Context: an optimization exercise on an open-source flow, tuned for small area. The choices shown serve that exercise and are no tape-out recipe. Only simulation tests tie the RTL to the original design; equivalence was not proved. The series may have gaps, and a smaller design here may also do less where the tests do not look. No activity file was given, so power comes from the tool's default toggle rates.

`flow/design.v`:
```
module countertest(input clk, original, input [3:0] in, input rstn,
                   input [3:0] operations, output [7:0] y,
                   output [3:0] Anode_Activate);
  reg [3:0] cnt;                        
  wire tick = (cnt == 4'd9);
  always @(posedge clk or posedge rstn)
    if (rstn) cnt <= 4'd5;
    else      cnt <= tick ? 4'd0 : cnt + 4'd1;
  reg [1:0] rc;
  always @(posedge clk or posedge rstn)
    if (rstn) rc <= 2'd0;
    else if (tick) rc <= rc + 2'd1;
  reg [3:0] p1, ps, pf;
  reg [3:0] D0, D1, D2, D3;
  always @(posedge clk) if (tick) begin
    p1 <= in;
    ps <= p1;
    pf <= ps;
  end
  wire [3:0] pe = ps & ~pf;
  function [3:0] step(input [3:0] d, input e, input i);
    step = !e ? d : (d >= 4'd9) ? 4'd0 : i ? d + 4'd1 : d;
  endfunction
  always @(posedge clk or posedge rstn)
    if (rstn) begin
      D0 <= 4'd0; D1 <= 4'd0; D2 <= 4'd0; D3 <= 4'd0;
    end else if (tick) begin
      D0 <= step(D0, pe[0], in[0]);
      D1 <= step(D1, pe[1], in[1]);
      D2 <= step(D2, pe[2], in[2]);
      D3 <= step(D3, pe[3], in[3]);
    end
  wire [3:0] a = D0, b = D1, c = D2, d = D3;
  wire [1:0] k = rc + 2'd1;             
  wire [4:0] s0 = b + d;
  wire       c0 = s0 >= 5'd10;
  wire [3:0] add1 = c0 ? s0 - 5'd10 : s0;
  wire [4:0] s1 = a + c + c0;
  wire       c1 = s1 >= 5'd10;
  wire [3:0] add10 = c1 ? s1 - 5'd10 : s1;
  wire neg = {c, d} > {a, b};
  wire [3:0] x1 = neg ? c : a, x0 = neg ? d : b;
  wire [3:0] y1 = neg ? a : c, y0 = neg ? b : d;
  wire       bw = x0 < y0;
  wire [3:0] sub1 = bw ? x0 + 4'd10 - y0 : x0 - y0;
  wire [3:0] sub10 = x1 - y1 - bw;
  reg  [7:0] S;
  wire [4:0] S10 = S / 10;
  reg  [1:0] asel;                      
  reg        xsel;                      
  reg  [1:0] ysel;                      
  always @* begin
    asel = 2'd1; xsel = 1'b0; ysel = 2'd0;
    case (cnt)
      4'd0: begin asel = 2'd0; xsel = 1'b0; ysel = 2'd1; end
      4'd1: if (k != 2'd3) begin asel = 2'd2; xsel = 1'b1; ysel = 2'd1; end
      4'd2: if (k != 2'd3) begin asel = 2'd1; xsel = 1'b0; ysel = 2'd2; end
      4'd3: if (k[1] == 1'b0) begin asel = 2'd2; xsel = 1'b1; ysel = 2'd2; end
      4'd4: if (k == 2'd0) begin asel = 2'd2; ysel = 2'd0; end
      default: ;
    endcase
  end
  wire [3:0] mx = xsel ? a : b;
  wire [3:0] my = ysel == 2'd1 ? d : ysel == 2'd2 ? c : 4'd0;
  wire [7:0] mA = asel == 2'd0 ? 8'd0 : asel == 2'd1 ? S : {3'd0, S10};
  always @(posedge clk) S <= mA + mx * my;
  wire [3:0] mulD = S % 10;
  wire [6:0] n1 = a * 4'd10 + b;
  wire [6:0] n2 = c * 4'd10 + d;
  wire       two = (c == 4'd0) && (d == 4'd2);
  wire [6:0] N  = n1 + two;             
  reg  [6:0] R;
  reg  [7:0] Q;
  wire       first = (cnt == 4'd0);
  wire       run = (cnt <= 4'd6);
  wire [7:0] Tr = {first ? 7'd0 : R, N[3'd6 - cnt[2:0]]};
  wire       ge = Tr >= {1'b0, n2};
  wire [7:0] Rn = ge ? Tr - {1'b0, n2} : Tr;
  wire [7:0] Qo = first ? 8'd0 : Q;
  wire [3:0] qh = Qo[7:4] >= 4'd5 ? Qo[7:4] + 4'd3 : Qo[7:4];
  wire [3:0] ql = Qo[3:0] >= 4'd5 ? Qo[3:0] + 4'd3 : Qo[3:0];
  always @(posedge clk) if (run) begin
    R <= Rn[6:0];
    Q <= {qh[2:0], ql, ge};
  end
  wire dz = (c == 4'd0) && (d == 4'd0);
  wire [3:0] divD = dz ? 4'd0 : k == 2'd2 ? Q[7:4] : Q[3:0];
  reg [3:0] T;
  reg       op;
  reg [3:0] nd;
  reg       nop;
  wire zero = ~|{a, b, c, d};
  always @* begin
    nop = 1'b1;
    if (original || operations == 4'd0) begin
      nop = 1'b0;
      case (k) 2'd0: nd = a; 2'd1: nd = b; 2'd2: nd = c; default: nd = d; endcase
    end else if (operations[0])
      nd = k == 2'd0 ? 4'd0 : k == 2'd1 ? {3'd0, c1} : k == 2'd2 ? add10 : add1;
    else if (operations[1])
      nd = zero ? 4'd0 : mulD;
    else if (operations[2])
      nd = k[1] ? divD : 4'd0;
    else
      nd = k[1] ? (k[0] ? sub1 : sub10) : 4'd0;
  end
  always @(posedge clk) if (tick) begin
    T  <= nd;
    op <= nop;
  end
  assign Anode_Activate = ~(4'b1000 >> rc);
  wire [3:0] dig = (rc == 2'd0 && neg && operations[3] && !original) ? 4'hf : T;
  reg  [6:0] seg;
  always @* case (dig)
    4'd0: seg = 7'b0000001;  4'd1: seg = 7'b1001111;
    4'd2: seg = 7'b0010010;  4'd3: seg = 7'b0000110;
    4'd4: seg = 7'b1001100;  4'd5: seg = 7'b0100100;
    4'd6: seg = 7'b0100000;  4'd7: seg = 7'b0001111;
    4'd8: seg = 7'b0000000;  4'd9: seg = 7'b0000100;
    4'd15: seg = 7'b1111110;
    default: seg = 7'b1111111;
  endcase
  assign y = {~(rc == 2'd1 && !op), seg};
endmodule
```
`flow/run.sh`:
```
#!/bin/bash
# synth_recipe.tcl (not shown) runs the flow's synth.tcl, then flattens the netlist and writes it again
# the make line also repeats each setting of config.mk as NAME=value (left out here)
make -C /OpenROAD-flow-scripts/flow DESIGN_CONFIG=/design/flow/config.mk WORK_HOME=/design/flow/orfs CLKGATE_MAP_FILE= SYNTH_SCRIPT=/design/flow/synth_recipe.tcl finish
```
`flow/config.mk`:
```
export PLATFORM = sky130hd
export DESIGN_NAME = countertest
export DESIGN_NICKNAME = countertest
export VERILOG_FILES = /design/flow/design.v
export SDC_FILE = /design/flow/constraint.sdc
export NUM_CORES = 4
export LEC_CHECK = 0
export ABC_AREA = 1
export CAP_MARGIN = 20
export CORE_MARGIN = 2
export CORE_UTILIZATION = 40
export SLEW_MARGIN = 20
```
`flow/constraint.sdc`:
```
create_clock -name core_clock -period 250.0 [get_ports {clk}]
set_input_delay 50.0000 -clock core_clock [delete_from_list [all_inputs] [get_ports {clk}]]
set_output_delay 50.0000 -clock core_clock [all_outputs]
set_load 0.01 [all_outputs]
```
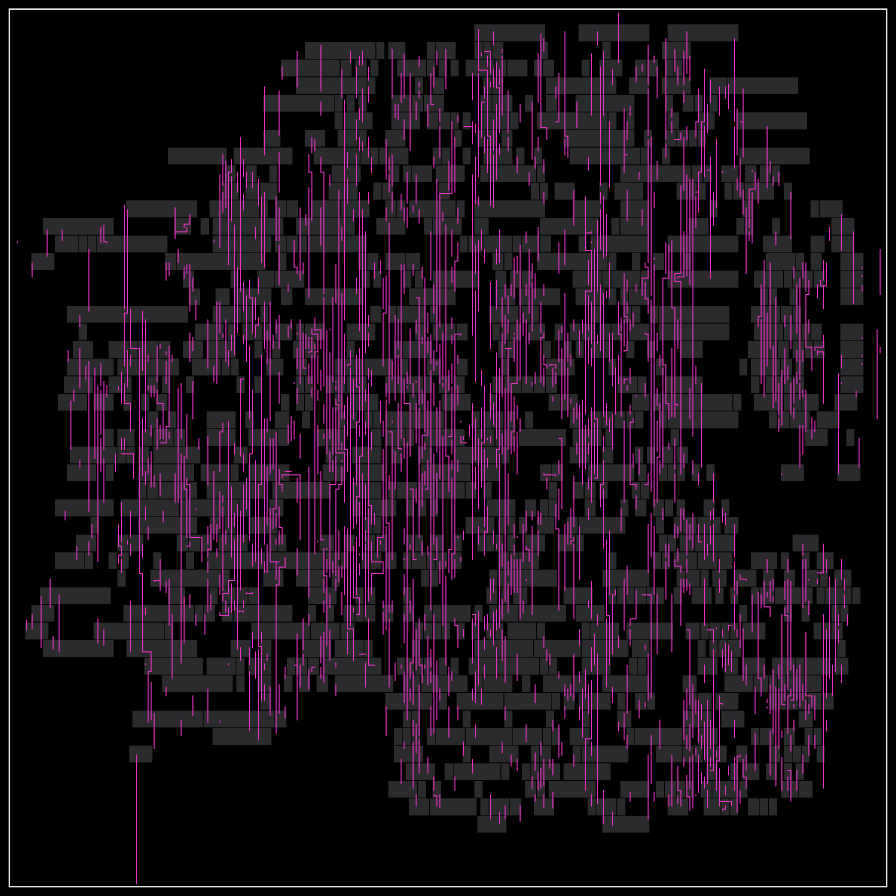
**Above:** run 1 (signal wires on met2).
longest straight run: 42.8 um
main direction: vertical
wire length on this layer: 7120 um
share of all routed wire: 44%
nets with wire on the layer: 802
vias: 5946
WL final: 16.2 mm
GR Layer Usage met2: 0.294

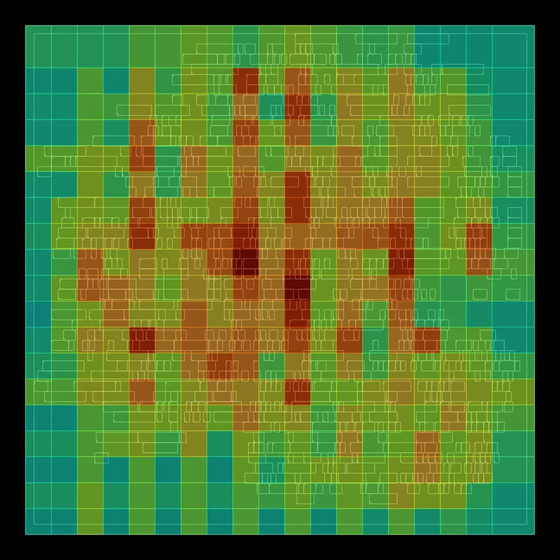
**Above:** run 1 (routing congestion map).
GR Util met1: 0.262
average routed wire per standard cell: 13.8 um
Final Util: 0.451

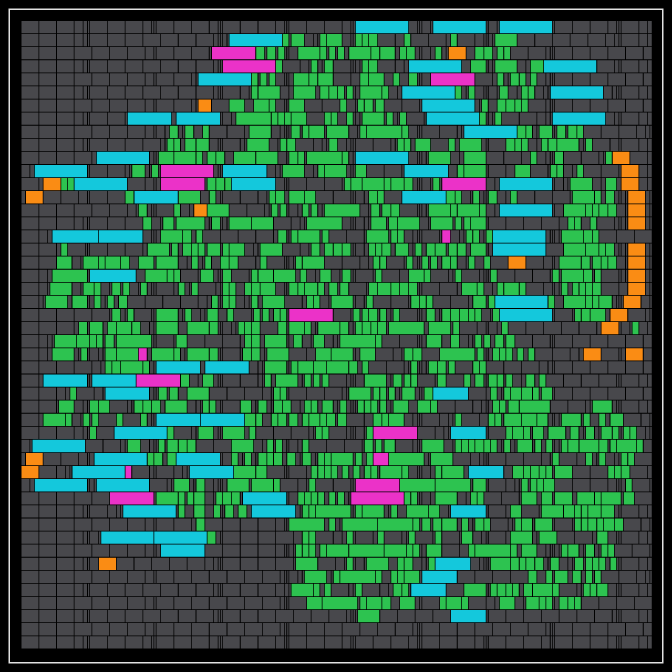
**Above:** run 1 (cells colored by class).
Fill, decap, tap and diode cells in gray.
legend:
  green:
    class: combinational and other logic
    cells: 846
    share_of_their_area: 70%
  magenta:
    class: clock drivers and dummy loads
    cells: 16
    share_of_their_area: 4.5%
  cyan:
    class: flops
    cells: 62
    share_of_their_area: 23%
  orange:
    class: other buffers and delay cells
    cells: 24
    share_of_their_area: 3.2%
sequential share of cell area: 0.217
design area: 7720 um2

==> results.cfg, run 1 <==
[detailed_routing]
drc_errors = 0
drt_pass1_iterations = 4
route.top_layer_used = met4
m1WireLength_mm = 8.12
routed-wl-met3_um = 668
drt-initial-drc-count = 281

[finish]
multi_input_comb_cells = 673
inverters = 173
nets = 1069
multi_input_area_share = 0.588
mostFrequentLayoutCells = nand2_1, inv_1, ha_1
reg_top3 = Q: 8 flops, S: 8 flops, R: 7 flops
drive_gt1_frac = 0.0696
dominant_cells = multi-input combinational cells

[setup_path]
cp.arrival_ns = 51.97
crit_start = original
path_delay_family = buffers and inverters

[sta]
setup_viol = 0
setup_tns_ns = 0
relSlewSlack = 0.362
period_needed_ns = 101.97
fin_crit_sh = 0.408

[synthesis]
synth_nets = 1046
synth-edff-count = 32
syn_avg_cell_area_um2 = 7.51
ys.flop_type = edfxtp_1
synthMuxAreaShare = 0
async_reset_ff_frac = 0.355
synth_area_leaders = ha_1, edfxtp_1, nand2_1
ys_seq_elements = 62
ys.warnings.count = 1

[die]
io_pins = 23
die_width_um = 135
core_um2 = 17100
start_util = 0.404
die_area_um2 = 18300

[power_and_ir_drop]
clkPwrFrac = 0.379
peakVddDrop_mv = 0.00334
comb-power_mw = 0.0124
pwr-share-comb = 0.320
p_sw_mw = 0.0132
finalPower_mw = 0.0386

[global_routing]
grt-busiest-layer = met2
gr-total-overflow = 0
grt_max_degree = 24

[cts]
cts_buffers = 9
cts-root-buf = clkbuf_16
cts.sinks = 62

[worst_hold_path]
hold_depth = 0
hold_end = ps[3]$_DFFE_PP_

[placed_design]
port_buffers = 22

[run_status]
status = no timing/DRC/antenna violations
**Run 1: routed metal, one color a layer**

Bar = 50 um. Two of the layers only.
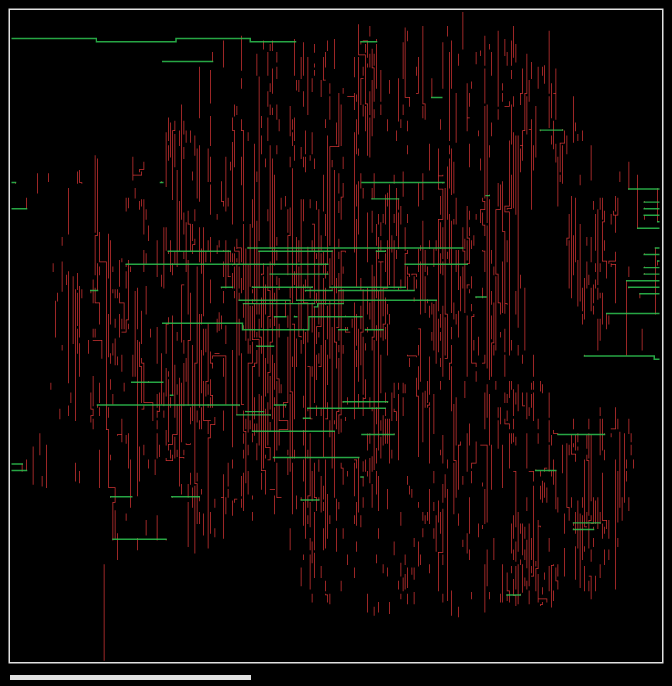

--- run 2 (changed files replaced; the others as in run 1) ---
==> flow/design.v <==
module radd #(parameter W = 4) (input [W-1:0] a, b, input ci,
                                output [W-1:0] s, output co);
  wire [W:0] c;
  assign c[0] = ci;
  genvar i;
  generate for (i = 0; i < W; i = i + 1) begin : g
    assign s[i] = a[i] ^ b[i] ^ c[i];
    assign c[i+1] = (a[i] & b[i]) | (c[i] & (a[i] ^ b[i]));
  end endgenerate
  assign co = c[W];
endmodule
module bcdadd (input [3:0] x, y, input ci, output [3:0] r, output dc);
  wire [3:0] s;
  wire s4;
  radd #(4) u (x, y, ci, s, s4);
  assign dc = s4 | (s[3] & (s[2] | s[1]));
  assign r = {s[3] ^ (dc & (s[2] | s[1])), s[2] ^ (dc & ~s[1]), s[1] ^ dc, s[0]};
endmodule
module countertest(input clk, original, input [3:0] in, input rstn,
                   input [3:0] operations, output [7:0] y,
                   output [3:0] Anode_Activate);
  function [3:0] nc(input [3:0] v);
    nc = {~(v[3] | v[2] | v[1]), v[2] ^ v[1], v[1], ~v[0]};
  endfunction
  function [3:0] add3(input [3:0] v);
    add3 = (v[3] | (v[2] & (v[1] | v[0]))) ? v + 4'd3 : v;
  endfunction
  reg [3:0] cnt;                        
  wire tick = cnt[3] & cnt[0];
  always @(posedge clk or posedge rstn)
    if (rstn) cnt <= 4'd5;
    else      cnt <= tick ? 4'd0 : cnt + 4'd1;
  reg [1:0] rc;
  always @(posedge clk or posedge rstn)
    if (rstn) rc <= 2'd0;
    else if (tick) rc <= rc + 2'd1;
  reg [3:0] p1, ps, pf;
  reg [3:0] D0, D1, D2, D3;
  always @(posedge clk) if (tick) begin
    p1 <= in;
    ps <= p1;
    pf <= ps;
  end
  wire [3:0] pe = ps & ~pf;
  function [3:0] step(input [3:0] d, input e, input i);
    step = !e ? d : (d[3] & d[0]) ? 4'd0 :
           i ? {d[3] | (d[2] & d[1] & d[0]), d[2] ^ (d[1] & d[0]), d[1] ^ d[0], ~d[0]} : d;
  endfunction
  always @(posedge clk or posedge rstn)
    if (rstn) begin
      D0 <= 4'd0; D1 <= 4'd0; D2 <= 4'd0; D3 <= 4'd0;
    end else if (tick) begin
      D0 <= step(D0, pe[0], in[0]);
      D1 <= step(D1, pe[1], in[1]);
      D2 <= step(D2, pe[2], in[2]);
      D3 <= step(D3, pe[3], in[3]);
    end
  wire [3:0] a = D0, b = D1, c = D2, d = D3;
  wire [1:0] k = rc + 2'd1;             
  wire two = ~|c & (d == 4'd2);         
  wire dz  = ~|c & ~|d;                 
  wire [3:0] u1s; wire u1c;
  radd #(4) ad1 (a, {1'b0, b[3:1]}, 1'b0, u1s, u1c);               
  wire [5:0] m1 = {u1c, u1s, b[0]};                                 
  wire [5:0] m1p; wire m1c;
  radd #(6) ad1c (m1, 6'd0, two, m1p, m1c);
  wire [3:0] N63; wire Nc;
  radd #(4) ad1d (a, {1'b0, m1p[5:3]}, 1'b0, N63, Nc);
  wire [6:0] N = {N63, m1p[2:0]};
  wire [3:0] v1s; wire v1c;
  radd #(4) ad2 (c, {1'b0, d[3:1]}, 1'b0, v1s, v1c);
  wire [5:0] m2 = {v1c, v1s, d[0]};
  wire [3:0] n263; wire n2c;
  radd #(4) ad2d (c, {1'b0, m2[5:3]}, 1'b0, n263, n2c);
  wire [6:0] n2 = {n263, m2[2:0]};
  reg nb, mb;
  always @* case (cnt)
    4'd2: begin nb = N[6]; mb = n2[6]; end
    4'd3: begin nb = N[5]; mb = n2[5]; end
    4'd4: begin nb = N[4]; mb = n2[4]; end
    4'd5: begin nb = N[3]; mb = n2[3]; end
    4'd6: begin nb = N[2]; mb = n2[2]; end
    4'd7: begin nb = N[1]; mb = n2[1]; end
    default: begin nb = N[0]; mb = n2[0]; end
  endcase
  wire first = (cnt == 4'd2);
  reg [3:0] P0, P1, P2, P3;
  wire [3:0] z0 = P0 & {4{~first}}, z1 = P1 & {4{~first}};
  wire [3:0] z2 = P2 & {4{~first}}, z3 = P3 & {4{~first}};
  wire [3:0] h0 = add3(z0), h1 = add3(z1), h2 = add3(z2);
  wire [3:0] d0 = {h0[2:0], 1'b0};
  wire [3:0] d1 = {h1[2:0], h0[3]};
  wire [3:0] d2 = {h2[2:0], h1[3]};
  wire [3:0] d3 = {z3[2:0], h2[3]};
  wire sub = ~operations[0];
  wire neg = {c, d} > {a, b};
  wire [3:0] A0 = tick ? (sub ? nc(d) : d) : d0;
  wire [3:0] A1 = tick ? (sub ? nc(c) : c) : d1;
  wire g = tick | mb;
  wire [3:0] r0, r1;
  wire c1, c2;
  bcdadd ua0 (A0, b & {4{g}}, tick & sub & ~neg, r0, c1);
  bcdadd ua1 (A1, a & {4{g}}, c1, r1, c2);
  wire c3 = c2 & d2[3] & d2[0];
  wire [3:0] r2 = c3 ? 4'd0 : d2 + c2;
  wire [3:0] r3 = d3 + c3;
  always @(posedge clk) begin
    P0 <= r0; P1 <= r1; P2 <= r2; P3 <= r3;
  end
  wire [3:0] s0 = (sub & neg) ? nc(r0) : r0;
  wire [3:0] s1 = (sub & neg) ? nc(r1) : r1;
  reg  [6:0] R;
  reg  [7:0] Q;
  wire [7:0] Tr = {R & {7{~first}}, nb};
  wire [7:0] df;
  wire ge;
  radd #(8) sb (Tr, ~{1'b0, n2}, 1'b1, df, ge);
  wire [7:0] Qo = Q & {8{~first}};
  wire [3:0] qh = add3(Qo[7:4]), ql = add3(Qo[3:0]);
  always @(posedge clk) begin
    R <= ge ? df[6:0] : Tr[6:0];
    Q <= {qh[2:0], ql, ge};
  end
  reg [3:0] T;
  reg       op;
  reg [3:0] nd;
  reg       nop;
  always @* begin
    nop = 1'b1;
    if (original || operations == 4'd0) begin
      nop = 1'b0;
      case (k) 2'd0: nd = a; 2'd1: nd = b; 2'd2: nd = c; default: nd = d; endcase
    end else if (operations[0])
      nd = k == 2'd0 ? 4'd0 : k == 2'd1 ? {3'd0, c2} : k == 2'd2 ? r1 : r0;
    else if (operations[1]) begin
      if (dz) nd = 4'd0;
      else case (k) 2'd0: nd = P3; 2'd1: nd = P2; 2'd2: nd = P1; default: nd = P0; endcase
    end else if (operations[2])
      nd = (dz | ~k[1]) ? 4'd0 : k[0] ? Q[3:0] : Q[7:4];
    else
      nd = k[1] ? (k[0] ? s0 : s1) : 4'd0;
  end
  always @(posedge clk) if (tick) begin
    T  <= nd;
    op <= nop;
  end
  assign Anode_Activate = ~(4'b1000 >> rc);
  wire [3:0] dig = (rc == 2'd0 && neg && operations[3] && !original) ? 4'hf : T;
  reg  [6:0] seg;
  always @* case (dig)
    4'd0: seg = 7'b0000001;  4'd1: seg = 7'b1001111;
    4'd2: seg = 7'b0010010;  4'd3: seg = 7'b0000110;
    4'd4: seg = 7'b1001100;  4'd5: seg = 7'b0100100;
    4'd6: seg = 7'b0100000;  4'd7: seg = 7'b0001111;
    4'd8: seg = 7'b0000000;  4'd9: seg = 7'b0000100;
    4'd15: seg = 7'b1111110;
    default: seg = 7'b1111111;
  endcase
  assign y = {~(rc == 2'd1 && !op), seg};
endmodule
==> flow/config.mk <==
export PLATFORM = sky130hd
export DESIGN_NAME = countertest
export DESIGN_NICKNAME = countertest
export VERILOG_FILES = /design/flow/design.v
export SDC_FILE = /design/flow/constraint.sdc
export NUM_CORES = 4
export LEC_CHECK = 0
export ABC_AREA = 1
export CAP_MARGIN = 20
export CORE_MARGIN = 2
export CORE_UTILIZATION = 40
export CTS_BUF_LIST = sky130_fd_sc_hd__clkbuf_4
export CTS_CLUSTER_DIAMETER = 100
export CTS_CLUSTER_SIZE = 30
export SLEW_MARGIN = 20
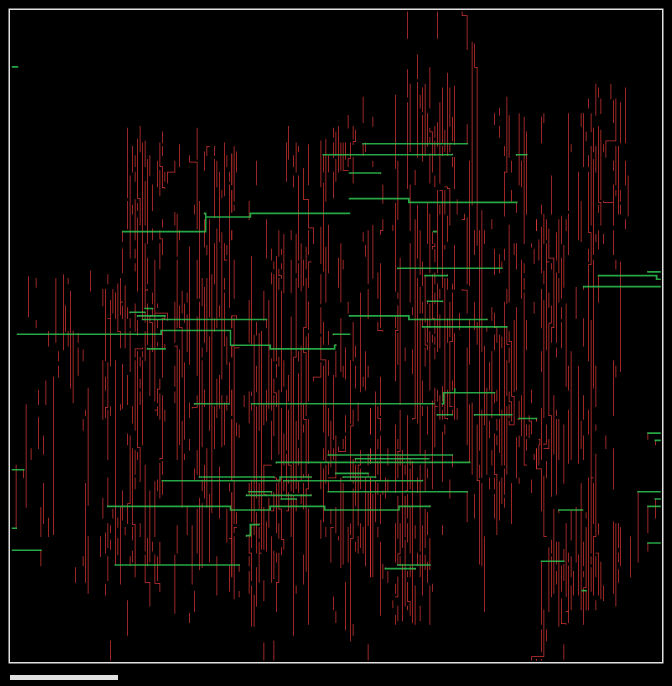
**Above:** run 2 (routed metal, one color a layer).
Bar = 20 um. Two of the layers only.
legend:
  red:
    layer: metal 2
    wire_length: 6740 um
  green:
    layer: metal 3
    wire_length: 722 um

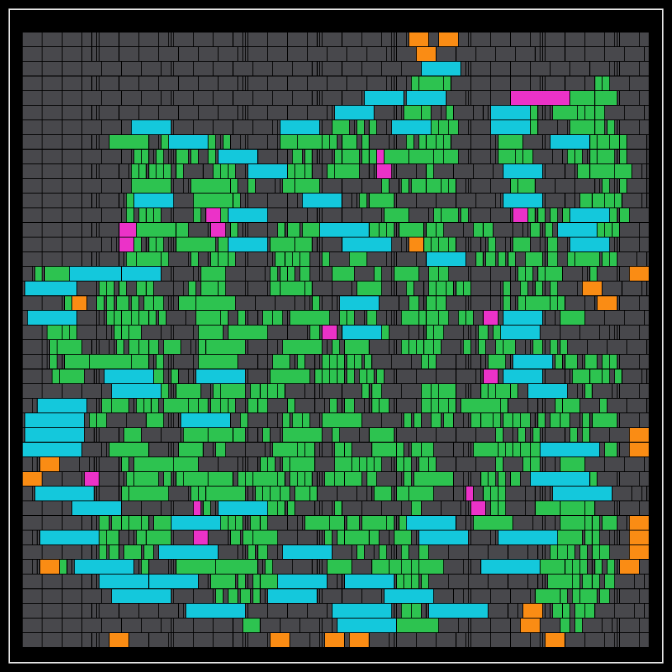
**Above:** run 2 (cells colored by class).
Fill, decap, tap and diode cells in gray.
legend:
  orange:
    class: other buffers and delay cells
    cells: 24
    share_of_their_area: 4.1%
  green:
    class: combinational and other logic
    cells: 615
    share_of_their_area: 65%
  cyan:
    class: flops
    cells: 70
    share_of_their_area: 29%
  magenta:
    class: clock drivers and dummy loads
    cells: 16
    share_of_their_area: 2.3%
number of placement rows: 42
CORE AREA: 13300 um2
sequential share of cell area: 0.280

==> results.cfg, run 2 <==
[synthesis]
synth-simple-area-share = 0.210
ys.warnings.count = 1
synth_nets = 789
syn_avg_cell_area_um2 = 7.89
ys_seq_elements = 70
async_reset_ff_frac = 0.314
yosys.area_share.adder = 0.221
synth_common_cells = nand2_1, inv_1, ha_1, nor2_1, o21ai_0
synth-edff-count = 17

[setup_path]
r2r_end = T[3]$_DFFE_PP_
crit_start = original
cp.arrival_ns = 52.17
critPathMaxFanout = 4
path_delay_family = buffers and inverters
path_buf_inv = 3
worst-r2r-setup-slack_ns = 241.42

[worst_hold_path]
hold_depth = 0

[detailed_routing]
drt_pass1_iterations = 7
num_vias = 4574
routed-wl-met3_um = 722
drc_errors = 0
m1WireLength_mm = 5.93
routed_wl_mm = 13.6
wl_per_cell_um = 15.0
drt-initial-drc-count = 352

[die]
die_area_um2 = 14700
io_pins = 23
die_width_um = 121

[global_routing]
grt-busiest-layer = met2
grt_pass1_wl_mm = 22.4
use_met2 = 0.344
gr-total-overflow = 0
use_met1 = 0.246
grt_max_degree = 28

[power_and_ir_drop]
p_sw_mw = 0.0169
comb-power_mw = 0.0184
peakVddDrop_mv = 0.00282
p_int_mw = 0.0243
finalPower_mw = 0.0412

[finish]
inverters = 135
multi_input_area_share = 0.537
drive_gt1_frac = 0.0662
nets = 814
buf_share = 0.0391
reg_top3 = Q: 8 flops, R: 7 flops
final_area_um2 = 6020
mostFrequentLayoutCells = nand2_1, inv_1, ha_1
dominant_cells = multi-input combinational cells

[placed_design]
port_buffers = 22
place_congestion = 0.881

[sta]
relSlewSlack = 0.364
period_needed_ns = 102.17
setup_tns_ns = 0
fin_crit_sh = 0.409

[cts]
post_cts_buffers = 0
cts.sinks = 70
cts-root-buf = clkbuf_4
cts_buffers = 9

[run_status]
status = no timing/DRC/antenna violations
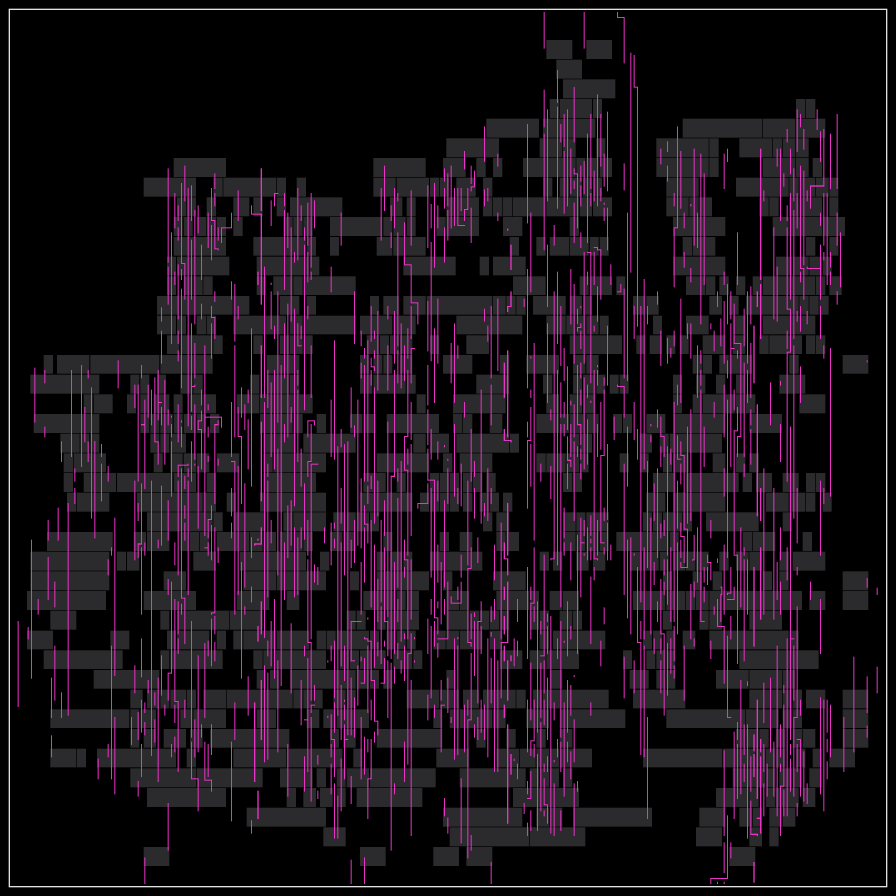
**Above:** run 2 (signal wires on met2).
main direction: vertical
wire length on this layer: 6740 um
longest straight run: 44.2 um
share of all routed wire: 50%

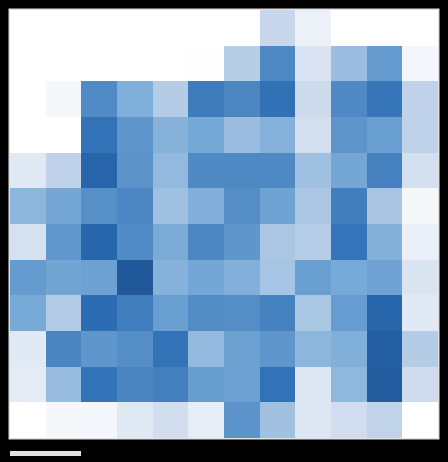
**Above:** run 2 (cell density map).
Bar = 20 um. 12 x 12 tiles, from white (low) to dark blue (high), 0 to 100% covered.
fullest tile: 84%
mean over tiles: 40%
nearly empty tiles: 15%
emptiest ninth of the die: top left
Final Util: 0.453
Initial Util: 0.412

**Run 2: routing congestion map**

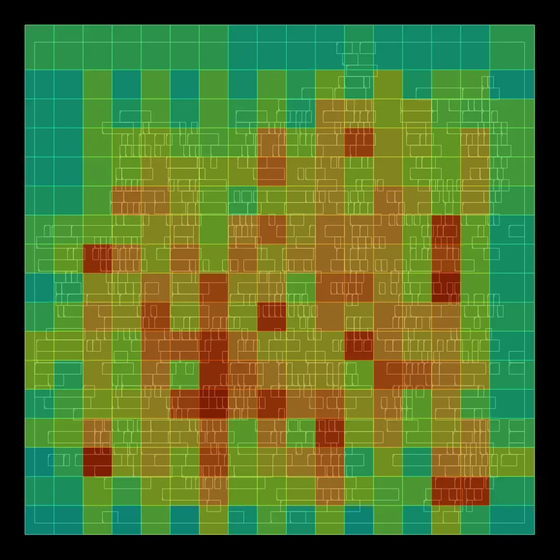

==> run 3: changes to the inputs <==
--- a/flow/config.mk
+++ b/flow/config.mk
@@ -9,7 +9,4 @@
 export CAP_MARGIN = 20
 export CORE_MARGIN = 2
 export CORE_UTILIZATION = 40
-export CTS_BUF_LIST = sky130_fd_sc_hd__clkbuf_4
-export CTS_CLUSTER_DIAMETER = 100
-export CTS_CLUSTER_SIZE = 30
 export SLEW_MARGIN = 20
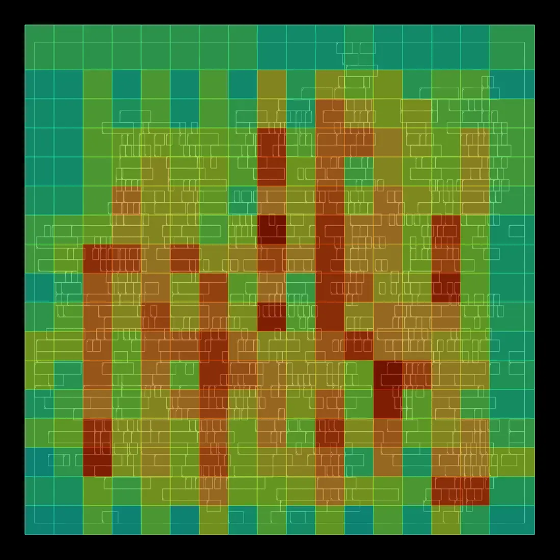
**Above:** run 3 (routing congestion map).
average routed wire per standard cell: 15.2 um
GR Layer Usage met2: 0.345
Final Util: 0.465

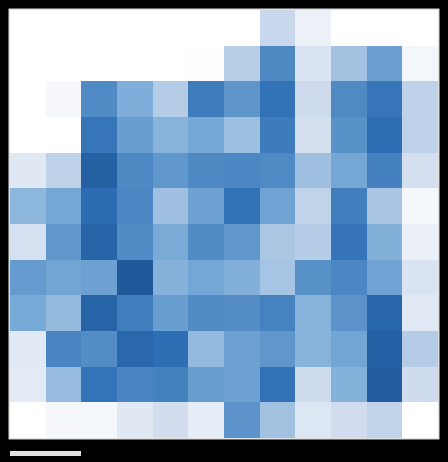
**Above:** run 3 (cell density map).
Bar = 20 um. 12 x 12 tiles, from white (low) to dark blue (high), 0 to 100% covered.
mean over tiles: 41%
fullest tile: 84%
tiles over 75% full: 6.9%
nearly empty tiles: 15%

==> results.cfg, run 3 <==
[finish]
multi_input_area_share = 0.523
nets = 814
sh_seq_area = 0.272
area_growth_pct = 12.8
mostFrequentLayoutCells = nand2_1, inv_1, ha_1
drive_gt1_frac = 0.0676
dominant_cells = multi-input combinational cells
final_area_um2 = 6180
inverters = 135
reg_top3 = Q: 8 flops, R: 7 flops

[power_and_ir_drop]
comb-power_mw = 0.0184
pwr-share-comb = 0.392
finalPower_mw = 0.0468
p_sw_mw = 0.0175

[placed_design]
port_buffers = 22
place_congestion = 0.881

[detailed_routing]
drt_pass1_iterations = 6
viasPerCell = 5.08
m1WireLength_mm = 5.98
drc_errors = 0
routed-wl-met3_um = 695

[die]
io_pins = 23
die_area_um2 = 14700
die_width_um = 121

[global_routing]
use_met1 = 0.246
grt-busiest-layer = met2
grt_max_degree = 28
gr-total-overflow = 0

[synthesis]
ys.warnings.count = 1
async_reset_ff_frac = 0.314
yosys.area_share.adder = 0.221
ys_seq_elements = 70
synth_nets = 789
ys.flop_type = dfxtp_1

[setup_path]
path_delay_family = buffers and inverters
crit_start = original
critPathMaxFanout = 4
r2r_end = T[3]$_DFFE_PP_
critical_path_depth = 9
worst-r2r-setup-slack_ns = 241.44

[cts]
post_cts_buffers = 0
cts.sinks = 70

[sta]
fin_crit_sh = 0.409
relSlewSlack = 0.353
period_needed_ns = 102.16
hold_violations = 0

[worst_hold_path]
hold_depth = 0

[run_status]
status = no timing/DRC/antenna violations
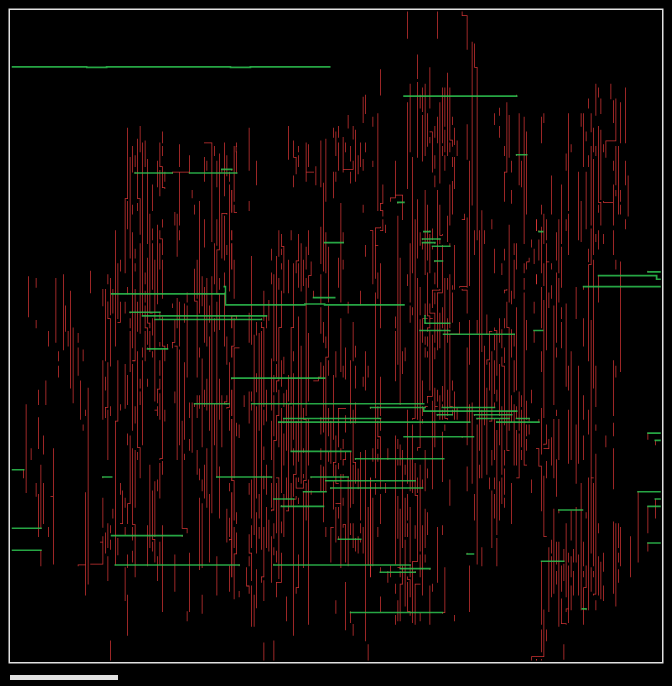
**Above:** run 3 (routed metal, one color a layer).
Bar = 20 um. Two of the layers only.
legend:
  red:
    layer: metal 2
    wire_length: 6720 um
  green:
    layer: metal 3
    wire_length: 695 um
GRT Util Overall: 0.200
vias: 4577
WL final: 13.7 mm

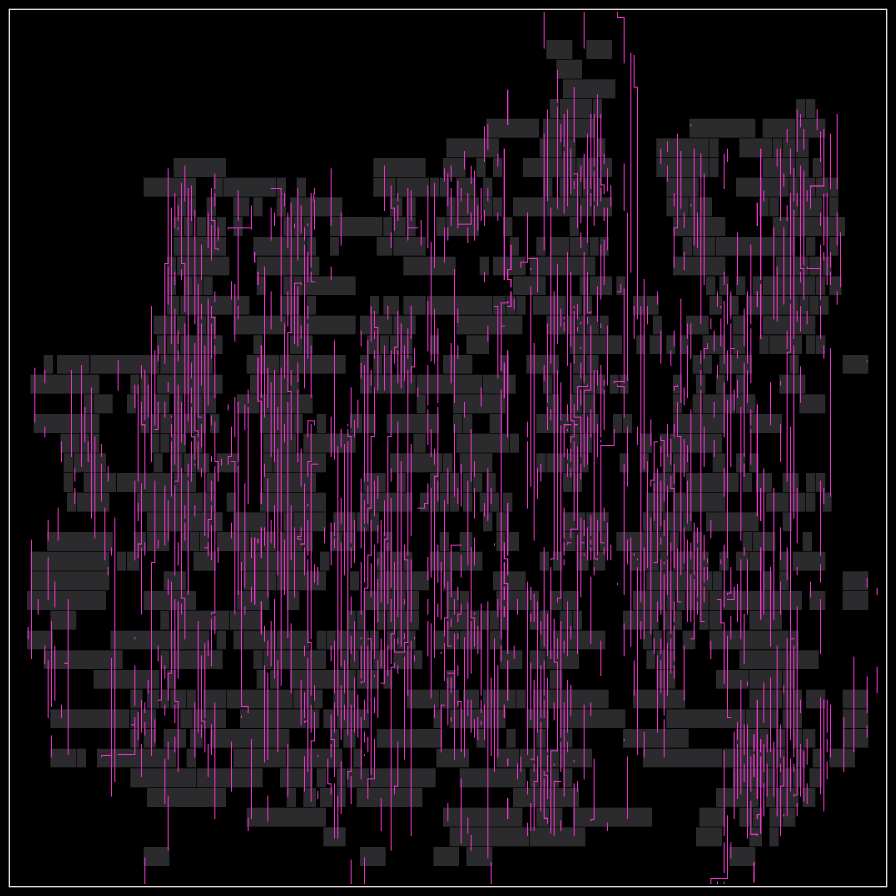
**Above:** run 3 (signal wires on met2).
main direction: vertical
nets with wire on the layer: 651
share of all routed wire: 49%
wire length on this layer: 6720 um
longest straight run: 43.9 um

**Run 3: cells colored by class**

Fill, decap, tap and diode cells in gray.
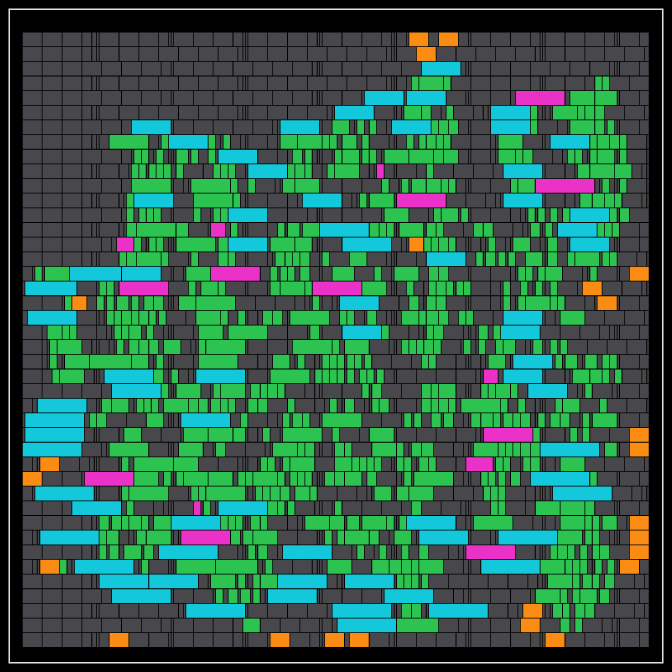

==> run 4: changes to the inputs <==
==> flow/flow/run.sh (new file) <==
#!/bin/bash
# Layout flow: the standard ORFS flow (standard.sh) with these changes,
# all made through ORFS variables and a copy of ORFS's synth.tcl:
#  - synthesis maps the combinational logic with flow/area.abc instead of the
#    ORFS ABC script, and leaves adders to ABC (no extract_fa adder cells, no
#    Kogge-Stone carry lookahead); flip-flops are mapped by the same
#    dfflibmap step, so the registers are those of the standard synthesis;
#  - every port still gets a buffer, a buf_1 cell;
#  - CTS builds the clock tree from small clock buffers, without dummy loads.
# Each tool's output goes to a log file in this folder (flow_*.log) and to
# ORFS's own logs under orfs/logs.
set -uo pipefail
W=$(pwd)
F=$W/flow
sed -e "s|^\(\s*\)log_cmd abc {\*}\$abc_args|\1set abc_args [lreplace \$abc_args 1 1 $F/area.abc]; log_cmd abc {*}\$abc_args|" \
    -e 's|"-extra-map $::env(FLOW_HOME)/platforms/common/lcu_kogge_stone.v"|""|' \
    "$FLOW_HOME/scripts/synth.tcl" > "$W/own_orfs_synth.tcl"
grep -q "area.abc" "$W/own_orfs_synth.tcl" || { echo "synth.tcl patch failed"; exit 1; }
sed -e "s|source \$::env(SCRIPTS_DIR)/synth.tcl|source $W/own_orfs_synth.tcl|" \
    "$W/synth_recipe.tcl" > "$W/own_synth.tcl"
grep -q "own_orfs_synth" "$W/own_synth.tcl" || { echo "synth_recipe.tcl patch failed"; exit 1; }
CTS="-sink_clustering_enable -repair_clock_nets -dont_use_dummy_load -root_buf sky130_fd_sc_hd__clkbuf_8 -buf_list sky130_fd_sc_hd__clkbuf_4"
sed -e "s|SYNTH_SCRIPT=[^ ]*|SYNTH_SCRIPT=$W/own_synth.tcl ADDER_MAP_FILE= 'BUFFER_PORTS_ARGS=-buffer_cell sky130_fd_sc_hd__buf_1' 'CTS_ARGS=$CTS'|" \
    "$W/standard.sh" > "$W/own_standard.sh"
grep -q "own_synth.tcl" "$W/own_standard.sh" || { echo "standard.sh patch failed"; exit 1; }
bash "$W/own_standard.sh" finish > "$W/flow_make.log" 2>&1
rc=$?
tail -n 30 "$W/flow_make.log"
exit $rc
==> flow/flow/area.abc (new file) <==
strash
&get -n
&deepsyn -T 20
&dch -f
&nf -a
&put
topo
==> flow/standard.sh (new file) <==
#!/bin/bash
# synth_recipe.tcl (not shown) runs the flow's synth.tcl, then flattens the netlist and writes it again
# the make line also repeats each setting of config.mk as NAME=value (left out here)
make -C /OpenROAD-flow-scripts/flow DESIGN_CONFIG=/design/flow/config.mk WORK_HOME=/design/flow/orfs CLKGATE_MAP_FILE= SYNTH_SCRIPT=/design/flow/synth_recipe.tcl "${@:-finish}"
--- a/flow/config.mk
+++ b/flow/config.mk
@@ -5,7 +5,6 @@
 export SDC_FILE = /design/flow/constraint.sdc
 export NUM_CORES = 4
 export LEC_CHECK = 0
-export ABC_AREA = 1
 export CAP_MARGIN = 20
 export CORE_MARGIN = 2
 export CORE_UTILIZATION = 40
removed: flow/run.sh
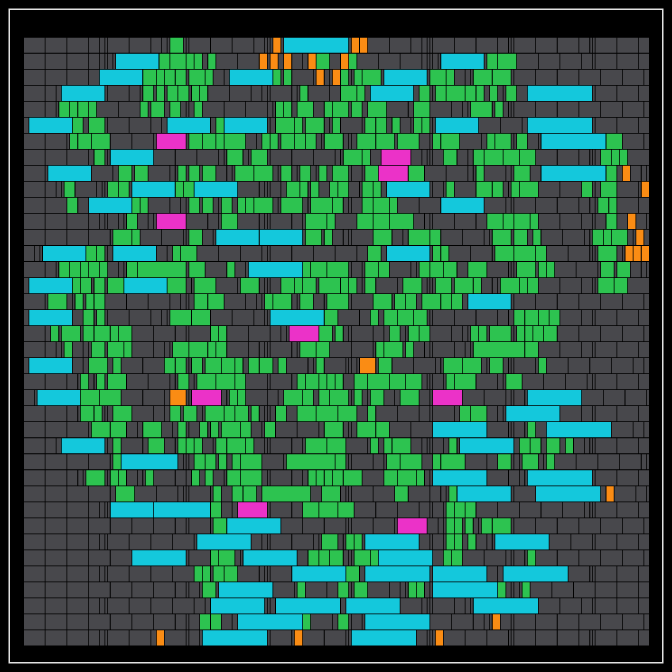
**Above:** run 4 (cells colored by class).
Fill, decap, tap and diode cells in gray.
legend:
  green:
    class: combinational and other logic
    cells: 484
    share_of_their_area: 60%
  orange:
    class: other buffers and delay cells
    cells: 24
    share_of_their_area: 2.0%
  cyan:
    class: flops
    cells: 70
    share_of_their_area: 35%
  magenta:
    class: clock drivers
    cells: 9
    share_of_their_area: 2.6%

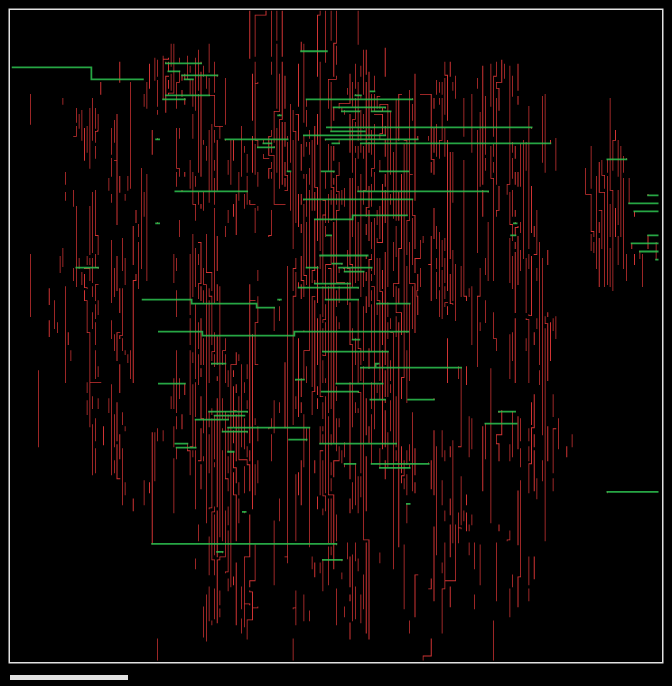
**Above:** run 4 (routed metal, one color a layer).
Bar = 20 um. Two of the layers only.
legend:
  red:
    layer: metal 2
    wire_length: 5620 um
  green:
    layer: metal 3
    wire_length: 612 um

==> results.cfg, run 4 <==
[detailed_routing]
routed_wl_mm = 12.5
m1WireLength_mm = 5.66
drt-initial-drc-count = 320
drt_pass1_iterations = 7
wl_met2_mm = 5.62
num_vias = 4321
viasPerCell = 5.94
drc_errors = 0
routed-wl-met3_um = 611

[synthesis]
synth_xor_xnor_area_share = 0.103
yosys.area_share.adder = 0.0154
async_reset_ff_frac = 0.314
ys_seq_elements = 70
ys.warnings.count = 1
synth_nets = 565
yosysSeqAreaShare = 0.370
ys.flop_type = dfxtp_1

[setup_path]
crit_start = original
r2r_start = D3[0]$_DFFE_PP0P_
path_delay_family = simple AND/OR/NAND/NOR gates
critical_path_depth = 7
r2r_end = T[2]$_DFFE_PP_
worst-r2r-setup-slack_ns = 243.45
critPathMaxFanout = 4
crit_chain = buf_1, clkinv_1, and4_1, nor3_1, a22oi_1, or2_0, buf_1

[sta]
worst_slack_ns = 148.63
period_needed_ns = 101.37
relSlewSlack = 0.445
hold_violations = 0
fin_crit_sh = 0.405

[finish]
antennaDiodeCount = 0
inverters = 36
final_area_um2 = 4950
reg_top3 = Q: 8 flops, R: 7 flops
layout_commonest_cell = nand2_1
drive_gt1_frac = 0.0221
sh_seq_area = 0.340
nets = 600
area_growth_pct = 8.71
multi_input_area_share = 0.552
mostFrequentLayoutCells = nand2_1, nor2_1, a21oi_1

[cts]
cts.sinks = 70
post_cts_buffers = 0

[worst_hold_path]
hold_depth = 0

[placed_design]
port_buffers = 22
place_area_um2 = 4830
place_congestion = 0.919

[global_routing]
gr-total-overflow = 0
track_usage = 0.210
grt-busiest-layer = met2
grt_max_degree = 23

[power_and_ir_drop]
p_sw_mw = 0.0106
finalPower_mw = 0.0308
comb-power_mw = 0.00784
pwr-share-comb = 0.254

[die]
die_area_um2 = 12300

[run_status]
status = no timing/DRC/antenna violations
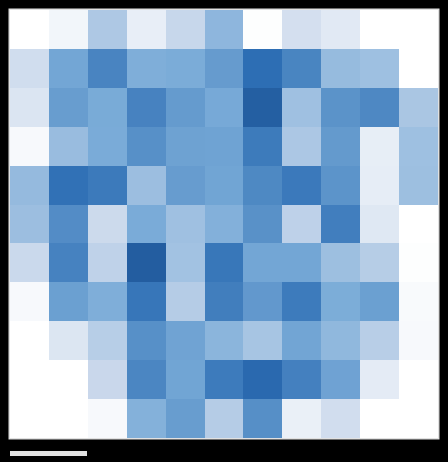
**Above:** run 4 (cell density map).
Bar = 20 um. 11 x 11 tiles, from white (low) to dark blue (high), 0 to 100% covered.
tiles over 75% full: 2.5%
nearly empty tiles: 12%
mean over tiles: 39%

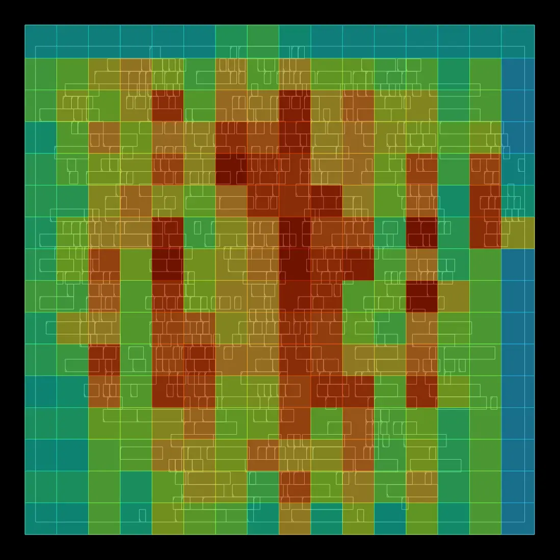
**Above:** run 4 (routing congestion map).
met3 Use GR: 0.0295
GR Util met1: 0.272
Final Util: 0.451
GR Layer Usage met2: 0.338
average routed wire per standard cell: 17.2 um

**Run 4: signal wires on met2**

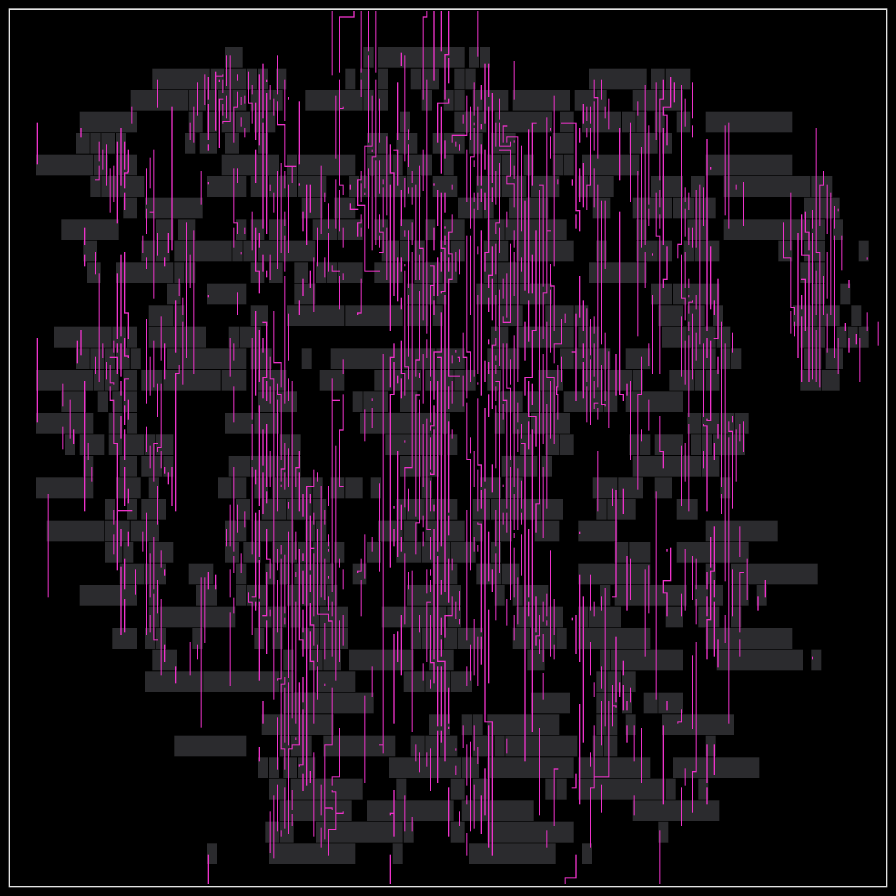

==> run 5: changes to the inputs <==
--- a/flow/design.v
+++ b/flow/design.v
@@ -94,12 +94,15 @@
   wire [3:0] d3 = {z3[2:0], h2[3]};
   wire sub = ~operations[0];
   wire neg = {c, d} > {a, b};
-  wire [3:0] A0 = tick ? (sub ? nc(d) : d) : d0;
-  wire [3:0] A1 = tick ? (sub ? nc(c) : c) : d1;
-  wire g = tick | mb;
+  wire dm = original | ~|operations;
+  wire az = dm & ~k[1];                 
+  wire bz = dm & k[1];                  
+  wire [3:0] A0 = tick ? ((sub & ~dm ? nc(d) : d) & {4{~az}}) : d0;
+  wire [3:0] A1 = tick ? ((sub & ~dm ? nc(c) : c) & {4{~az}}) : d1;
+  wire g = tick ? ~bz : mb;
   wire [3:0] r0, r1;
   wire c1, c2;
-  bcdadd ua0 (A0, b & {4{g}}, tick & sub & ~neg, r0, c1);
+  bcdadd ua0 (A0, b & {4{g}}, tick & sub & ~dm & ~neg, r0, c1);
   bcdadd ua1 (A1, a & {4{g}}, c1, r1, c2);
   wire c3 = c2 & d2[3] & d2[0];
   wire [3:0] r2 = c3 ? 4'd0 : d2 + c2;
@@ -107,8 +110,9 @@
   always @(posedge clk) begin
     P0 <= r0; P1 <= r1; P2 <= r2; P3 <= r3;
   end
-  wire [3:0] s0 = (sub & neg) ? nc(r0) : r0;
-  wire [3:0] s1 = (sub & neg) ? nc(r1) : r1;
+  wire cn = sub & ~dm & neg;            
+  wire [3:0] s0 = cn ? nc(r0) : r0;
+  wire [3:0] s1 = cn ? nc(r1) : r1;
   reg  [6:0] R;
   reg  [7:0] Q;
   wire [7:0] Tr = {R & {7{~first}}, nb};
@@ -127,18 +131,15 @@
   reg       nop;
   always @* begin
     nop = 1'b1;
-    if (original || operations == 4'd0) begin
-      nop = 1'b0;
-      case (k) 2'd0: nd = a; 2'd1: nd = b; 2'd2: nd = c; default: nd = d; endcase
-    end else if (operations[0])
-      nd = k == 2'd0 ? 4'd0 : k == 2'd1 ? {3'd0, c2} : k == 2'd2 ? r1 : r0;
+    if (dm | operations[0] | ~(operations[1] | operations[2])) begin
+      nop = ~dm;
+      nd = (dm | k[1]) ? (k[0] ? s0 : s1) : {3'd0, k[0] & c2 & ~sub};
+    end
     else if (operations[1]) begin
       if (dz) nd = 4'd0;
       else case (k) 2'd0: nd = P3; 2'd1: nd = P2; 2'd2: nd = P1; default: nd = P0; endcase
-    end else if (operations[2])
+    end else
       nd = (dz | ~k[1]) ? 4'd0 : k[0] ? Q[3:0] : Q[7:4];
-    else
-      nd = k[1] ? (k[0] ? s0 : s1) : 4'd0;
   end
   always @(posedge clk) if (tick) begin
     T  <= nd;
--- a/flow/flow/run.sh
+++ b/flow/flow/run.sh
@@ -19,7 +19,7 @@
 sed -e "s|source \$::env(SCRIPTS_DIR)/synth.tcl|source $W/own_orfs_synth.tcl|" \
     "$W/synth_recipe.tcl" > "$W/own_synth.tcl"
 grep -q "own_orfs_synth" "$W/own_synth.tcl" || { echo "synth_recipe.tcl patch failed"; exit 1; }
-CTS="-sink_clustering_enable -repair_clock_nets -dont_use_dummy_load -root_buf sky130_fd_sc_hd__clkbuf_8 -buf_list sky130_fd_sc_hd__clkbuf_4"
+CTS="-repair_clock_nets -dont_use_dummy_load -root_buf sky130_fd_sc_hd__clkbuf_16 -buf_list sky130_fd_sc_hd__clkbuf_16"
 sed -e "s|SYNTH_SCRIPT=[^ ]*|SYNTH_SCRIPT=$W/own_synth.tcl ADDER_MAP_FILE= 'BUFFER_PORTS_ARGS=-buffer_cell sky130_fd_sc_hd__buf_1' 'CTS_ARGS=$CTS'|" \
     "$W/standard.sh" > "$W/own_standard.sh"
 grep -q "own_synth.tcl" "$W/own_standard.sh" || { echo "standard.sh patch failed"; exit 1; }
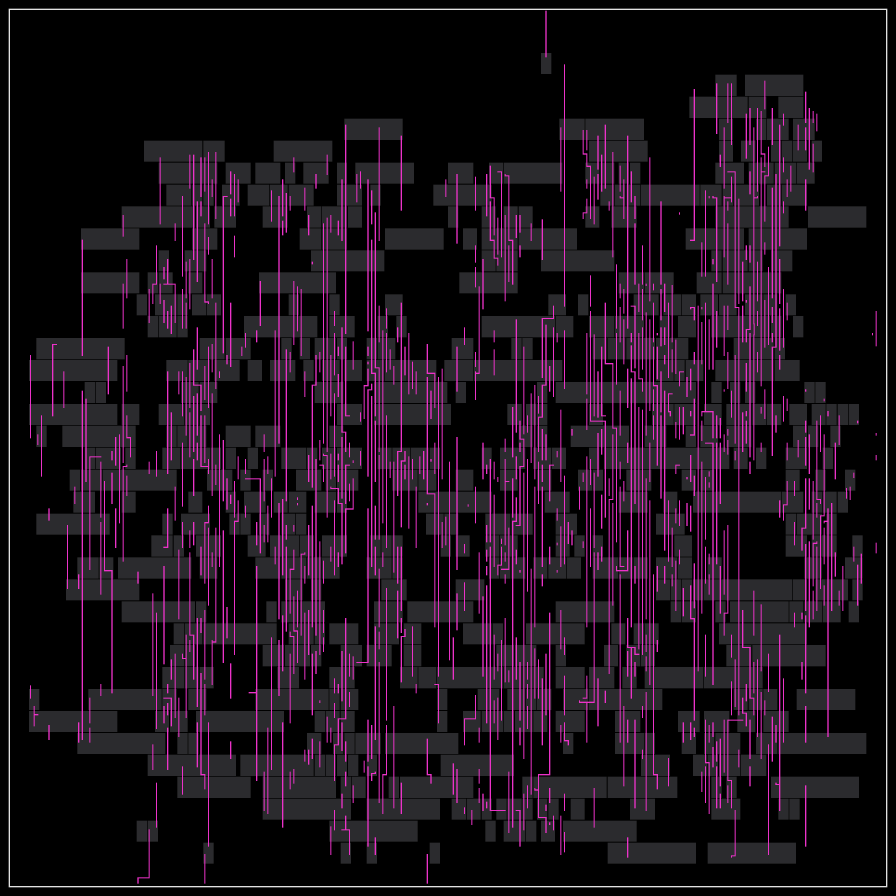
**Above:** run 5 (signal wires on met2).
nets with wire on the layer: 481
share of all routed wire: 48%
GR Layer Usage met2: 0.344
vias: 4031
WL final: 11.2 mm

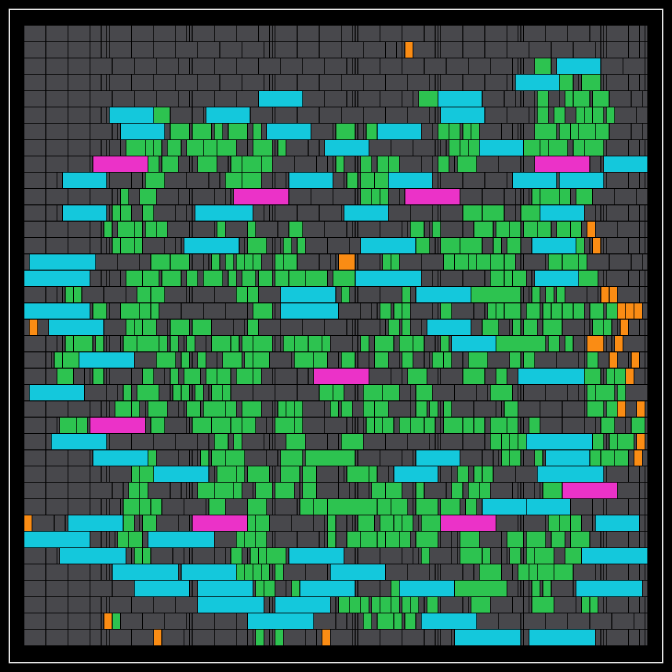
**Above:** run 5 (cells colored by class).
Fill, decap, tap and diode cells in gray.
legend:
  orange:
    class: other buffers and delay cells
    cells: 24
    share_of_their_area: 2.1%
  cyan:
    class: flops
    cells: 70
    share_of_their_area: 36%
  magenta:
    class: clock drivers
    cells: 9
    share_of_their_area: 4.8%
  green:
    class: combinational and other logic
    cells: 451
    share_of_their_area: 57%

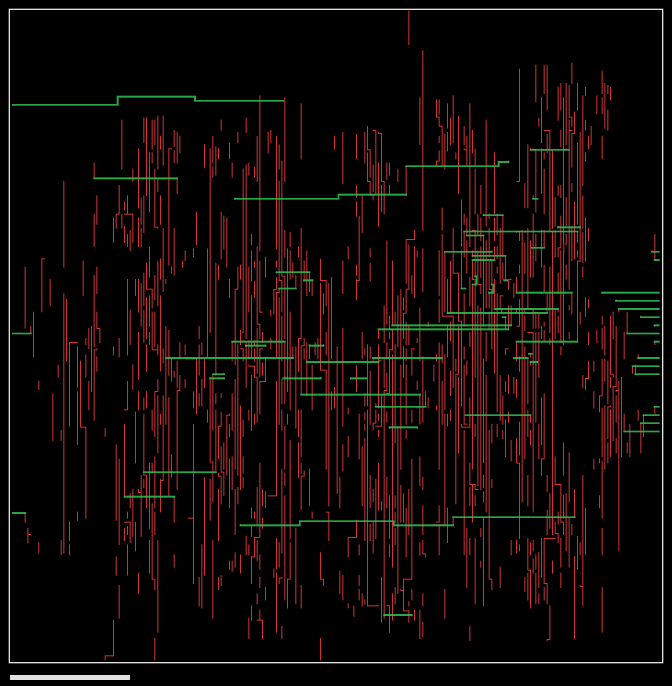
**Above:** run 5 (routed metal, one color a layer).
Bar = 20 um. Two of the layers only.
legend:
  green:
    layer: metal 3
    wire_length: 530 um
  red:
    layer: metal 2
    wire_length: 5330 um

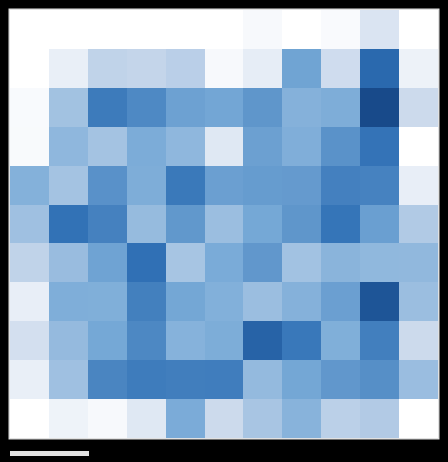
**Above:** run 5 (cell density map).
Bar = 20 um. 11 x 11 tiles, from white (low) to dark blue (high), 0 to 100% covered.
fullest tile: 89%
emptiest ninth of the die: top left
tiles over 75% full: 3.3%
mean over tiles: 40%
nearly empty tiles: 9.9%
Initial Util: 0.408
CORE AREA: 10700 um2
Final Util: 0.454

==> results.cfg, run 5 <==
[global_routing]
gr-total-overflow = 0
grt_pass1_wl_mm = 18.4
grt_max_degree = 27
grt-busiest-layer = met2
track_usage = 0.204
grt_use_met3 = 0.0538
use_met1 = 0.254

[detailed_routing]
wl_met2_mm = 5.33
viasPerCell = 5.81
drt_pass1_iterations = 4
drt-initial-drc-count = 275
ant_nets = 0
routed-wl-met3_um = 530
drc_errors = 0
m1WireLength_mm = 5.13
wl_per_cell_um = 16.1

[power_and_ir_drop]
pwr-share-comb = 0.278
power.density_nw_per_um2 = 7.69
comb-power_mw = 0.0104
finalPower_mw = 0.0375

[synthesis]
ys_seq_elements = 70
async_reset_ff_frac = 0.314
synth_top_family_by_area = simple AND/OR/NAND/NOR gates
ys.flop_type = dfxtp_1
yosys.area_share.adder = 0.0183
syn_avg_cell_area_um2 = 8.41
synth-edff-count = 17
synth_nets = 532
ys.warnings.count = 1
synth_xor_xnor_area_share = 0.0857

[placed_design]
port_buffers = 22
dp_hpwl_mm = 8.38
place_congestion = 0.878
place_area_um2 = 4650

[sta]
tightest_slew_ns = 0.878
fin_crit_sh = 0.404
period_needed_ns = 101.10
worst_slack_ns = 148.90
hold_violations = 0

[setup_path]
cp.arrival_ns = 51.10
crit_chain = buf_1, nor3_1, a21oi_1, o31ai_1, nand2b_1, buf_1
path_delay_family = compound AO/OA/AOI/OAI gates
r2r_start = D3[1]$_DFFE_PP0P_
critPathSlowestCell = a21oi_1
critPathMaxFanout = 7
r2r_end = P3[3]$_DFF_P_
worst-r2r-setup-slack_ns = 242.96
crit_start = original
critical_path_depth = 6

[finish]
n_clock_buffer = 9
antennaDiodeCount = 0
drive_gt1_frac = 0.0271
dominant_cells = multi-input combinational cells
buffers = 24
final_area_um2 = 4880
area_growth_pct = 11.4
layout_commonest_cell = nand2_1
nFillCells = 1097
seq_area_um2 = 1680
sh_seq_area = 0.345
multi_input_area_share = 0.534
inverters = 24
mostFrequentLayoutCells = nand2_1, nor2_1, a21oi_1
nets = 567
reg_top3 = Q: 8 flops, R: 7 flops

[die]
io_pins = 23
die_h_um = 109
die_area_um2 = 11800

[cts]
post_cts_buffers = 0
cts.sinks = 70
cts_buffers = 9
ctsResizeCount = 0

[worst_hold_path]
hold_depth = 0

[run_status]
status = no timing/DRC/antenna violations
**Run 5: routing congestion map**

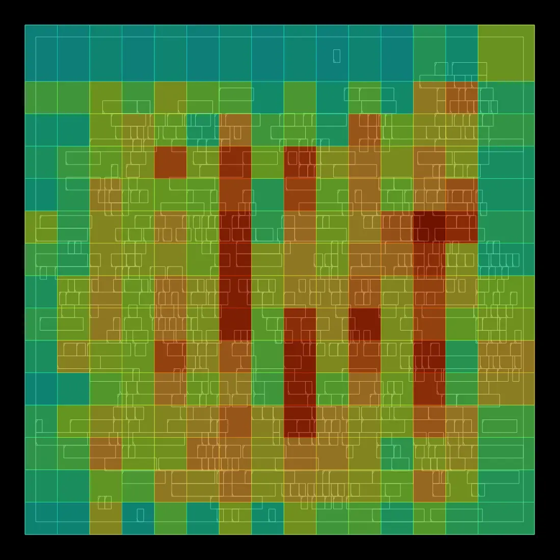

==> run 6: changes to the inputs <==
--- a/flow/flow/run.sh
+++ b/flow/flow/run.sh
@@ -19,7 +19,7 @@
 sed -e "s|source \$::env(SCRIPTS_DIR)/synth.tcl|source $W/own_orfs_synth.tcl|" \
     "$W/synth_recipe.tcl" > "$W/own_synth.tcl"
 grep -q "own_orfs_synth" "$W/own_synth.tcl" || { echo "synth_recipe.tcl patch failed"; exit 1; }
-CTS="-repair_clock_nets -dont_use_dummy_load -root_buf sky130_fd_sc_hd__clkbuf_16 -buf_list sky130_fd_sc_hd__clkbuf_16"
+CTS="-sink_clustering_enable -sink_clustering_size 40 -sink_clustering_max_diameter 200 -repair_clock_nets -dont_use_dummy_load -root_buf sky130_fd_sc_hd__clkbuf_8 -buf_list sky130_fd_sc_hd__clkbuf_8"
 sed -e "s|SYNTH_SCRIPT=[^ ]*|SYNTH_SCRIPT=$W/own_synth.tcl ADDER_MAP_FILE= 'BUFFER_PORTS_ARGS=-buffer_cell sky130_fd_sc_hd__buf_1' 'CTS_ARGS=$CTS'|" \
     "$W/standard.sh" > "$W/own_standard.sh"
 grep -q "own_synth.tcl" "$W/own_standard.sh" || { echo "standard.sh patch failed"; exit 1; }
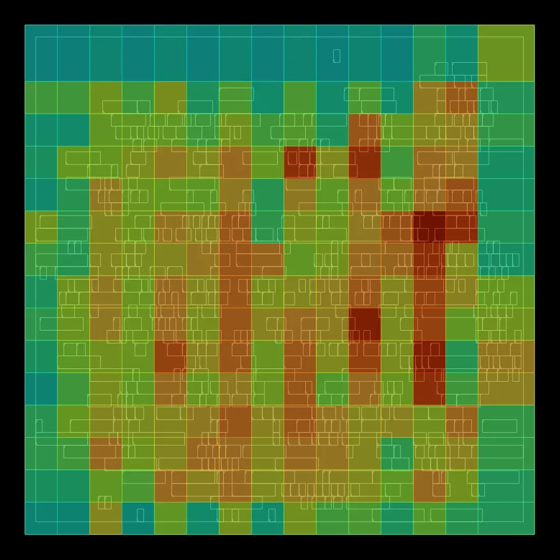
**Above:** run 6 (routing congestion map).
met3 Use GR: 0.0556
gr busiest metal: met2
Final Util: 0.444
average routed wire per standard cell: 16.1 um

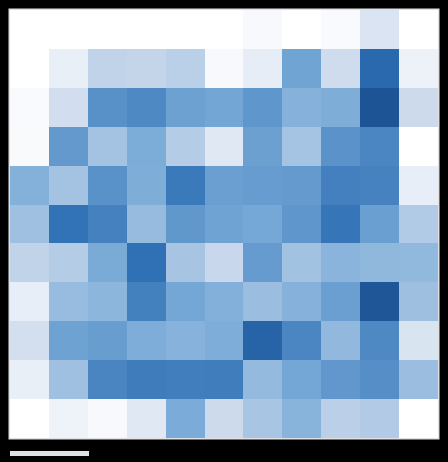
**Above:** run 6 (cell density map).
Bar = 20 um. 11 x 11 tiles, from white (low) to dark blue (high), 0 to 100% covered.
emptiest ninth of the die: top left
fullest tile: 86%
nearly empty tiles: 9.9%
mean over tiles: 39%
tiles over 75% full: 3.3%

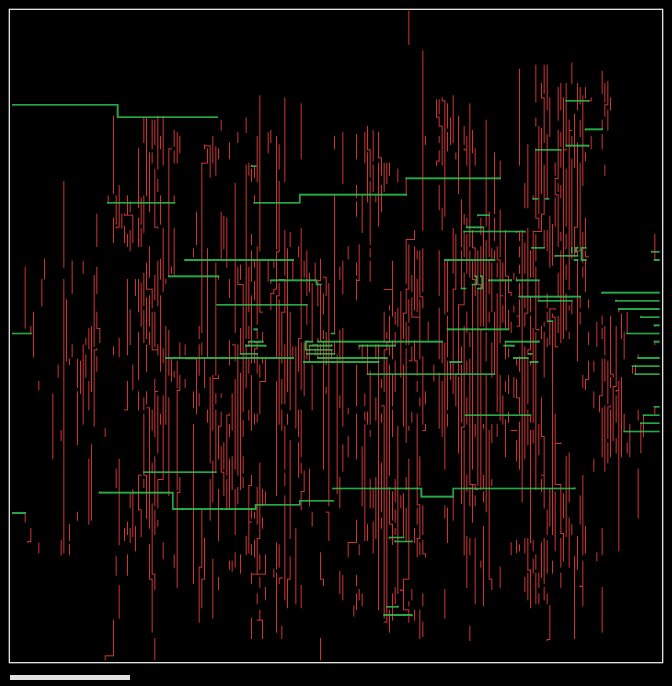
**Above:** run 6 (routed metal, one color a layer).
Bar = 20 um. Two of the layers only.
legend:
  green:
    layer: metal 3
    wire_length: 542 um
  red:
    layer: metal 2
    wire_length: 5310 um
WL final: 11.2 mm
vias: 4038
GRT Util Overall: 0.204

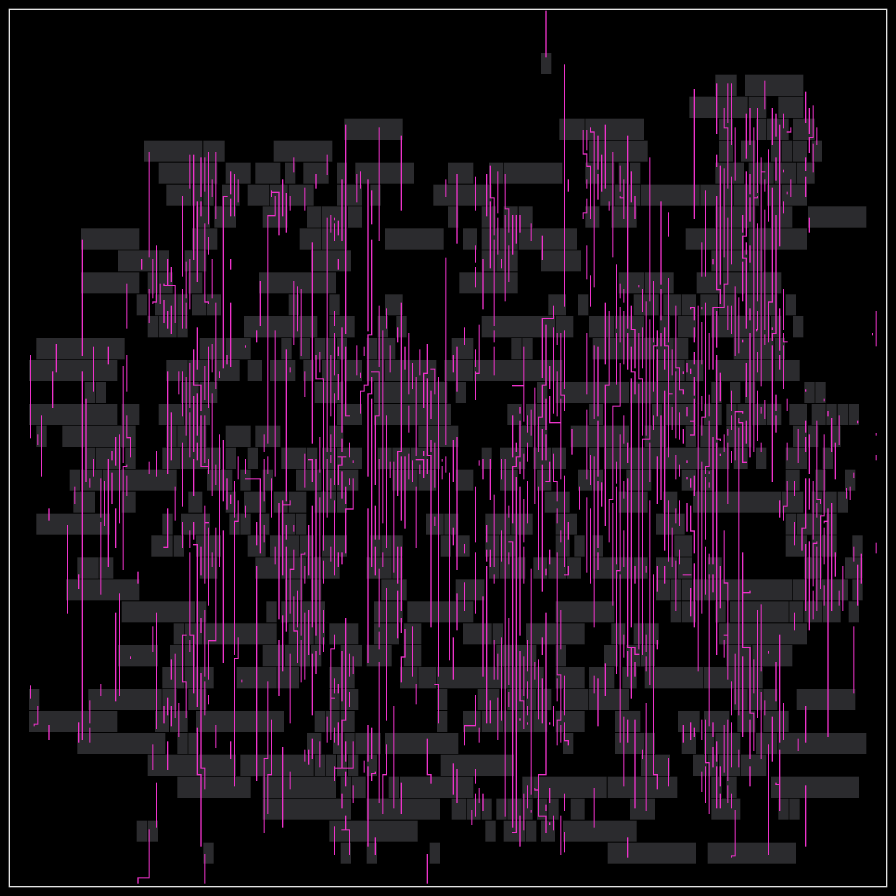
**Above:** run 6 (signal wires on met2).
nets with wire on the layer: 486
share of all routed wire: 48%
main direction: vertical

==> results.cfg, run 6 <==
[synthesis]
syn_avg_cell_area_um2 = 8.41
synth_top_family_by_area = simple AND/OR/NAND/NOR gates
synth_xor_xnor_area_share = 0.0857
synth_nets = 532
ys.flop_type = dfxtp_1
synth-edff-count = 17
ys.warnings.count = 1

[finish]
dominant_cells = multi-input combinational cells
nFillCells = 1104
drive_gt1_frac = 0.0271
layout_commonest_cell = nand2_1
final_area_um2 = 4780
inverters = 24
nets = 567
seq_area_um2 = 1680
area_growth_pct = 9.06

[detailed_routing]
drt_pass1_iterations = 6
drc_errors = 0
m1WireLength_mm = 5.13
routed-wl-met3_um = 542
drt-initial-drc-count = 290
wl_met2_mm = 5.31

[placed_design]
place_congestion = 0.878
port_buffers = 22
place_area_um2 = 4650

[run_status]
status = no timing/DRC/antenna violations

[die]
die_area_um2 = 11800
die_h_um = 109
core_um2 = 10700

[worst_hold_path]
hold_depth = 0

[global_routing]
use_met2 = 0.344
grt_max_degree = 27

[sta]
tightest_slew_ns = 0.885
worst_slack_ns = 148.92
period_needed_ns = 101.08

[setup_path]
critPathMaxFanout = 7
crit_chain = buf_1, nor3_1, a21oi_1, o31ai_1, nand2b_1, buf_1
critPathSlowestCell = a21oi_1
r2r_end = P3[3]$_DFF_P_
worst-r2r-setup-slack_ns = 242.99
cp.arrival_ns = 51.08

[cts]
cts.sinks = 70
cts_buffers = 9
ctsResizeCount = 0
post_cts_buffers = 0

[power_and_ir_drop]
finalPower_mw = 0.0340
**Run 6: cells colored by class**

Fill, decap, tap and diode cells in gray.
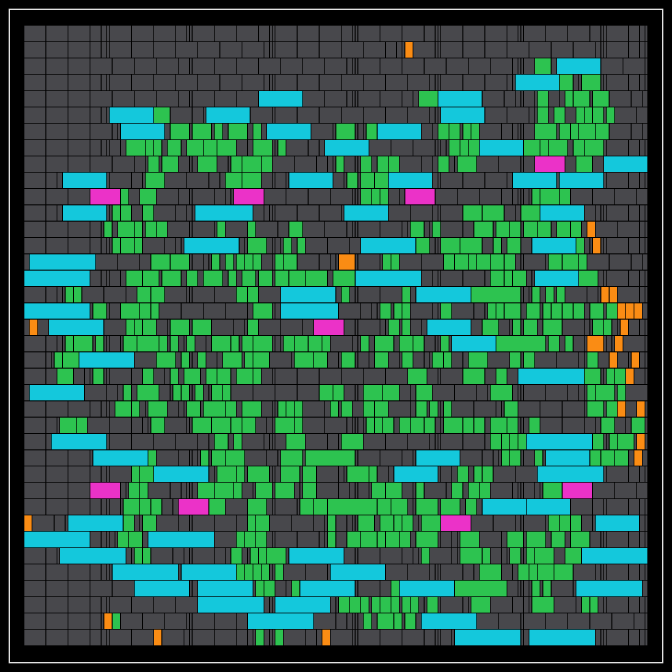

==> run 7: changes to the inputs <==
--- a/flow/flow/run.sh
+++ b/flow/flow/run.sh
@@ -19,7 +19,7 @@
 sed -e "s|source \$::env(SCRIPTS_DIR)/synth.tcl|source $W/own_orfs_synth.tcl|" \
     "$W/synth_recipe.tcl" > "$W/own_synth.tcl"
 grep -q "own_orfs_synth" "$W/own_synth.tcl" || { echo "synth_recipe.tcl patch failed"; exit 1; }
-CTS="-sink_clustering_enable -sink_clustering_size 40 -sink_clustering_max_diameter 200 -repair_clock_nets -dont_use_dummy_load -root_buf sky130_fd_sc_hd__clkbuf_8 -buf_list sky130_fd_sc_hd__clkbuf_8"
+CTS="-sink_clustering_enable -repair_clock_nets -dont_use_dummy_load -root_buf sky130_fd_sc_hd__clkbuf_4 -buf_list sky130_fd_sc_hd__clkbuf_4"
 sed -e "s|SYNTH_SCRIPT=[^ ]*|SYNTH_SCRIPT=$W/own_synth.tcl ADDER_MAP_FILE= 'BUFFER_PORTS_ARGS=-buffer_cell sky130_fd_sc_hd__buf_1' 'CTS_ARGS=$CTS'|" \
     "$W/standard.sh" > "$W/own_standard.sh"
 grep -q "own_synth.tcl" "$W/own_standard.sh" || { echo "standard.sh patch failed"; exit 1; }
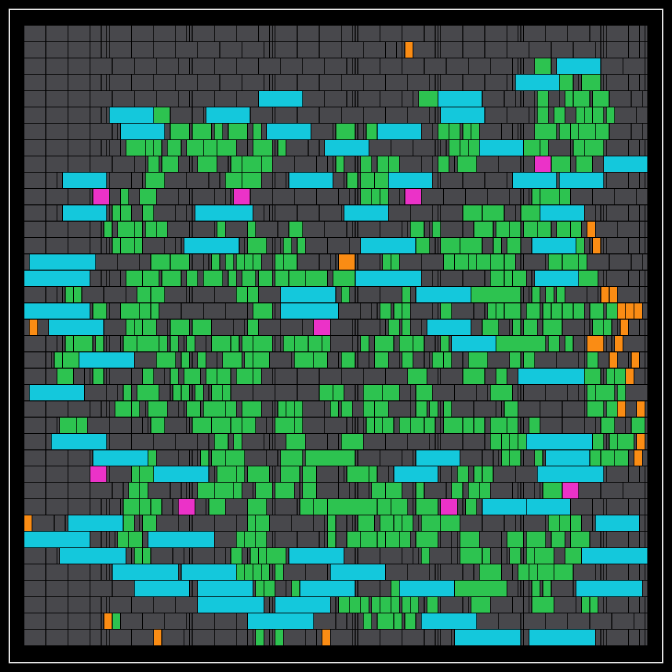
**Above:** run 7 (cells colored by class).
Fill, decap, tap and diode cells in gray.
legend:
  orange:
    class: other buffers and delay cells
    cells: 24
    share_of_their_area: 2.1%
  cyan:
    class: flops
    cells: 70
    share_of_their_area: 37%
  green:
    class: combinational and other logic
    cells: 451
    share_of_their_area: 59%
  magenta:
    class: clock drivers
    cells: 9
    share_of_their_area: 1.5%
sequential share of cell area: 0.357
Final Util: 0.439
number of placement rows: 38

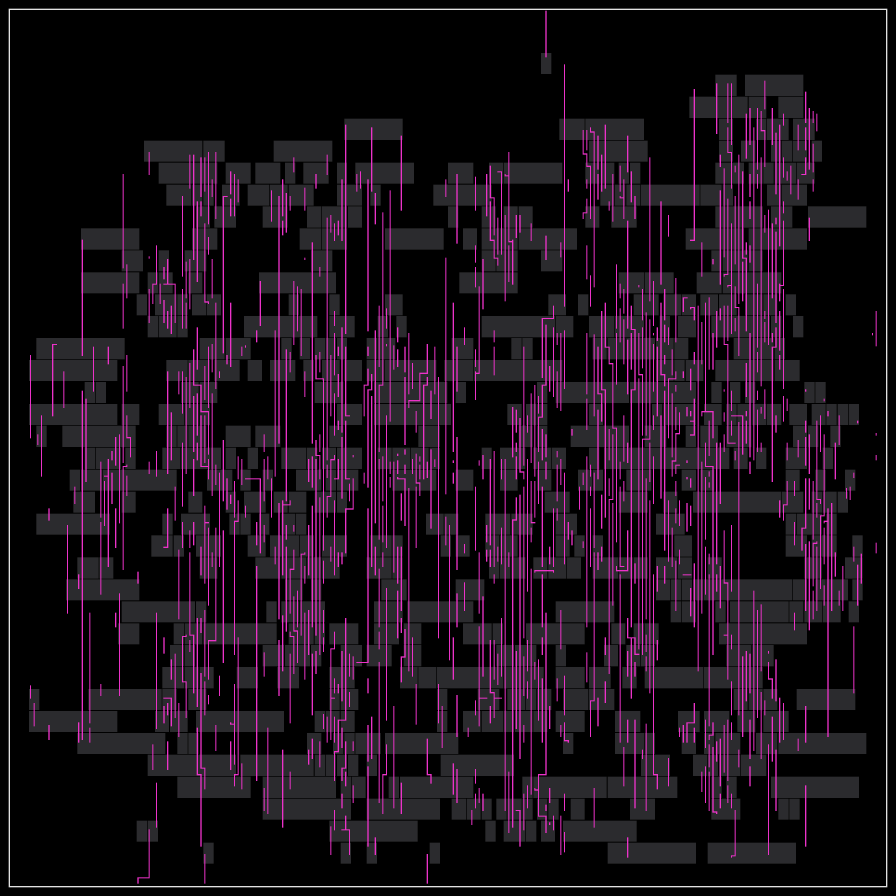
**Above:** run 7 (signal wires on met2).
nets with wire on the layer: 479
wire length on this layer: 5310 um
longest straight run: 45.2 um
main direction: vertical
share of all routed wire: 48%
vias: 4014
WL final: 11.1 mm
GR Layer Usage met2: 0.343

==> results.cfg, run 7 <==
[synthesis]
synth_compound_area_frac = 0.235
async_reset_ff_frac = 0.314
synth-simple-area-share = 0.239
synth-edff-count = 17
yosysSeqAreaShare = 0.385
yosysUniqueCellTypes = 60
synth_top_family_by_area = simple AND/OR/NAND/NOR gates
synth_cells = 521
synthMuxAreaShare = 0.0171
ys.warnings.count = 1
syn_avg_cell_area_um2 = 8.41
synth_xor_xnor_area_share = 0.0857
ys.flop_type = dfxtp_1
synth_nets = 532

[sta]
rsz0062_at_grt = no
relSlewSlack = 0.401
fin_crit_sh = 0.404
period_needed_ns = 101.10
slew_viol_final = 0
tightest_slew_ns = 0.893
worst_slack_ns = 148.90
fin_skew_ns = 0.0269

[setup_path]
r2r_start = D3[1]$_DFFE_PP0P_
reg2reg_depth = 21
worst-r2r-setup-slack_ns = 242.99
cp.arrival_ns = 51.10
startpoint_type = primary input
critical_path_depth = 6
cp-end-kind = output pin
r2r_end = P3[3]$_DFF_P_
critPathSlowestCell = a21oi_1
path_delay_family = compound AO/OA/AOI/OAI gates
crit_chain = buf_1, nor3_1, a21oi_1, o31ai_1, nand2b_1, buf_1
critPathRequiredTime_ns = 200.00
crit_top_cell = buf_1
critPathMaxFanout = 7
path_buf_inv = 2
slowest_delay_ns = 0.32

[detailed_routing]
drt_pass1_iterations = 5
m1WireLength_mm = 5.19
drc_errors = 0
routed-wl-met3_um = 479
drt-initial-drc-count = 277
wl_met2_mm = 5.31
viasPerCell = 5.78

[finish]
area_growth_pct = 7.77
regMostFlops = Q
nFlopsAndLatches = 70
multi_input_comb_cells = 427
final_area_um2 = 4720
seq_area_um2 = 1680
nFillCells = 1112
layout_commonest_cell = nand2_1
clkCellAreaFrac = 0.0143
drive_gt1_frac = 0.0271
reg_top3 = Q: 8 flops, R: 7 flops
dominant_cells = multi-input combinational cells
multi_input_area_share = 0.552
inverters = 24
nets = 567

[power_and_ir_drop]
seq-power_mw = 0.0165
p_int_mw = 0.0203
power.group.top = sequential cells
powerClk_mw = 0.00517
pwr-share-comb = 0.325
netSwitchingFraction = 0.371
power.density_nw_per_um2 = 6.82
finalPower_mw = 0.0322

[global_routing]
first_global_vias = 3766
antenna_found_initial = 0
grt_max_degree = 27
grt-busiest-layer = met2

[placed_design]
place_ws_ns = 148.92
place_area_um2 = 4650
port_buffers = 22
place_congestion = 0.878

[worst_hold_path]
hp-start = p1[3]$_DFFE_PP_
hp-class = flip-flop to flip-flop
hold_depth = 0

[die]
die_h_um = 109
die_area_um2 = 11800
tap_cells = 140
core_um2 = 10700
io_pins = 23

[cts]
cts_buffers = 9
cts.sinks = 70
post_cts_buffers = 0
h-tree-depth = 3
ctsResizeCount = 0

[job]
maxCapViolCount = 0

[run_status]
status = no timing/DRC/antenna violations
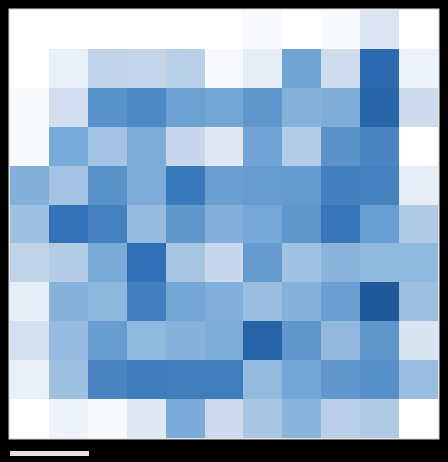
**Above:** run 7 (cell density map).
Bar = 20 um. 11 x 11 tiles, from white (low) to dark blue (high), 0 to 100% covered.
emptiest ninth of the die: top left
nearly empty tiles: 9.9%
mean over tiles: 39%
fullest tile: 84%
tiles over 75% full: 3.3%

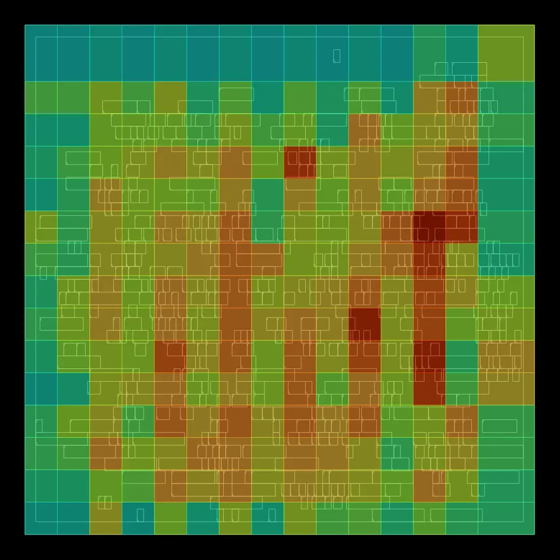
**Above:** run 7 (routing congestion map).
average routed wire per standard cell: 16.1 um
GRT Util Overall: 0.203
met3 Use GR: 0.0514
GR Util met1: 0.256

**Run 7: routed metal, one color a layer**

Bar = 20 um. Two of the layers only.
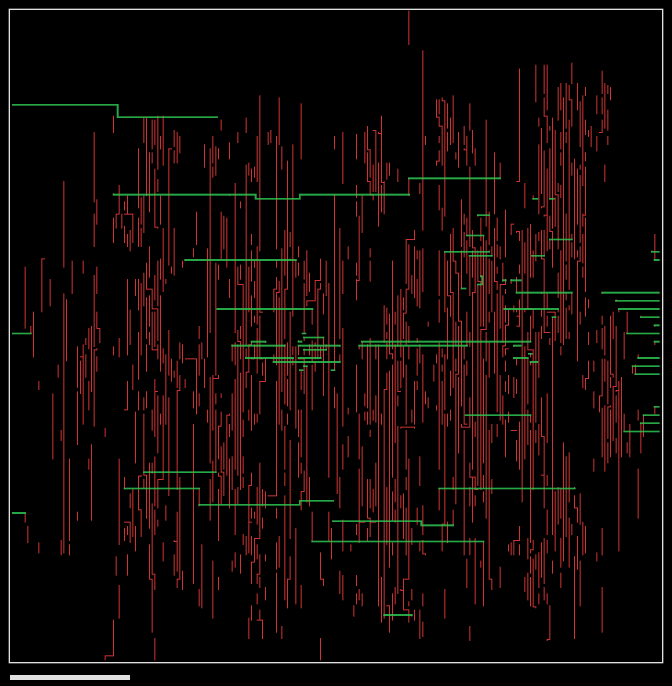

==> run 8: changes to the inputs <==
--- a/flow/config.mk
+++ b/flow/config.mk
@@ -7,5 +7,6 @@
 export LEC_CHECK = 0
 export CAP_MARGIN = 20
 export CORE_MARGIN = 2
-export CORE_UTILIZATION = 40
+export CORE_UTILIZATION = 70
+export GPL_TIMING_DRIVEN = 0
 export SLEW_MARGIN = 20
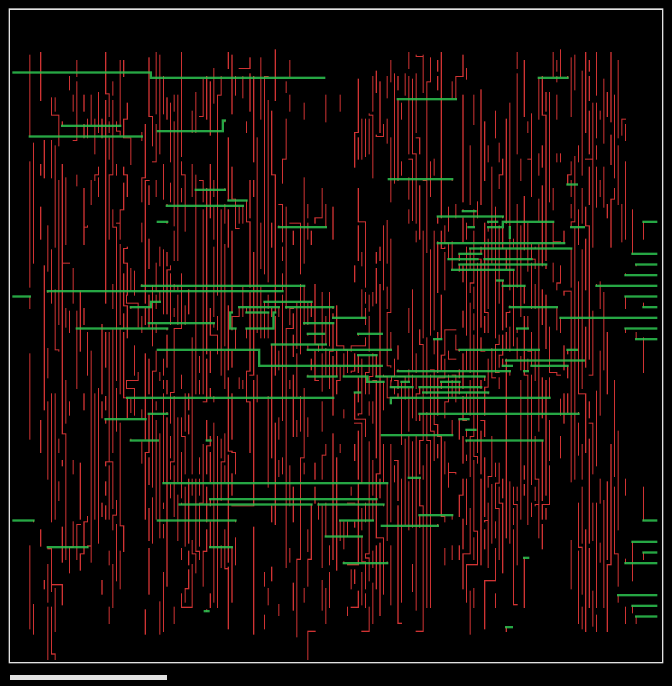
**Above:** run 8 (routed metal, one color a layer).
Bar = 20 um. Two of the layers only.
legend:
  red:
    layer: metal 2
    wire_length: 5090 um
  green:
    layer: metal 3
    wire_length: 752 um
GRT Util Overall: 0.317
average routed wire per standard cell: 16.9 um
vias: 4119
WL final: 10.6 mm

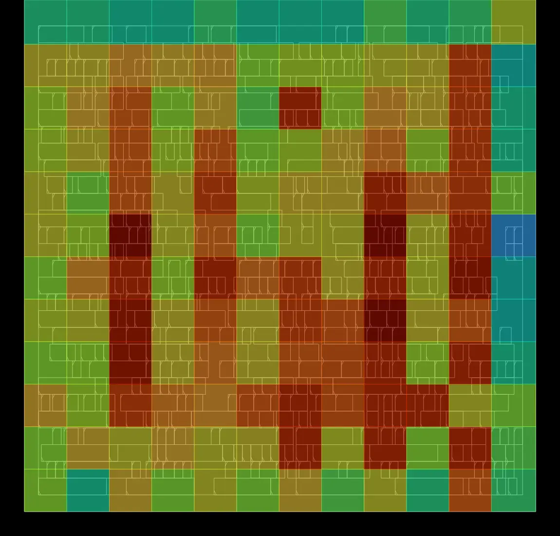
**Above:** run 8 (routing congestion map).
met3 Use GR: 0.0567
GR Layer Usage met2: 0.529
Final Util: 0.772
GR Util met1: 0.397

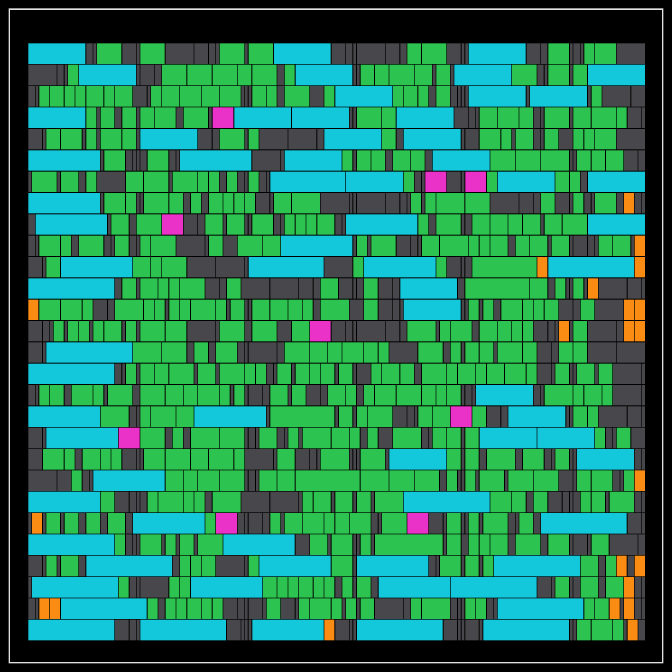
**Above:** run 8 (cells colored by class).
Fill, decap, tap and diode cells in gray.
legend:
  cyan:
    class: flops
    cells: 70
    share_of_their_area: 37%
  green:
    class: combinational and other logic
    cells: 451
    share_of_their_area: 60%
  magenta:
    class: clock drivers
    cells: 9
    share_of_their_area: 1.5%
  orange:
    class: other buffers and delay cells
    cells: 22
    share_of_their_area: 1.8%

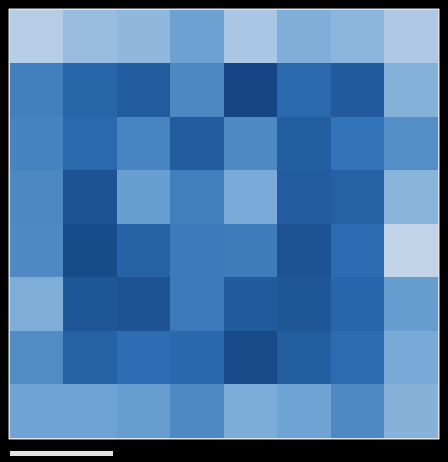
**Above:** run 8 (cell density map).
Bar = 20 um. 8 x 8 tiles, from white (low) to dark blue (high), 0 to 100% covered.
fullest tile: 92%
mean over tiles: 66%
tiles over 75% full: 41%
CORE AREA: 5990 um2
Initial Util: 0.731

==> results.cfg, run 8 <==
[run_status]
status = no timing/DRC/antenna violations

[setup_path]
crit_top_cell = buf_1
r2r_start = D3[1]$_DFFE_PP0P_
critPathRequiredTime_ns = 200.00
worst-r2r-setup-slack_ns = 243.12
critical_path_depth = 6
critPathSlowestCell = a21oi_1
critPathMaxFanout = 7
reg2reg_depth = 21

[finish]
dominant_cells = multi-input combinational cells
final_area_um2 = 4620
seq_area_um2 = 1680
area_growth_pct = 5.57
layout_commonest_cell = nand2_1
regMostFlops = Q
drive_gt1_frac = 0.0236
clkCellAreaFrac = 0.0146
reg_top3 = Q: 8 flops, R: 7 flops
nFillCells = 440

[placed_design]
place_congestion = 1.01
place_ws_ns = 148.87
port_buffers = 22

[sta]
slew_viol_final = 0
tightest_slew_ns = 0.995
relSlewSlack = 0.333
fin_skew_ns = 0.0257
rsz0062_at_grt = no

[power_and_ir_drop]
power.group.top = sequential cells
power.density_nw_per_um2 = 6.93
powerClk_mw = 0.00518

[cts]
post_cts_buffers = 0
cts.sinks = 70
h-tree-depth = 3
cts_buffers = 9
ctsResizeCount = 0

[detailed_routing]
wl_met2_mm = 5.09
viasPerCell = 6.57
drt-initial-drc-count = 328
drt_pass1_iterations = 7

[die]
die_h_um = 83.1
rows = 28
tap_cells = 75
die_area_um2 = 6900

[global_routing]
grt_max_degree = 28
first_global_vias = 3933
grt-busiest-layer = met2
antenna_found_initial = 0

[synthesis]
synthMuxAreaShare = 0.0171
yosysSeqAreaShare = 0.385
async_reset_ff_frac = 0.314
synth-edff-count = 17
yosysUniqueCellTypes = 60
ys.warnings.count = 1
synth_top_family_by_area = simple AND/OR/NAND/NOR gates
synth-simple-area-share = 0.239

[job]
maxCapViolCount = 0
**Run 8: signal wires on met2**

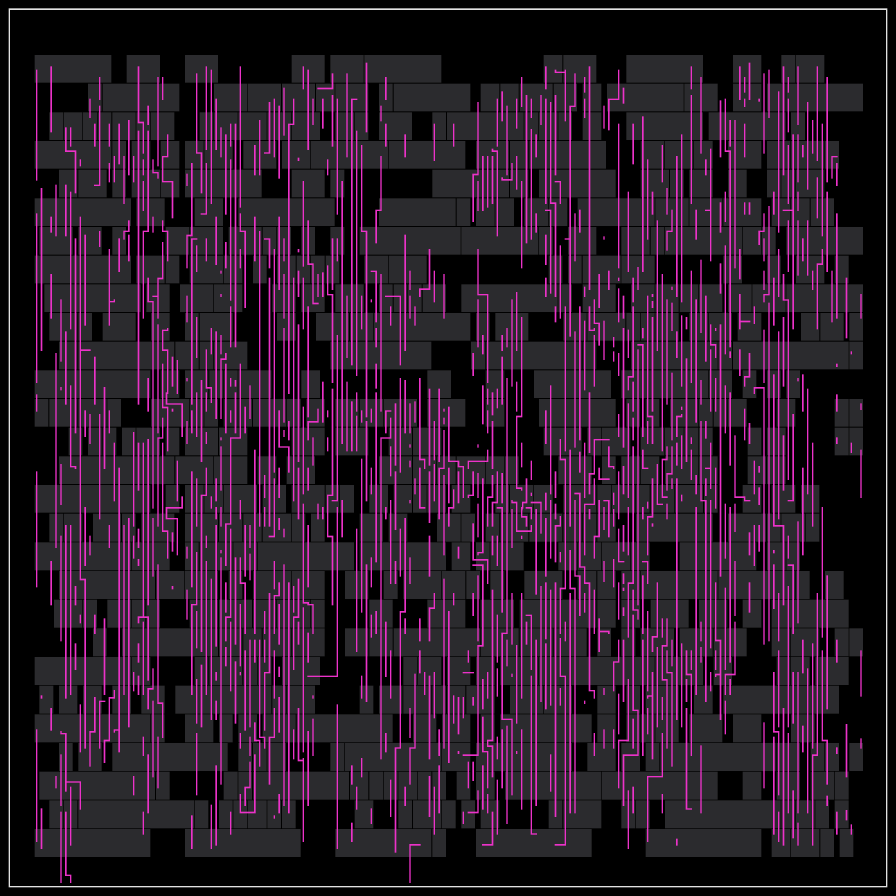

==> run 9: changes to the inputs <==
--- a/flow/flow/run.sh
+++ b/flow/flow/run.sh
@@ -6,7 +6,9 @@
 #    Kogge-Stone carry lookahead); flip-flops are mapped by the same
 #    dfflibmap step, so the registers are those of the standard synthesis;
 #  - every port still gets a buffer, a buf_1 cell;
-#  - CTS builds the clock tree from small clock buffers, without dummy loads.
+#  - CTS builds the clock tree from clkbuf_4 cells without dummy loads; if a
+#    flip-flop clock pin of the finished layout then has a slew above
+#    110 ps, CTS and the later steps are run again with clkbuf_8 cells.
 # Each tool's output goes to a log file in this folder (flow_*.log) and to
 # ORFS's own logs under orfs/logs.
 set -uo pipefail
@@ -19,11 +21,33 @@
 sed -e "s|source \$::env(SCRIPTS_DIR)/synth.tcl|source $W/own_orfs_synth.tcl|" \
     "$W/synth_recipe.tcl" > "$W/own_synth.tcl"
 grep -q "own_orfs_synth" "$W/own_synth.tcl" || { echo "synth_recipe.tcl patch failed"; exit 1; }
-CTS="-sink_clustering_enable -repair_clock_nets -dont_use_dummy_load -root_buf sky130_fd_sc_hd__clkbuf_4 -buf_list sky130_fd_sc_hd__clkbuf_4"
-sed -e "s|SYNTH_SCRIPT=[^ ]*|SYNTH_SCRIPT=$W/own_synth.tcl ADDER_MAP_FILE= 'BUFFER_PORTS_ARGS=-buffer_cell sky130_fd_sc_hd__buf_1' 'CTS_ARGS=$CTS'|" \
-    "$W/standard.sh" > "$W/own_standard.sh"
-grep -q "own_synth.tcl" "$W/own_standard.sh" || { echo "standard.sh patch failed"; exit 1; }
+
+mkscript () {   # $1: clock buffer cell, $2: script name
+  local cts="-sink_clustering_enable -repair_clock_nets -dont_use_dummy_load -root_buf $1 -buf_list $1"
+  sed -e "s|SYNTH_SCRIPT=[^ ]*|SYNTH_SCRIPT=$W/own_synth.tcl ADDER_MAP_FILE= 'BUFFER_PORTS_ARGS=-buffer_cell sky130_fd_sc_hd__buf_1' 'CTS_ARGS=$cts'|" \
+      "$W/standard.sh" > "$W/$2"
+  grep -q "own_synth.tcl" "$W/$2" || { echo "standard.sh patch failed"; exit 1; }
+}
+mkscript sky130_fd_sc_hd__clkbuf_4 own_standard.sh
+mkscript sky130_fd_sc_hd__clkbuf_8 own_standard8.sh
+
 bash "$W/own_standard.sh" finish > "$W/flow_make.log" 2>&1
 rc=$?
-tail -n 30 "$W/flow_make.log"
-exit $rc
+tail -n 20 "$W/flow_make.log"
+[ $rc -eq 0 ] || exit $rc
+
+RES=$(ls -d "$W"/orfs/results/*/countertest/base)
+LIB_FILE=$(ls "$FLOW_HOME"/platforms/sky130hd/lib/sky130_fd_sc_hd__tt_025C_1v80.lib) RES=$RES \
+  openroad -no_init -exit "$F/clkslew.tcl" > "$W/flow_slew.log" 2>&1
+slew=$(sed -n 's/^MAXCLKSLEW //p' "$W/flow_slew.log")
+echo "clock pin slew with clkbuf_4: ${slew:-unknown} ns"
+if [ -z "$slew" ] || python3 -c "import sys; sys.exit(0 if float('$slew') > 0.050 else 1)"; then
+  echo "rebuilding the clock tree with clkbuf_8"
+  rm -f "$W/out/final.def"
+  bash "$W/own_standard8.sh" clean_cts clean_route clean_finish > "$W/flow_clean.log" 2>&1
+  bash "$W/own_standard8.sh" finish > "$W/flow_make8.log" 2>&1
+  rc=$?
+  tail -n 20 "$W/flow_make8.log"
+  exit $rc
+fi
+exit 0
==> flow/flow/clkslew.tcl (new file) <==
# Largest slew at a flip-flop clock pin of the final layout, with its
# extracted parasitics. Prints "MAXCLKSLEW <ns>".
read_liberty $::env(LIB_FILE)
read_db $::env(RES)/6_final.odb
read_sdc $::env(RES)/6_final.sdc
read_spef $::env(RES)/6_final.spef
set mx 0
foreach p [get_pins -hierarchical */CLK] {
  foreach prop {slew_max_rise slew_max_fall} {
    set s [get_property $p $prop]
    if {$s > $mx} { set mx $s }
  }
}
puts "MAXCLKSLEW $mx"
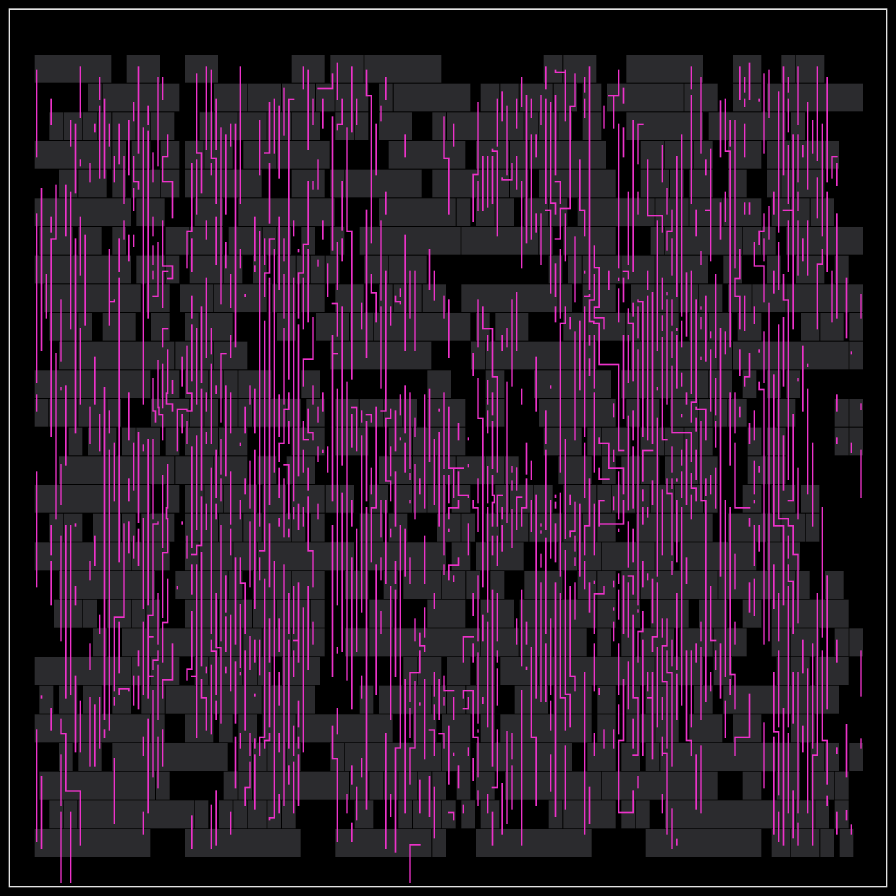
**Above:** run 9 (signal wires on met2).
share of all routed wire: 47%
nets with wire on the layer: 498
wire length on this layer: 5000 um

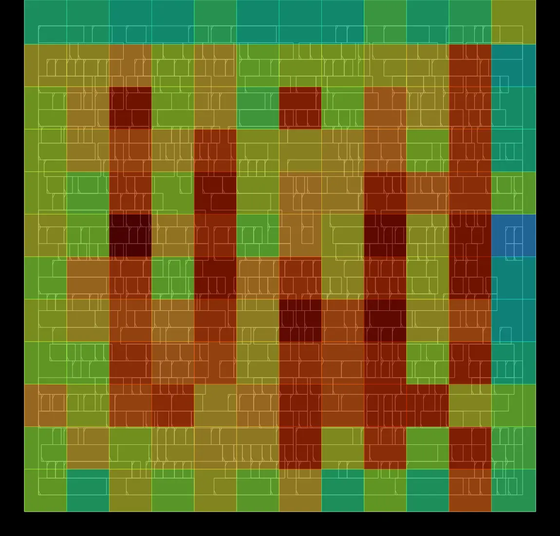
**Above:** run 9 (routing congestion map).
GR Layer Usage met2: 0.523
Final Util: 0.781
average routed wire per standard cell: 16.9 um
GR Util met1: 0.400

==> results.cfg, run 9 <==
[sta]
period_needed_ns = 101.12
slew_viol_final = 0
fin_skew_ns = 0.0170
tightest_slew_ns = 0.992
rsz0062_at_grt = no
fin_crit_sh = 0.404
relSlewSlack = 0.335

[detailed_routing]
drc_errors = 0
num_vias = 4174
m1WireLength_mm = 4.47
drt-initial-drc-count = 307
viasPerCell = 6.66
drt_pass1_iterations = 6
wl_met2_mm = 5.00
ant_nets = 0
routed_wl_mm = 10.6

[die]
core_um2 = 5990
start_util = 0.731
die_area_um2 = 6900
rows = 28
tap_cells = 75
die_h_um = 83.1

[setup_path]
crit_type = primary input to output pin
worst-r2r-setup-slack_ns = 243.13
crit_top_cell = buf_1
critPathRequiredTime_ns = 200.00
critical_path_depth = 6
path_buf_inv = 2
reg2reg_depth = 21
path_delay_family = compound AO/OA/AOI/OAI gates
critPathMaxFanout = 7
critPathSlowestCell = a21oi_1
r2r_start = D3[1]$_DFFE_PP0P_

[worst_hold_path]
hp-class = flip-flop to flip-flop
hold_depth = 0
hp-start = p1[0]$_DFFE_PP_

[cts]
ctsResizeCount = 0
cts_buffers = 9
cts.sinks = 70
post_cts_buffers = 0
h-tree-depth = 3
postCtsHoldBufs = 0
cts_tree = built

[finish]
largest_reg_flops = 8
n_clock_buffer = 9
multi_input_comb_cells = 427
drive_gt1_frac = 0.0236
regMostFlops = Q
buf_share = 0.0176
nFillCells = 429
seq_area_um2 = 1680
reg_top3 = Q: 8 flops, R: 7 flops
mostFrequentLayoutCells = nand2_1, nor2_1, a21oi_1
buffers = 22
layout_commonest_cell = nand2_1
area_growth_pct = 6.86
dominant_cells = multi-input combinational cells
clkCellAreaFrac = 0.0265
nets = 565
final_area_um2 = 4680
nFlopsAndLatches = 70
multi_input_area_um2 = 2610

[synthesis]
ys.warnings.count = 1
yosysUniqueCellTypes = 60
yosysMostFrequentCell = nand2_1
synth_xor_xnor_area_share = 0.0857
yosysSeqAreaShare = 0.385
synthMuxAreaShare = 0.0171
netlist_area_um2 = 4380
synth-simple-area-share = 0.239
synth-edff-count = 17
synth_top_family_by_area = simple AND/OR/NAND/NOR gates
synth_compound_area_frac = 0.235
async_reset_ff_frac = 0.314
synth_nets = 532
syn_avg_cell_area_um2 = 8.41

[job]
maxCapViolCount = 0

[power_and_ir_drop]
powerClk_mw = 0.00692
power.density_nw_per_um2 = 7.23
power.group.top = sequential cells
netSwitchingFraction = 0.356
peakVddDrop_mv = 0.00756
power.leakage_nw = 1.80
p_int_mw = 0.0218

[placed_design]
dpl.cell_count = 618
port_buffers = 22
place_area_um2 = 4560
place_congestion = 1.01
place_ws_ns = 148.87

[global_routing]
first_global_vias = 3922
grt_use_met3 = 0.0606
grt_max_degree = 28
antenna_found_initial = 0
grt-busiest-layer = met2
track_usage = 0.316

[run_status]
status = no timing/DRC/antenna violations
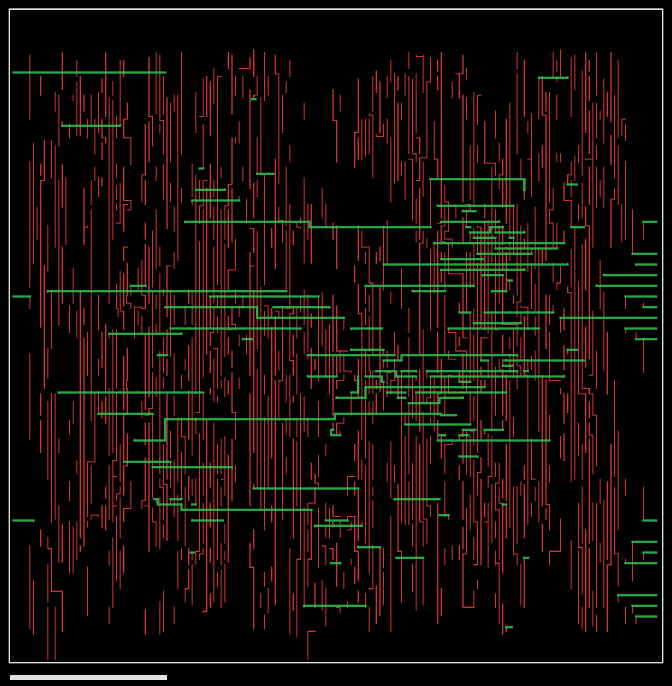
**Above:** run 9 (routed metal, one color a layer).
Bar = 20 um. Two of the layers only.
legend:
  red:
    layer: metal 2
    wire_length: 5000 um
  green:
    layer: metal 3
    wire_length: 748 um

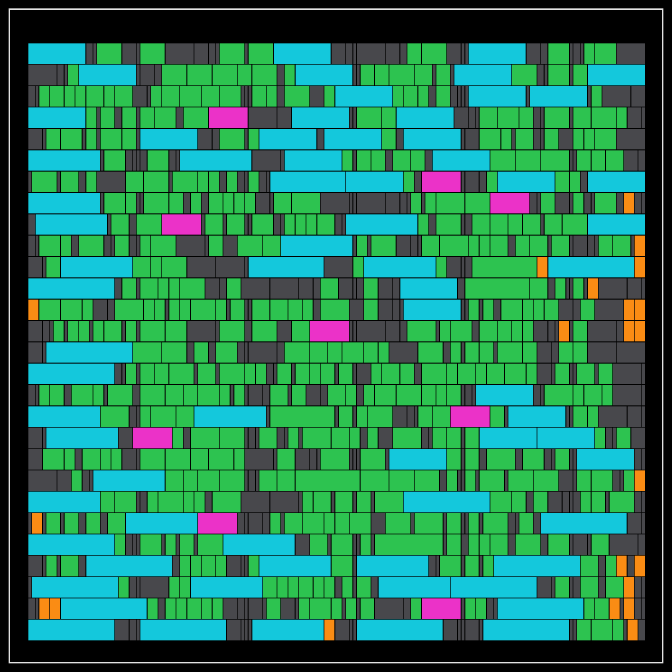
**Above:** run 9 (cells colored by class).
Fill, decap, tap and diode cells in gray.
legend:
  cyan:
    class: flops
    cells: 70
    share_of_their_area: 37%
  magenta:
    class: clock drivers
    cells: 9
    share_of_their_area: 2.7%
  orange:
    class: other buffers and delay cells
    cells: 22
    share_of_their_area: 1.8%
  green:
    class: combinational and other logic
    cells: 451
    share_of_their_area: 59%

==> run 10: changes to the inputs <==
--- a/flow/flow/run.sh
+++ b/flow/flow/run.sh
@@ -41,7 +41,7 @@
   openroad -no_init -exit "$F/clkslew.tcl" > "$W/flow_slew.log" 2>&1
 slew=$(sed -n 's/^MAXCLKSLEW //p' "$W/flow_slew.log")
 echo "clock pin slew with clkbuf_4: ${slew:-unknown} ns"
-if [ -z "$slew" ] || python3 -c "import sys; sys.exit(0 if float('$slew') > 0.050 else 1)"; then
+if [ -z "$slew" ] || python3 -c "import sys; sys.exit(0 if float('$slew') > 0.110 else 1)"; then
   echo "rebuilding the clock tree with clkbuf_8"
   rm -f "$W/out/final.def"
   bash "$W/own_standard8.sh" clean_cts clean_route clean_finish > "$W/flow_clean.log" 2>&1
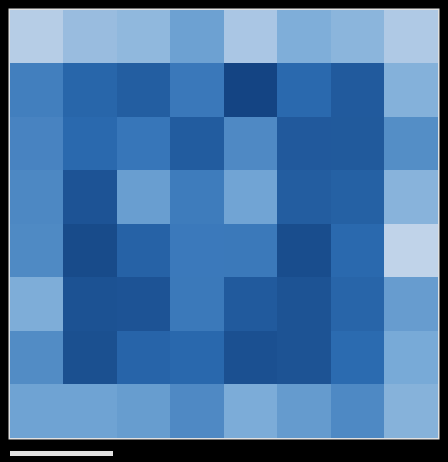
**Above:** run 10 (cell density map).
Bar = 20 um. 8 x 8 tiles, from white (low) to dark blue (high), 0 to 100% covered.
mean over tiles: 66%
fullest tile: 92%
tiles over 75% full: 42%

==> results.cfg, run 10 <==
[die]
start_util = 0.731
rows = 28
tap_cells = 75
core_um2 = 5990
die_area_um2 = 6900
die_h_um = 83.1

[setup_path]
cp.arrival_ns = 51.12
path_delay_family = compound AO/OA/AOI/OAI gates
crit_start = original
crit_top_cell = buf_1
path_buf_inv = 2
reg2reg_depth = 21
critical_path_depth = 6
critPathSlowestCell = a21oi_1
r2r_start = D3[1]$_DFFE_PP0P_
crit_type = primary input to output pin
critPathRequiredTime_ns = 200.00
critPathMaxFanout = 7
worst-r2r-setup-slack_ns = 243.13

[sta]
worst_slack_ns = 148.88
relSlewSlack = 0.335
period_needed_ns = 101.12
slew_viol_final = 0
tightest_slew_ns = 0.992
fin_crit_sh = 0.404
fin_skew_ns = 0.0170
rsz0062_at_grt = no

[run_status]
status = no timing/DRC/antenna violations

[finish]
seq_area_um2 = 1680
largest_reg_flops = 8
multi_input_comb_cells = 427
utilization = 0.781
layout_commonest_cell = nand2_1
regMostFlops = Q
nets = 565
area_growth_pct = 6.86
multi_input_area_um2 = 2610
inverters = 24
nFillCells = 429
dominant_cells = multi-input combinational cells
final_area_um2 = 4680
nFlopsAndLatches = 70
mostFrequentLayoutCells = nand2_1, nor2_1, a21oi_1
buffers = 22
drive_gt1_frac = 0.0236
buf_share = 0.0176
reg_top3 = Q: 8 flops, R: 7 flops
clkCellAreaFrac = 0.0265
n_clock_buffer = 9

[synthesis]
yosysMostFrequentCell = nand2_1
synthMuxAreaShare = 0.0171
synth_top_family_by_area = simple AND/OR/NAND/NOR gates
syn_avg_cell_area_um2 = 8.41
synth-simple-area-share = 0.239
synth-edff-count = 17
synth_nets = 532
ys.warnings.count = 1
yosysSeqAreaShare = 0.385
synth_compound_area_frac = 0.235
synth_xor_xnor_area_share = 0.0857
async_reset_ff_frac = 0.314
netlist_area_um2 = 4380
yosysUniqueCellTypes = 60

[placed_design]
place_area_um2 = 4560
place_ws_ns = 148.87
port_buffers = 22
dpl.cell_count = 618
place_congestion = 1.01

[detailed_routing]
num_vias = 4174
routed_wl_mm = 10.6
ant_nets = 0
m1WireLength_mm = 4.47
wl_per_cell_um = 16.9
drt-initial-drc-count = 307
drt_pass1_iterations = 6
drc_errors = 0
wl_met2_mm = 5.00
viasPerCell = 6.66

[cts]
insertion_delay_ns = 0.36
cts_tree = built
clkTransAtPathRegs_ns = 0.07
cts_buffers = 9
postCtsHoldBufs = 0
post_cts_buffers = 0
ctsResizeCount = 0
cts.sinks = 70
h-tree-depth = 3

[global_routing]
first_global_vias = 3922
grt-busiest-layer = met2
track_usage = 0.316
use_met1 = 0.400
grt_use_met3 = 0.0606
antenna_found_initial = 0
grt_max_degree = 28

[power_and_ir_drop]
peakVddDrop_mv = 0.00756
p_int_mw = 0.0218
netSwitchingFraction = 0.356
powerClk_mw = 0.00692
power.density_nw_per_um2 = 7.23
seq-power_mw = 0.0164
power.leakage_nw = 1.80
power.group.top = sequential cells

[worst_hold_path]
hp-start = p1[0]$_DFFE_PP_
hold_depth = 0
hp-class = flip-flop to flip-flop

[job]
maxCapViolCount = 0
==> run 11: changes to the inputs <==
--- a/flow/flow/run.sh
+++ b/flow/flow/run.sh
@@ -2,22 +2,31 @@
 # Layout flow: the standard ORFS flow (standard.sh) with these changes,
 # all made through ORFS variables and a copy of ORFS's synth.tcl:
 #  - synthesis maps the combinational logic with flow/area.abc instead of the
-#    ORFS ABC script, and leaves adders to ABC (no extract_fa adder cells, no
-#    Kogge-Stone carry lookahead); flip-flops are mapped by the same
-#    dfflibmap step, so the registers are those of the standard synthesis;
+#    ORFS ABC script, run with six &deepsyn seeds, keeping the smallest
+#    result (flow/abc_multi.tcl), and leaves adders to ABC (no extract_fa
+#    adder cells, no Kogge-Stone carry lookahead); flip-flops are mapped by
+#    the same dfflibmap step, so the registers are those of the standard
+#    synthesis;
 #  - every port still gets a buffer, a buf_1 cell;
 #  - CTS builds the clock tree from clkbuf_4 cells without dummy loads; if a
 #    flip-flop clock pin of the finished layout then has a slew above
-#    110 ps, CTS and the later steps are run again with clkbuf_8 cells.
+#    118 ps, CTS and the later steps are run again with clkbuf_8 cells.
 # Each tool's output goes to a log file in this folder (flow_*.log) and to
 # ORFS's own logs under orfs/logs.
 set -uo pipefail
 W=$(pwd)
 F=$W/flow
-sed -e "s|^\(\s*\)log_cmd abc {\*}\$abc_args|\1set abc_args [lreplace \$abc_args 1 1 $F/area.abc]; log_cmd abc {*}\$abc_args|" \
+# one ABC script per &deepsyn seed; abc_multi.tcl keeps the smallest result
+scripts=""
+for sd in 0 1 2 3 4 5; do
+  sed "s/&deepsyn -T 20/\&deepsyn -T 20 -S $sd/" "$F/area.abc" > "$W/own_area_$sd.abc"
+  scripts="$scripts $W/own_area_$sd.abc"
+done
+{ echo "set own_abc_scripts {$scripts}"; cat "$F/abc_multi.tcl"; } > "$W/own_abc_multi.tcl"
+sed -e "s|^\(\s*\)log_cmd abc {\*}\$abc_args|\1source $W/own_abc_multi.tcl|" \
     -e 's|"-extra-map $::env(FLOW_HOME)/platforms/common/lcu_kogge_stone.v"|""|' \
     "$FLOW_HOME/scripts/synth.tcl" > "$W/own_orfs_synth.tcl"
-grep -q "area.abc" "$W/own_orfs_synth.tcl" || { echo "synth.tcl patch failed"; exit 1; }
+grep -q "own_abc_multi.tcl" "$W/own_orfs_synth.tcl" || { echo "synth.tcl patch failed"; exit 1; }
 sed -e "s|source \$::env(SCRIPTS_DIR)/synth.tcl|source $W/own_orfs_synth.tcl|" \
     "$W/synth_recipe.tcl" > "$W/own_synth.tcl"
 grep -q "own_orfs_synth" "$W/own_synth.tcl" || { echo "synth_recipe.tcl patch failed"; exit 1; }
@@ -41,7 +50,7 @@
   openroad -no_init -exit "$F/clkslew.tcl" > "$W/flow_slew.log" 2>&1
 slew=$(sed -n 's/^MAXCLKSLEW //p' "$W/flow_slew.log")
 echo "clock pin slew with clkbuf_4: ${slew:-unknown} ns"
-if [ -z "$slew" ] || python3 -c "import sys; sys.exit(0 if float('$slew') > 0.110 else 1)"; then
+if [ -z "$slew" ] || python3 -c "import sys; sys.exit(0 if float('$slew') > 0.118 else 1)"; then
   echo "rebuilding the clock tree with clkbuf_8"
   rm -f "$W/out/final.def"
   bash "$W/own_standard8.sh" clean_cts clean_route clean_finish > "$W/flow_clean.log" 2>&1
==> flow/flow/abc_multi.tcl (new file) <==
# Included in place of synth.tcl's ABC call. Maps the logic with ABC once per
# script in own_abc_scripts (the same script with different &deepsyn seeds)
# and keeps the result with the smallest standard-cell area.
design -save own_pre_abc
set own_best -1
foreach own_script $own_abc_scripts {
  design -load own_pre_abc
  log_cmd abc {*}[lreplace $abc_args 1 1 $own_script]
  set own_txt [tee -q -s result.string stat {*}$lib_args]
  set own_area -1
  regexp {Chip area for module[^:]*:\s*([0-9.]+)} $own_txt -> own_area
  puts "own flow: ABC script $own_script gives area $own_area"
  if { $own_area > 0 && ($own_best < 0 || $own_area < $own_best) } {
    set own_best $own_area
    design -save own_best_abc
  }
}
design -load own_best_abc
puts "own flow: kept area $own_best"
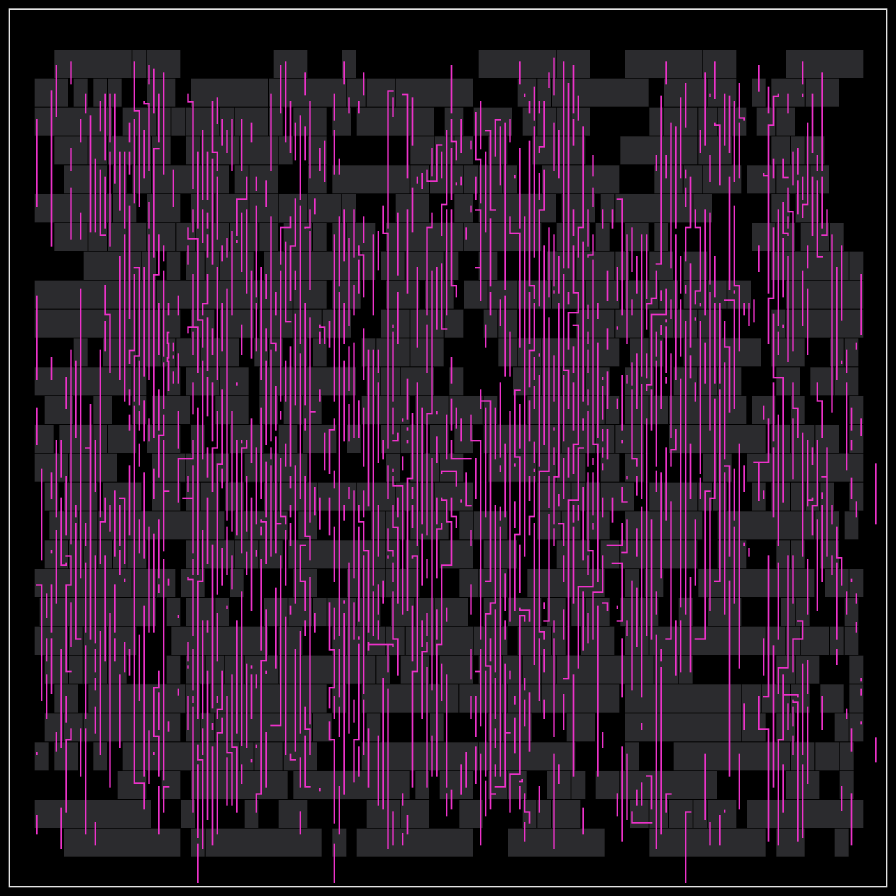
**Above:** run 11 (signal wires on met2).
nets with wire on the layer: 499
main direction: vertical
wire length on this layer: 5300 um
share of all routed wire: 48%
longest straight run: 35.5 um

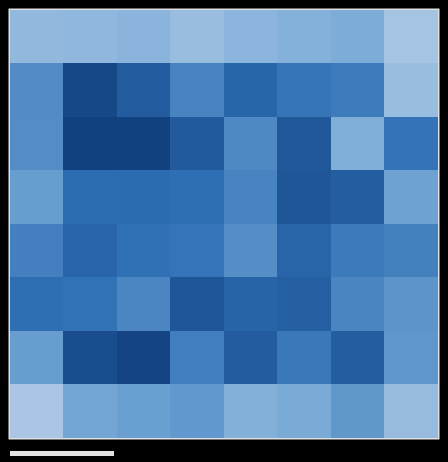
**Above:** run 11 (cell density map).
Bar = 20 um. 8 x 8 tiles, from white (low) to dark blue (high), 0 to 100% covered.
tiles over 75% full: 33%
fullest tile: 93%
mean over tiles: 66%
CORE AREA: 5960 um2
Initial Util: 0.726
Final Util: 0.770

==> results.cfg, run 11 <==
[power_and_ir_drop]
seq-power_mw = 0.0157
power.leakage_nw = 1.68
p_int_mw = 0.0189
netSwitchingFraction = 0.354
power.density_nw_per_um2 = 6.39
powerClk_mw = 0.00526
finalPower_mw = 0.0293
peakVddDrop_mv = 0.00646
power.group.top = sequential cells

[placed_design]
place_ws_ns = 149.00
dpl.cell_count = 618
place_congestion = 0.920
port_buffers = 22
place_area_um2 = 4510

[finish]
area_growth_pct = 6.05
nFillCells = 415
largest_reg_flops = 8
buf_share = 0.0196
layout_commonest_cell = nand2_1
regMostFlops = Q
multi_input_comb_cells = 433
nets = 565
mostFrequentLayoutCells = nand2_1, nor2_1, o21ai_0
multi_input_area_um2 = 2590
drive_gt1_frac = 0.0254
seq_area_um2 = 1680
buffers = 23
clkCellAreaFrac = 0.0147
n_clock_buffer = 9
reg_top3 = Q: 8 flops, R: 7 flops

[synthesis]
synth-edff-count = 17
syn_avg_cell_area_um2 = 8.32
synth_nets = 531
synth_compound_area_frac = 0.232
async_reset_ff_frac = 0.314
yosysSeqAreaShare = 0.389
yosysUniqueCellTypes = 52
synth_xor_xnor_area_share = 0.0911
synth-simple-area-share = 0.252
synthMuxAreaShare = 0.00521
netlist_area_um2 = 4330
synth_top_family_by_area = simple AND/OR/NAND/NOR gates

[detailed_routing]
drt_pass1_iterations = 5
wl_met2_mm = 5.30
drc_errors = 0
viasPerCell = 6.73
ant_nets = 0
drt-initial-drc-count = 381

[sta]
tightest_slew_ns = 0.990
fin_skew_ns = 0.0361
period_needed_ns = 101.02
slew_viol_final = 0
fin_crit_sh = 0.404
worst_slack_ns = 148.98
relSlewSlack = 0.323

[setup_path]
reg2reg_depth = 24
critPathMaxFanout = 4
crit_start = original
crit_top_cell = buf_1
worst-r2r-setup-slack_ns = 242.15
critPathRequiredTime_ns = 200.00
r2r_start = D3[2]$_DFFE_PP0P_
crit_chain = buf_1, nor2_1, nand3_1, nand2_1, a21oi_1, o31ai_1, nand2b_1, buf_1
path_delay_family = simple AND/OR/NAND/NOR gates
critical_path_depth = 8
crit_type = primary input to output pin

[run_status]
status = no timing/DRC/antenna violations

[worst_hold_path]
hold_depth = 0
hp-start = p1[3]$_DFFE_PP_

[cts]
h-tree-depth = 3
postCtsHoldBufs = 0
insertion_delay_ns = 0.43
clkTransAtPathRegs_ns = 0.10
ctsResizeCount = 0
cts_tree = built
cts_buffers = 9

[global_routing]
grt_max_degree = 23
use_met1 = 0.388
first_global_vias = 3936
grt-busiest-layer = met2

[die]
die_h_um = 82.6
tap_cells = 75

[job]
maxCapViolCount = 0
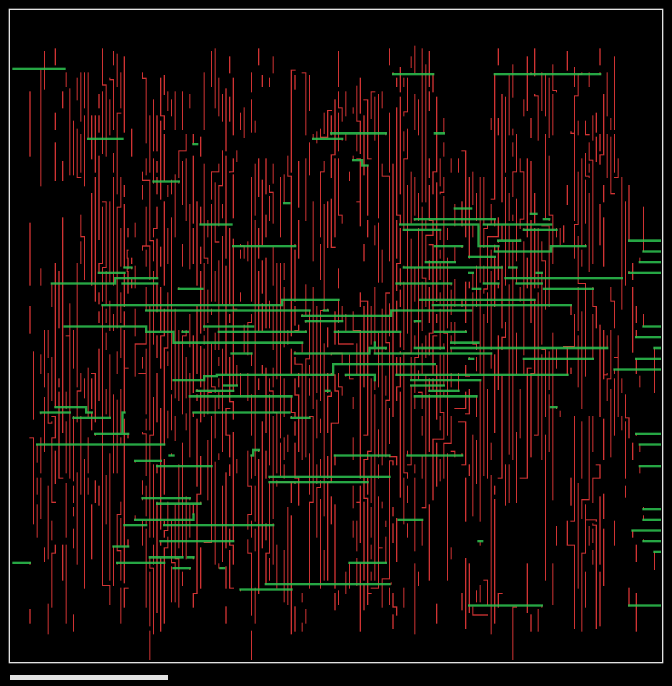
**Above:** run 11 (routed metal, one color a layer).
Bar = 20 um. Two of the layers only.
legend:
  red:
    layer: metal 2
    wire_length: 5300 um
  green:
    layer: metal 3
    wire_length: 804 um
vias: 4218
WL final: 11.0 mm
average routed wire per standard cell: 17.5 um
GRT Util Overall: 0.337

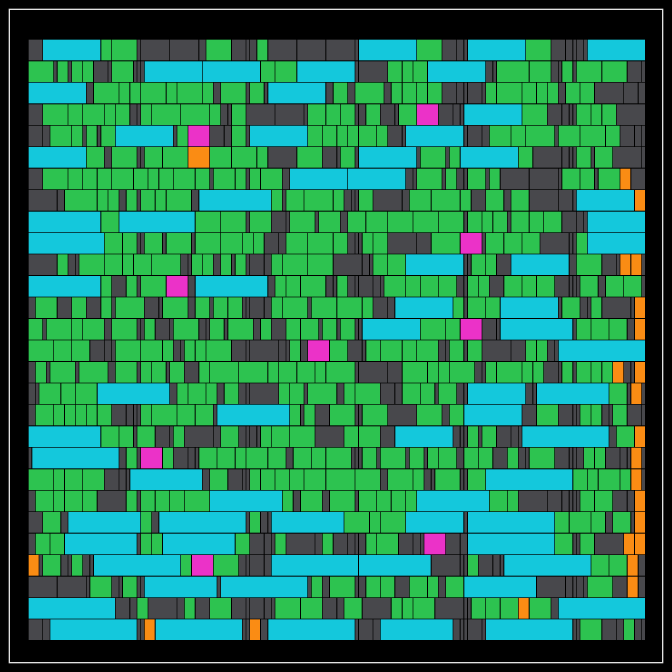
**Above:** run 11 (cells colored by class).
Fill, decap, tap and diode cells in gray.
legend:
  magenta:
    class: clock drivers
    cells: 9
    share_of_their_area: 1.5%
  green:
    class: combinational and other logic
    cells: 450
    share_of_their_area: 59%
  orange:
    class: other buffers and delay cells
    cells: 23
    share_of_their_area: 2.0%
  cyan:
    class: flops
    cells: 70
    share_of_their_area: 37%
design area: 4590 um2
number of placement rows: 28
sequential share of cell area: 0.367

-- static timing again, ports no longer ideal --
The flow's constraints put no driver on any port. The routed layouts listed below were extracted and timed again, unchanged, in two steps.
Step 1 sets driving cells, clkbuf_16 on the clock port and buf_2 on the other inputs (assumed; they add their load-dependent delay and slew).
Step 2, shift: input delay + t, output delay - t, t = (earliest + latest rising clock arrival at the registers) / 2. This alone moves slack from input paths to output paths.
a / b / c = no drivers / after step 1 / after step 2; a / b = the first two.
run	t (ns)	setup WS [ns]	worst register clock-pin slew, ns
run 1	0.388	148.027 / 147.994 / 147.994	0.06 / 0.06
run 2	0.485	147.833 / 147.804 / 147.804	0.13 / 0.13
run 3	0.379	147.835 / 147.805 / 147.805	0.06 / 0.06
run 4	0.380	148.634 / 148.607 / 148.607	0.08 / 0.08
run 5	0.373	148.896 / 148.872 / 148.872	0.06 / 0.06
run 6	0.381	148.918 / 148.894 / 148.894	0.08 / 0.08
run 7	0.449	148.900 / 148.876 / 148.876	0.11 / 0.11
run 8	0.448	148.884 / 148.863 / 148.863	0.11 / 0.11
run 9	0.381	148.881 / 148.860 / 148.860	0.07 / 0.07
run 10	0.381	148.881 / 148.860 / 148.860	0.07 / 0.07
run 11	0.440	148.981 / 148.955 / 148.955	0.11 / 0.11
After both steps setup and hold are still met in every run listed. The setup slack of run 1, which loses most, moves by -0.033 ns with the drivers and by -0.033 ns with both steps.
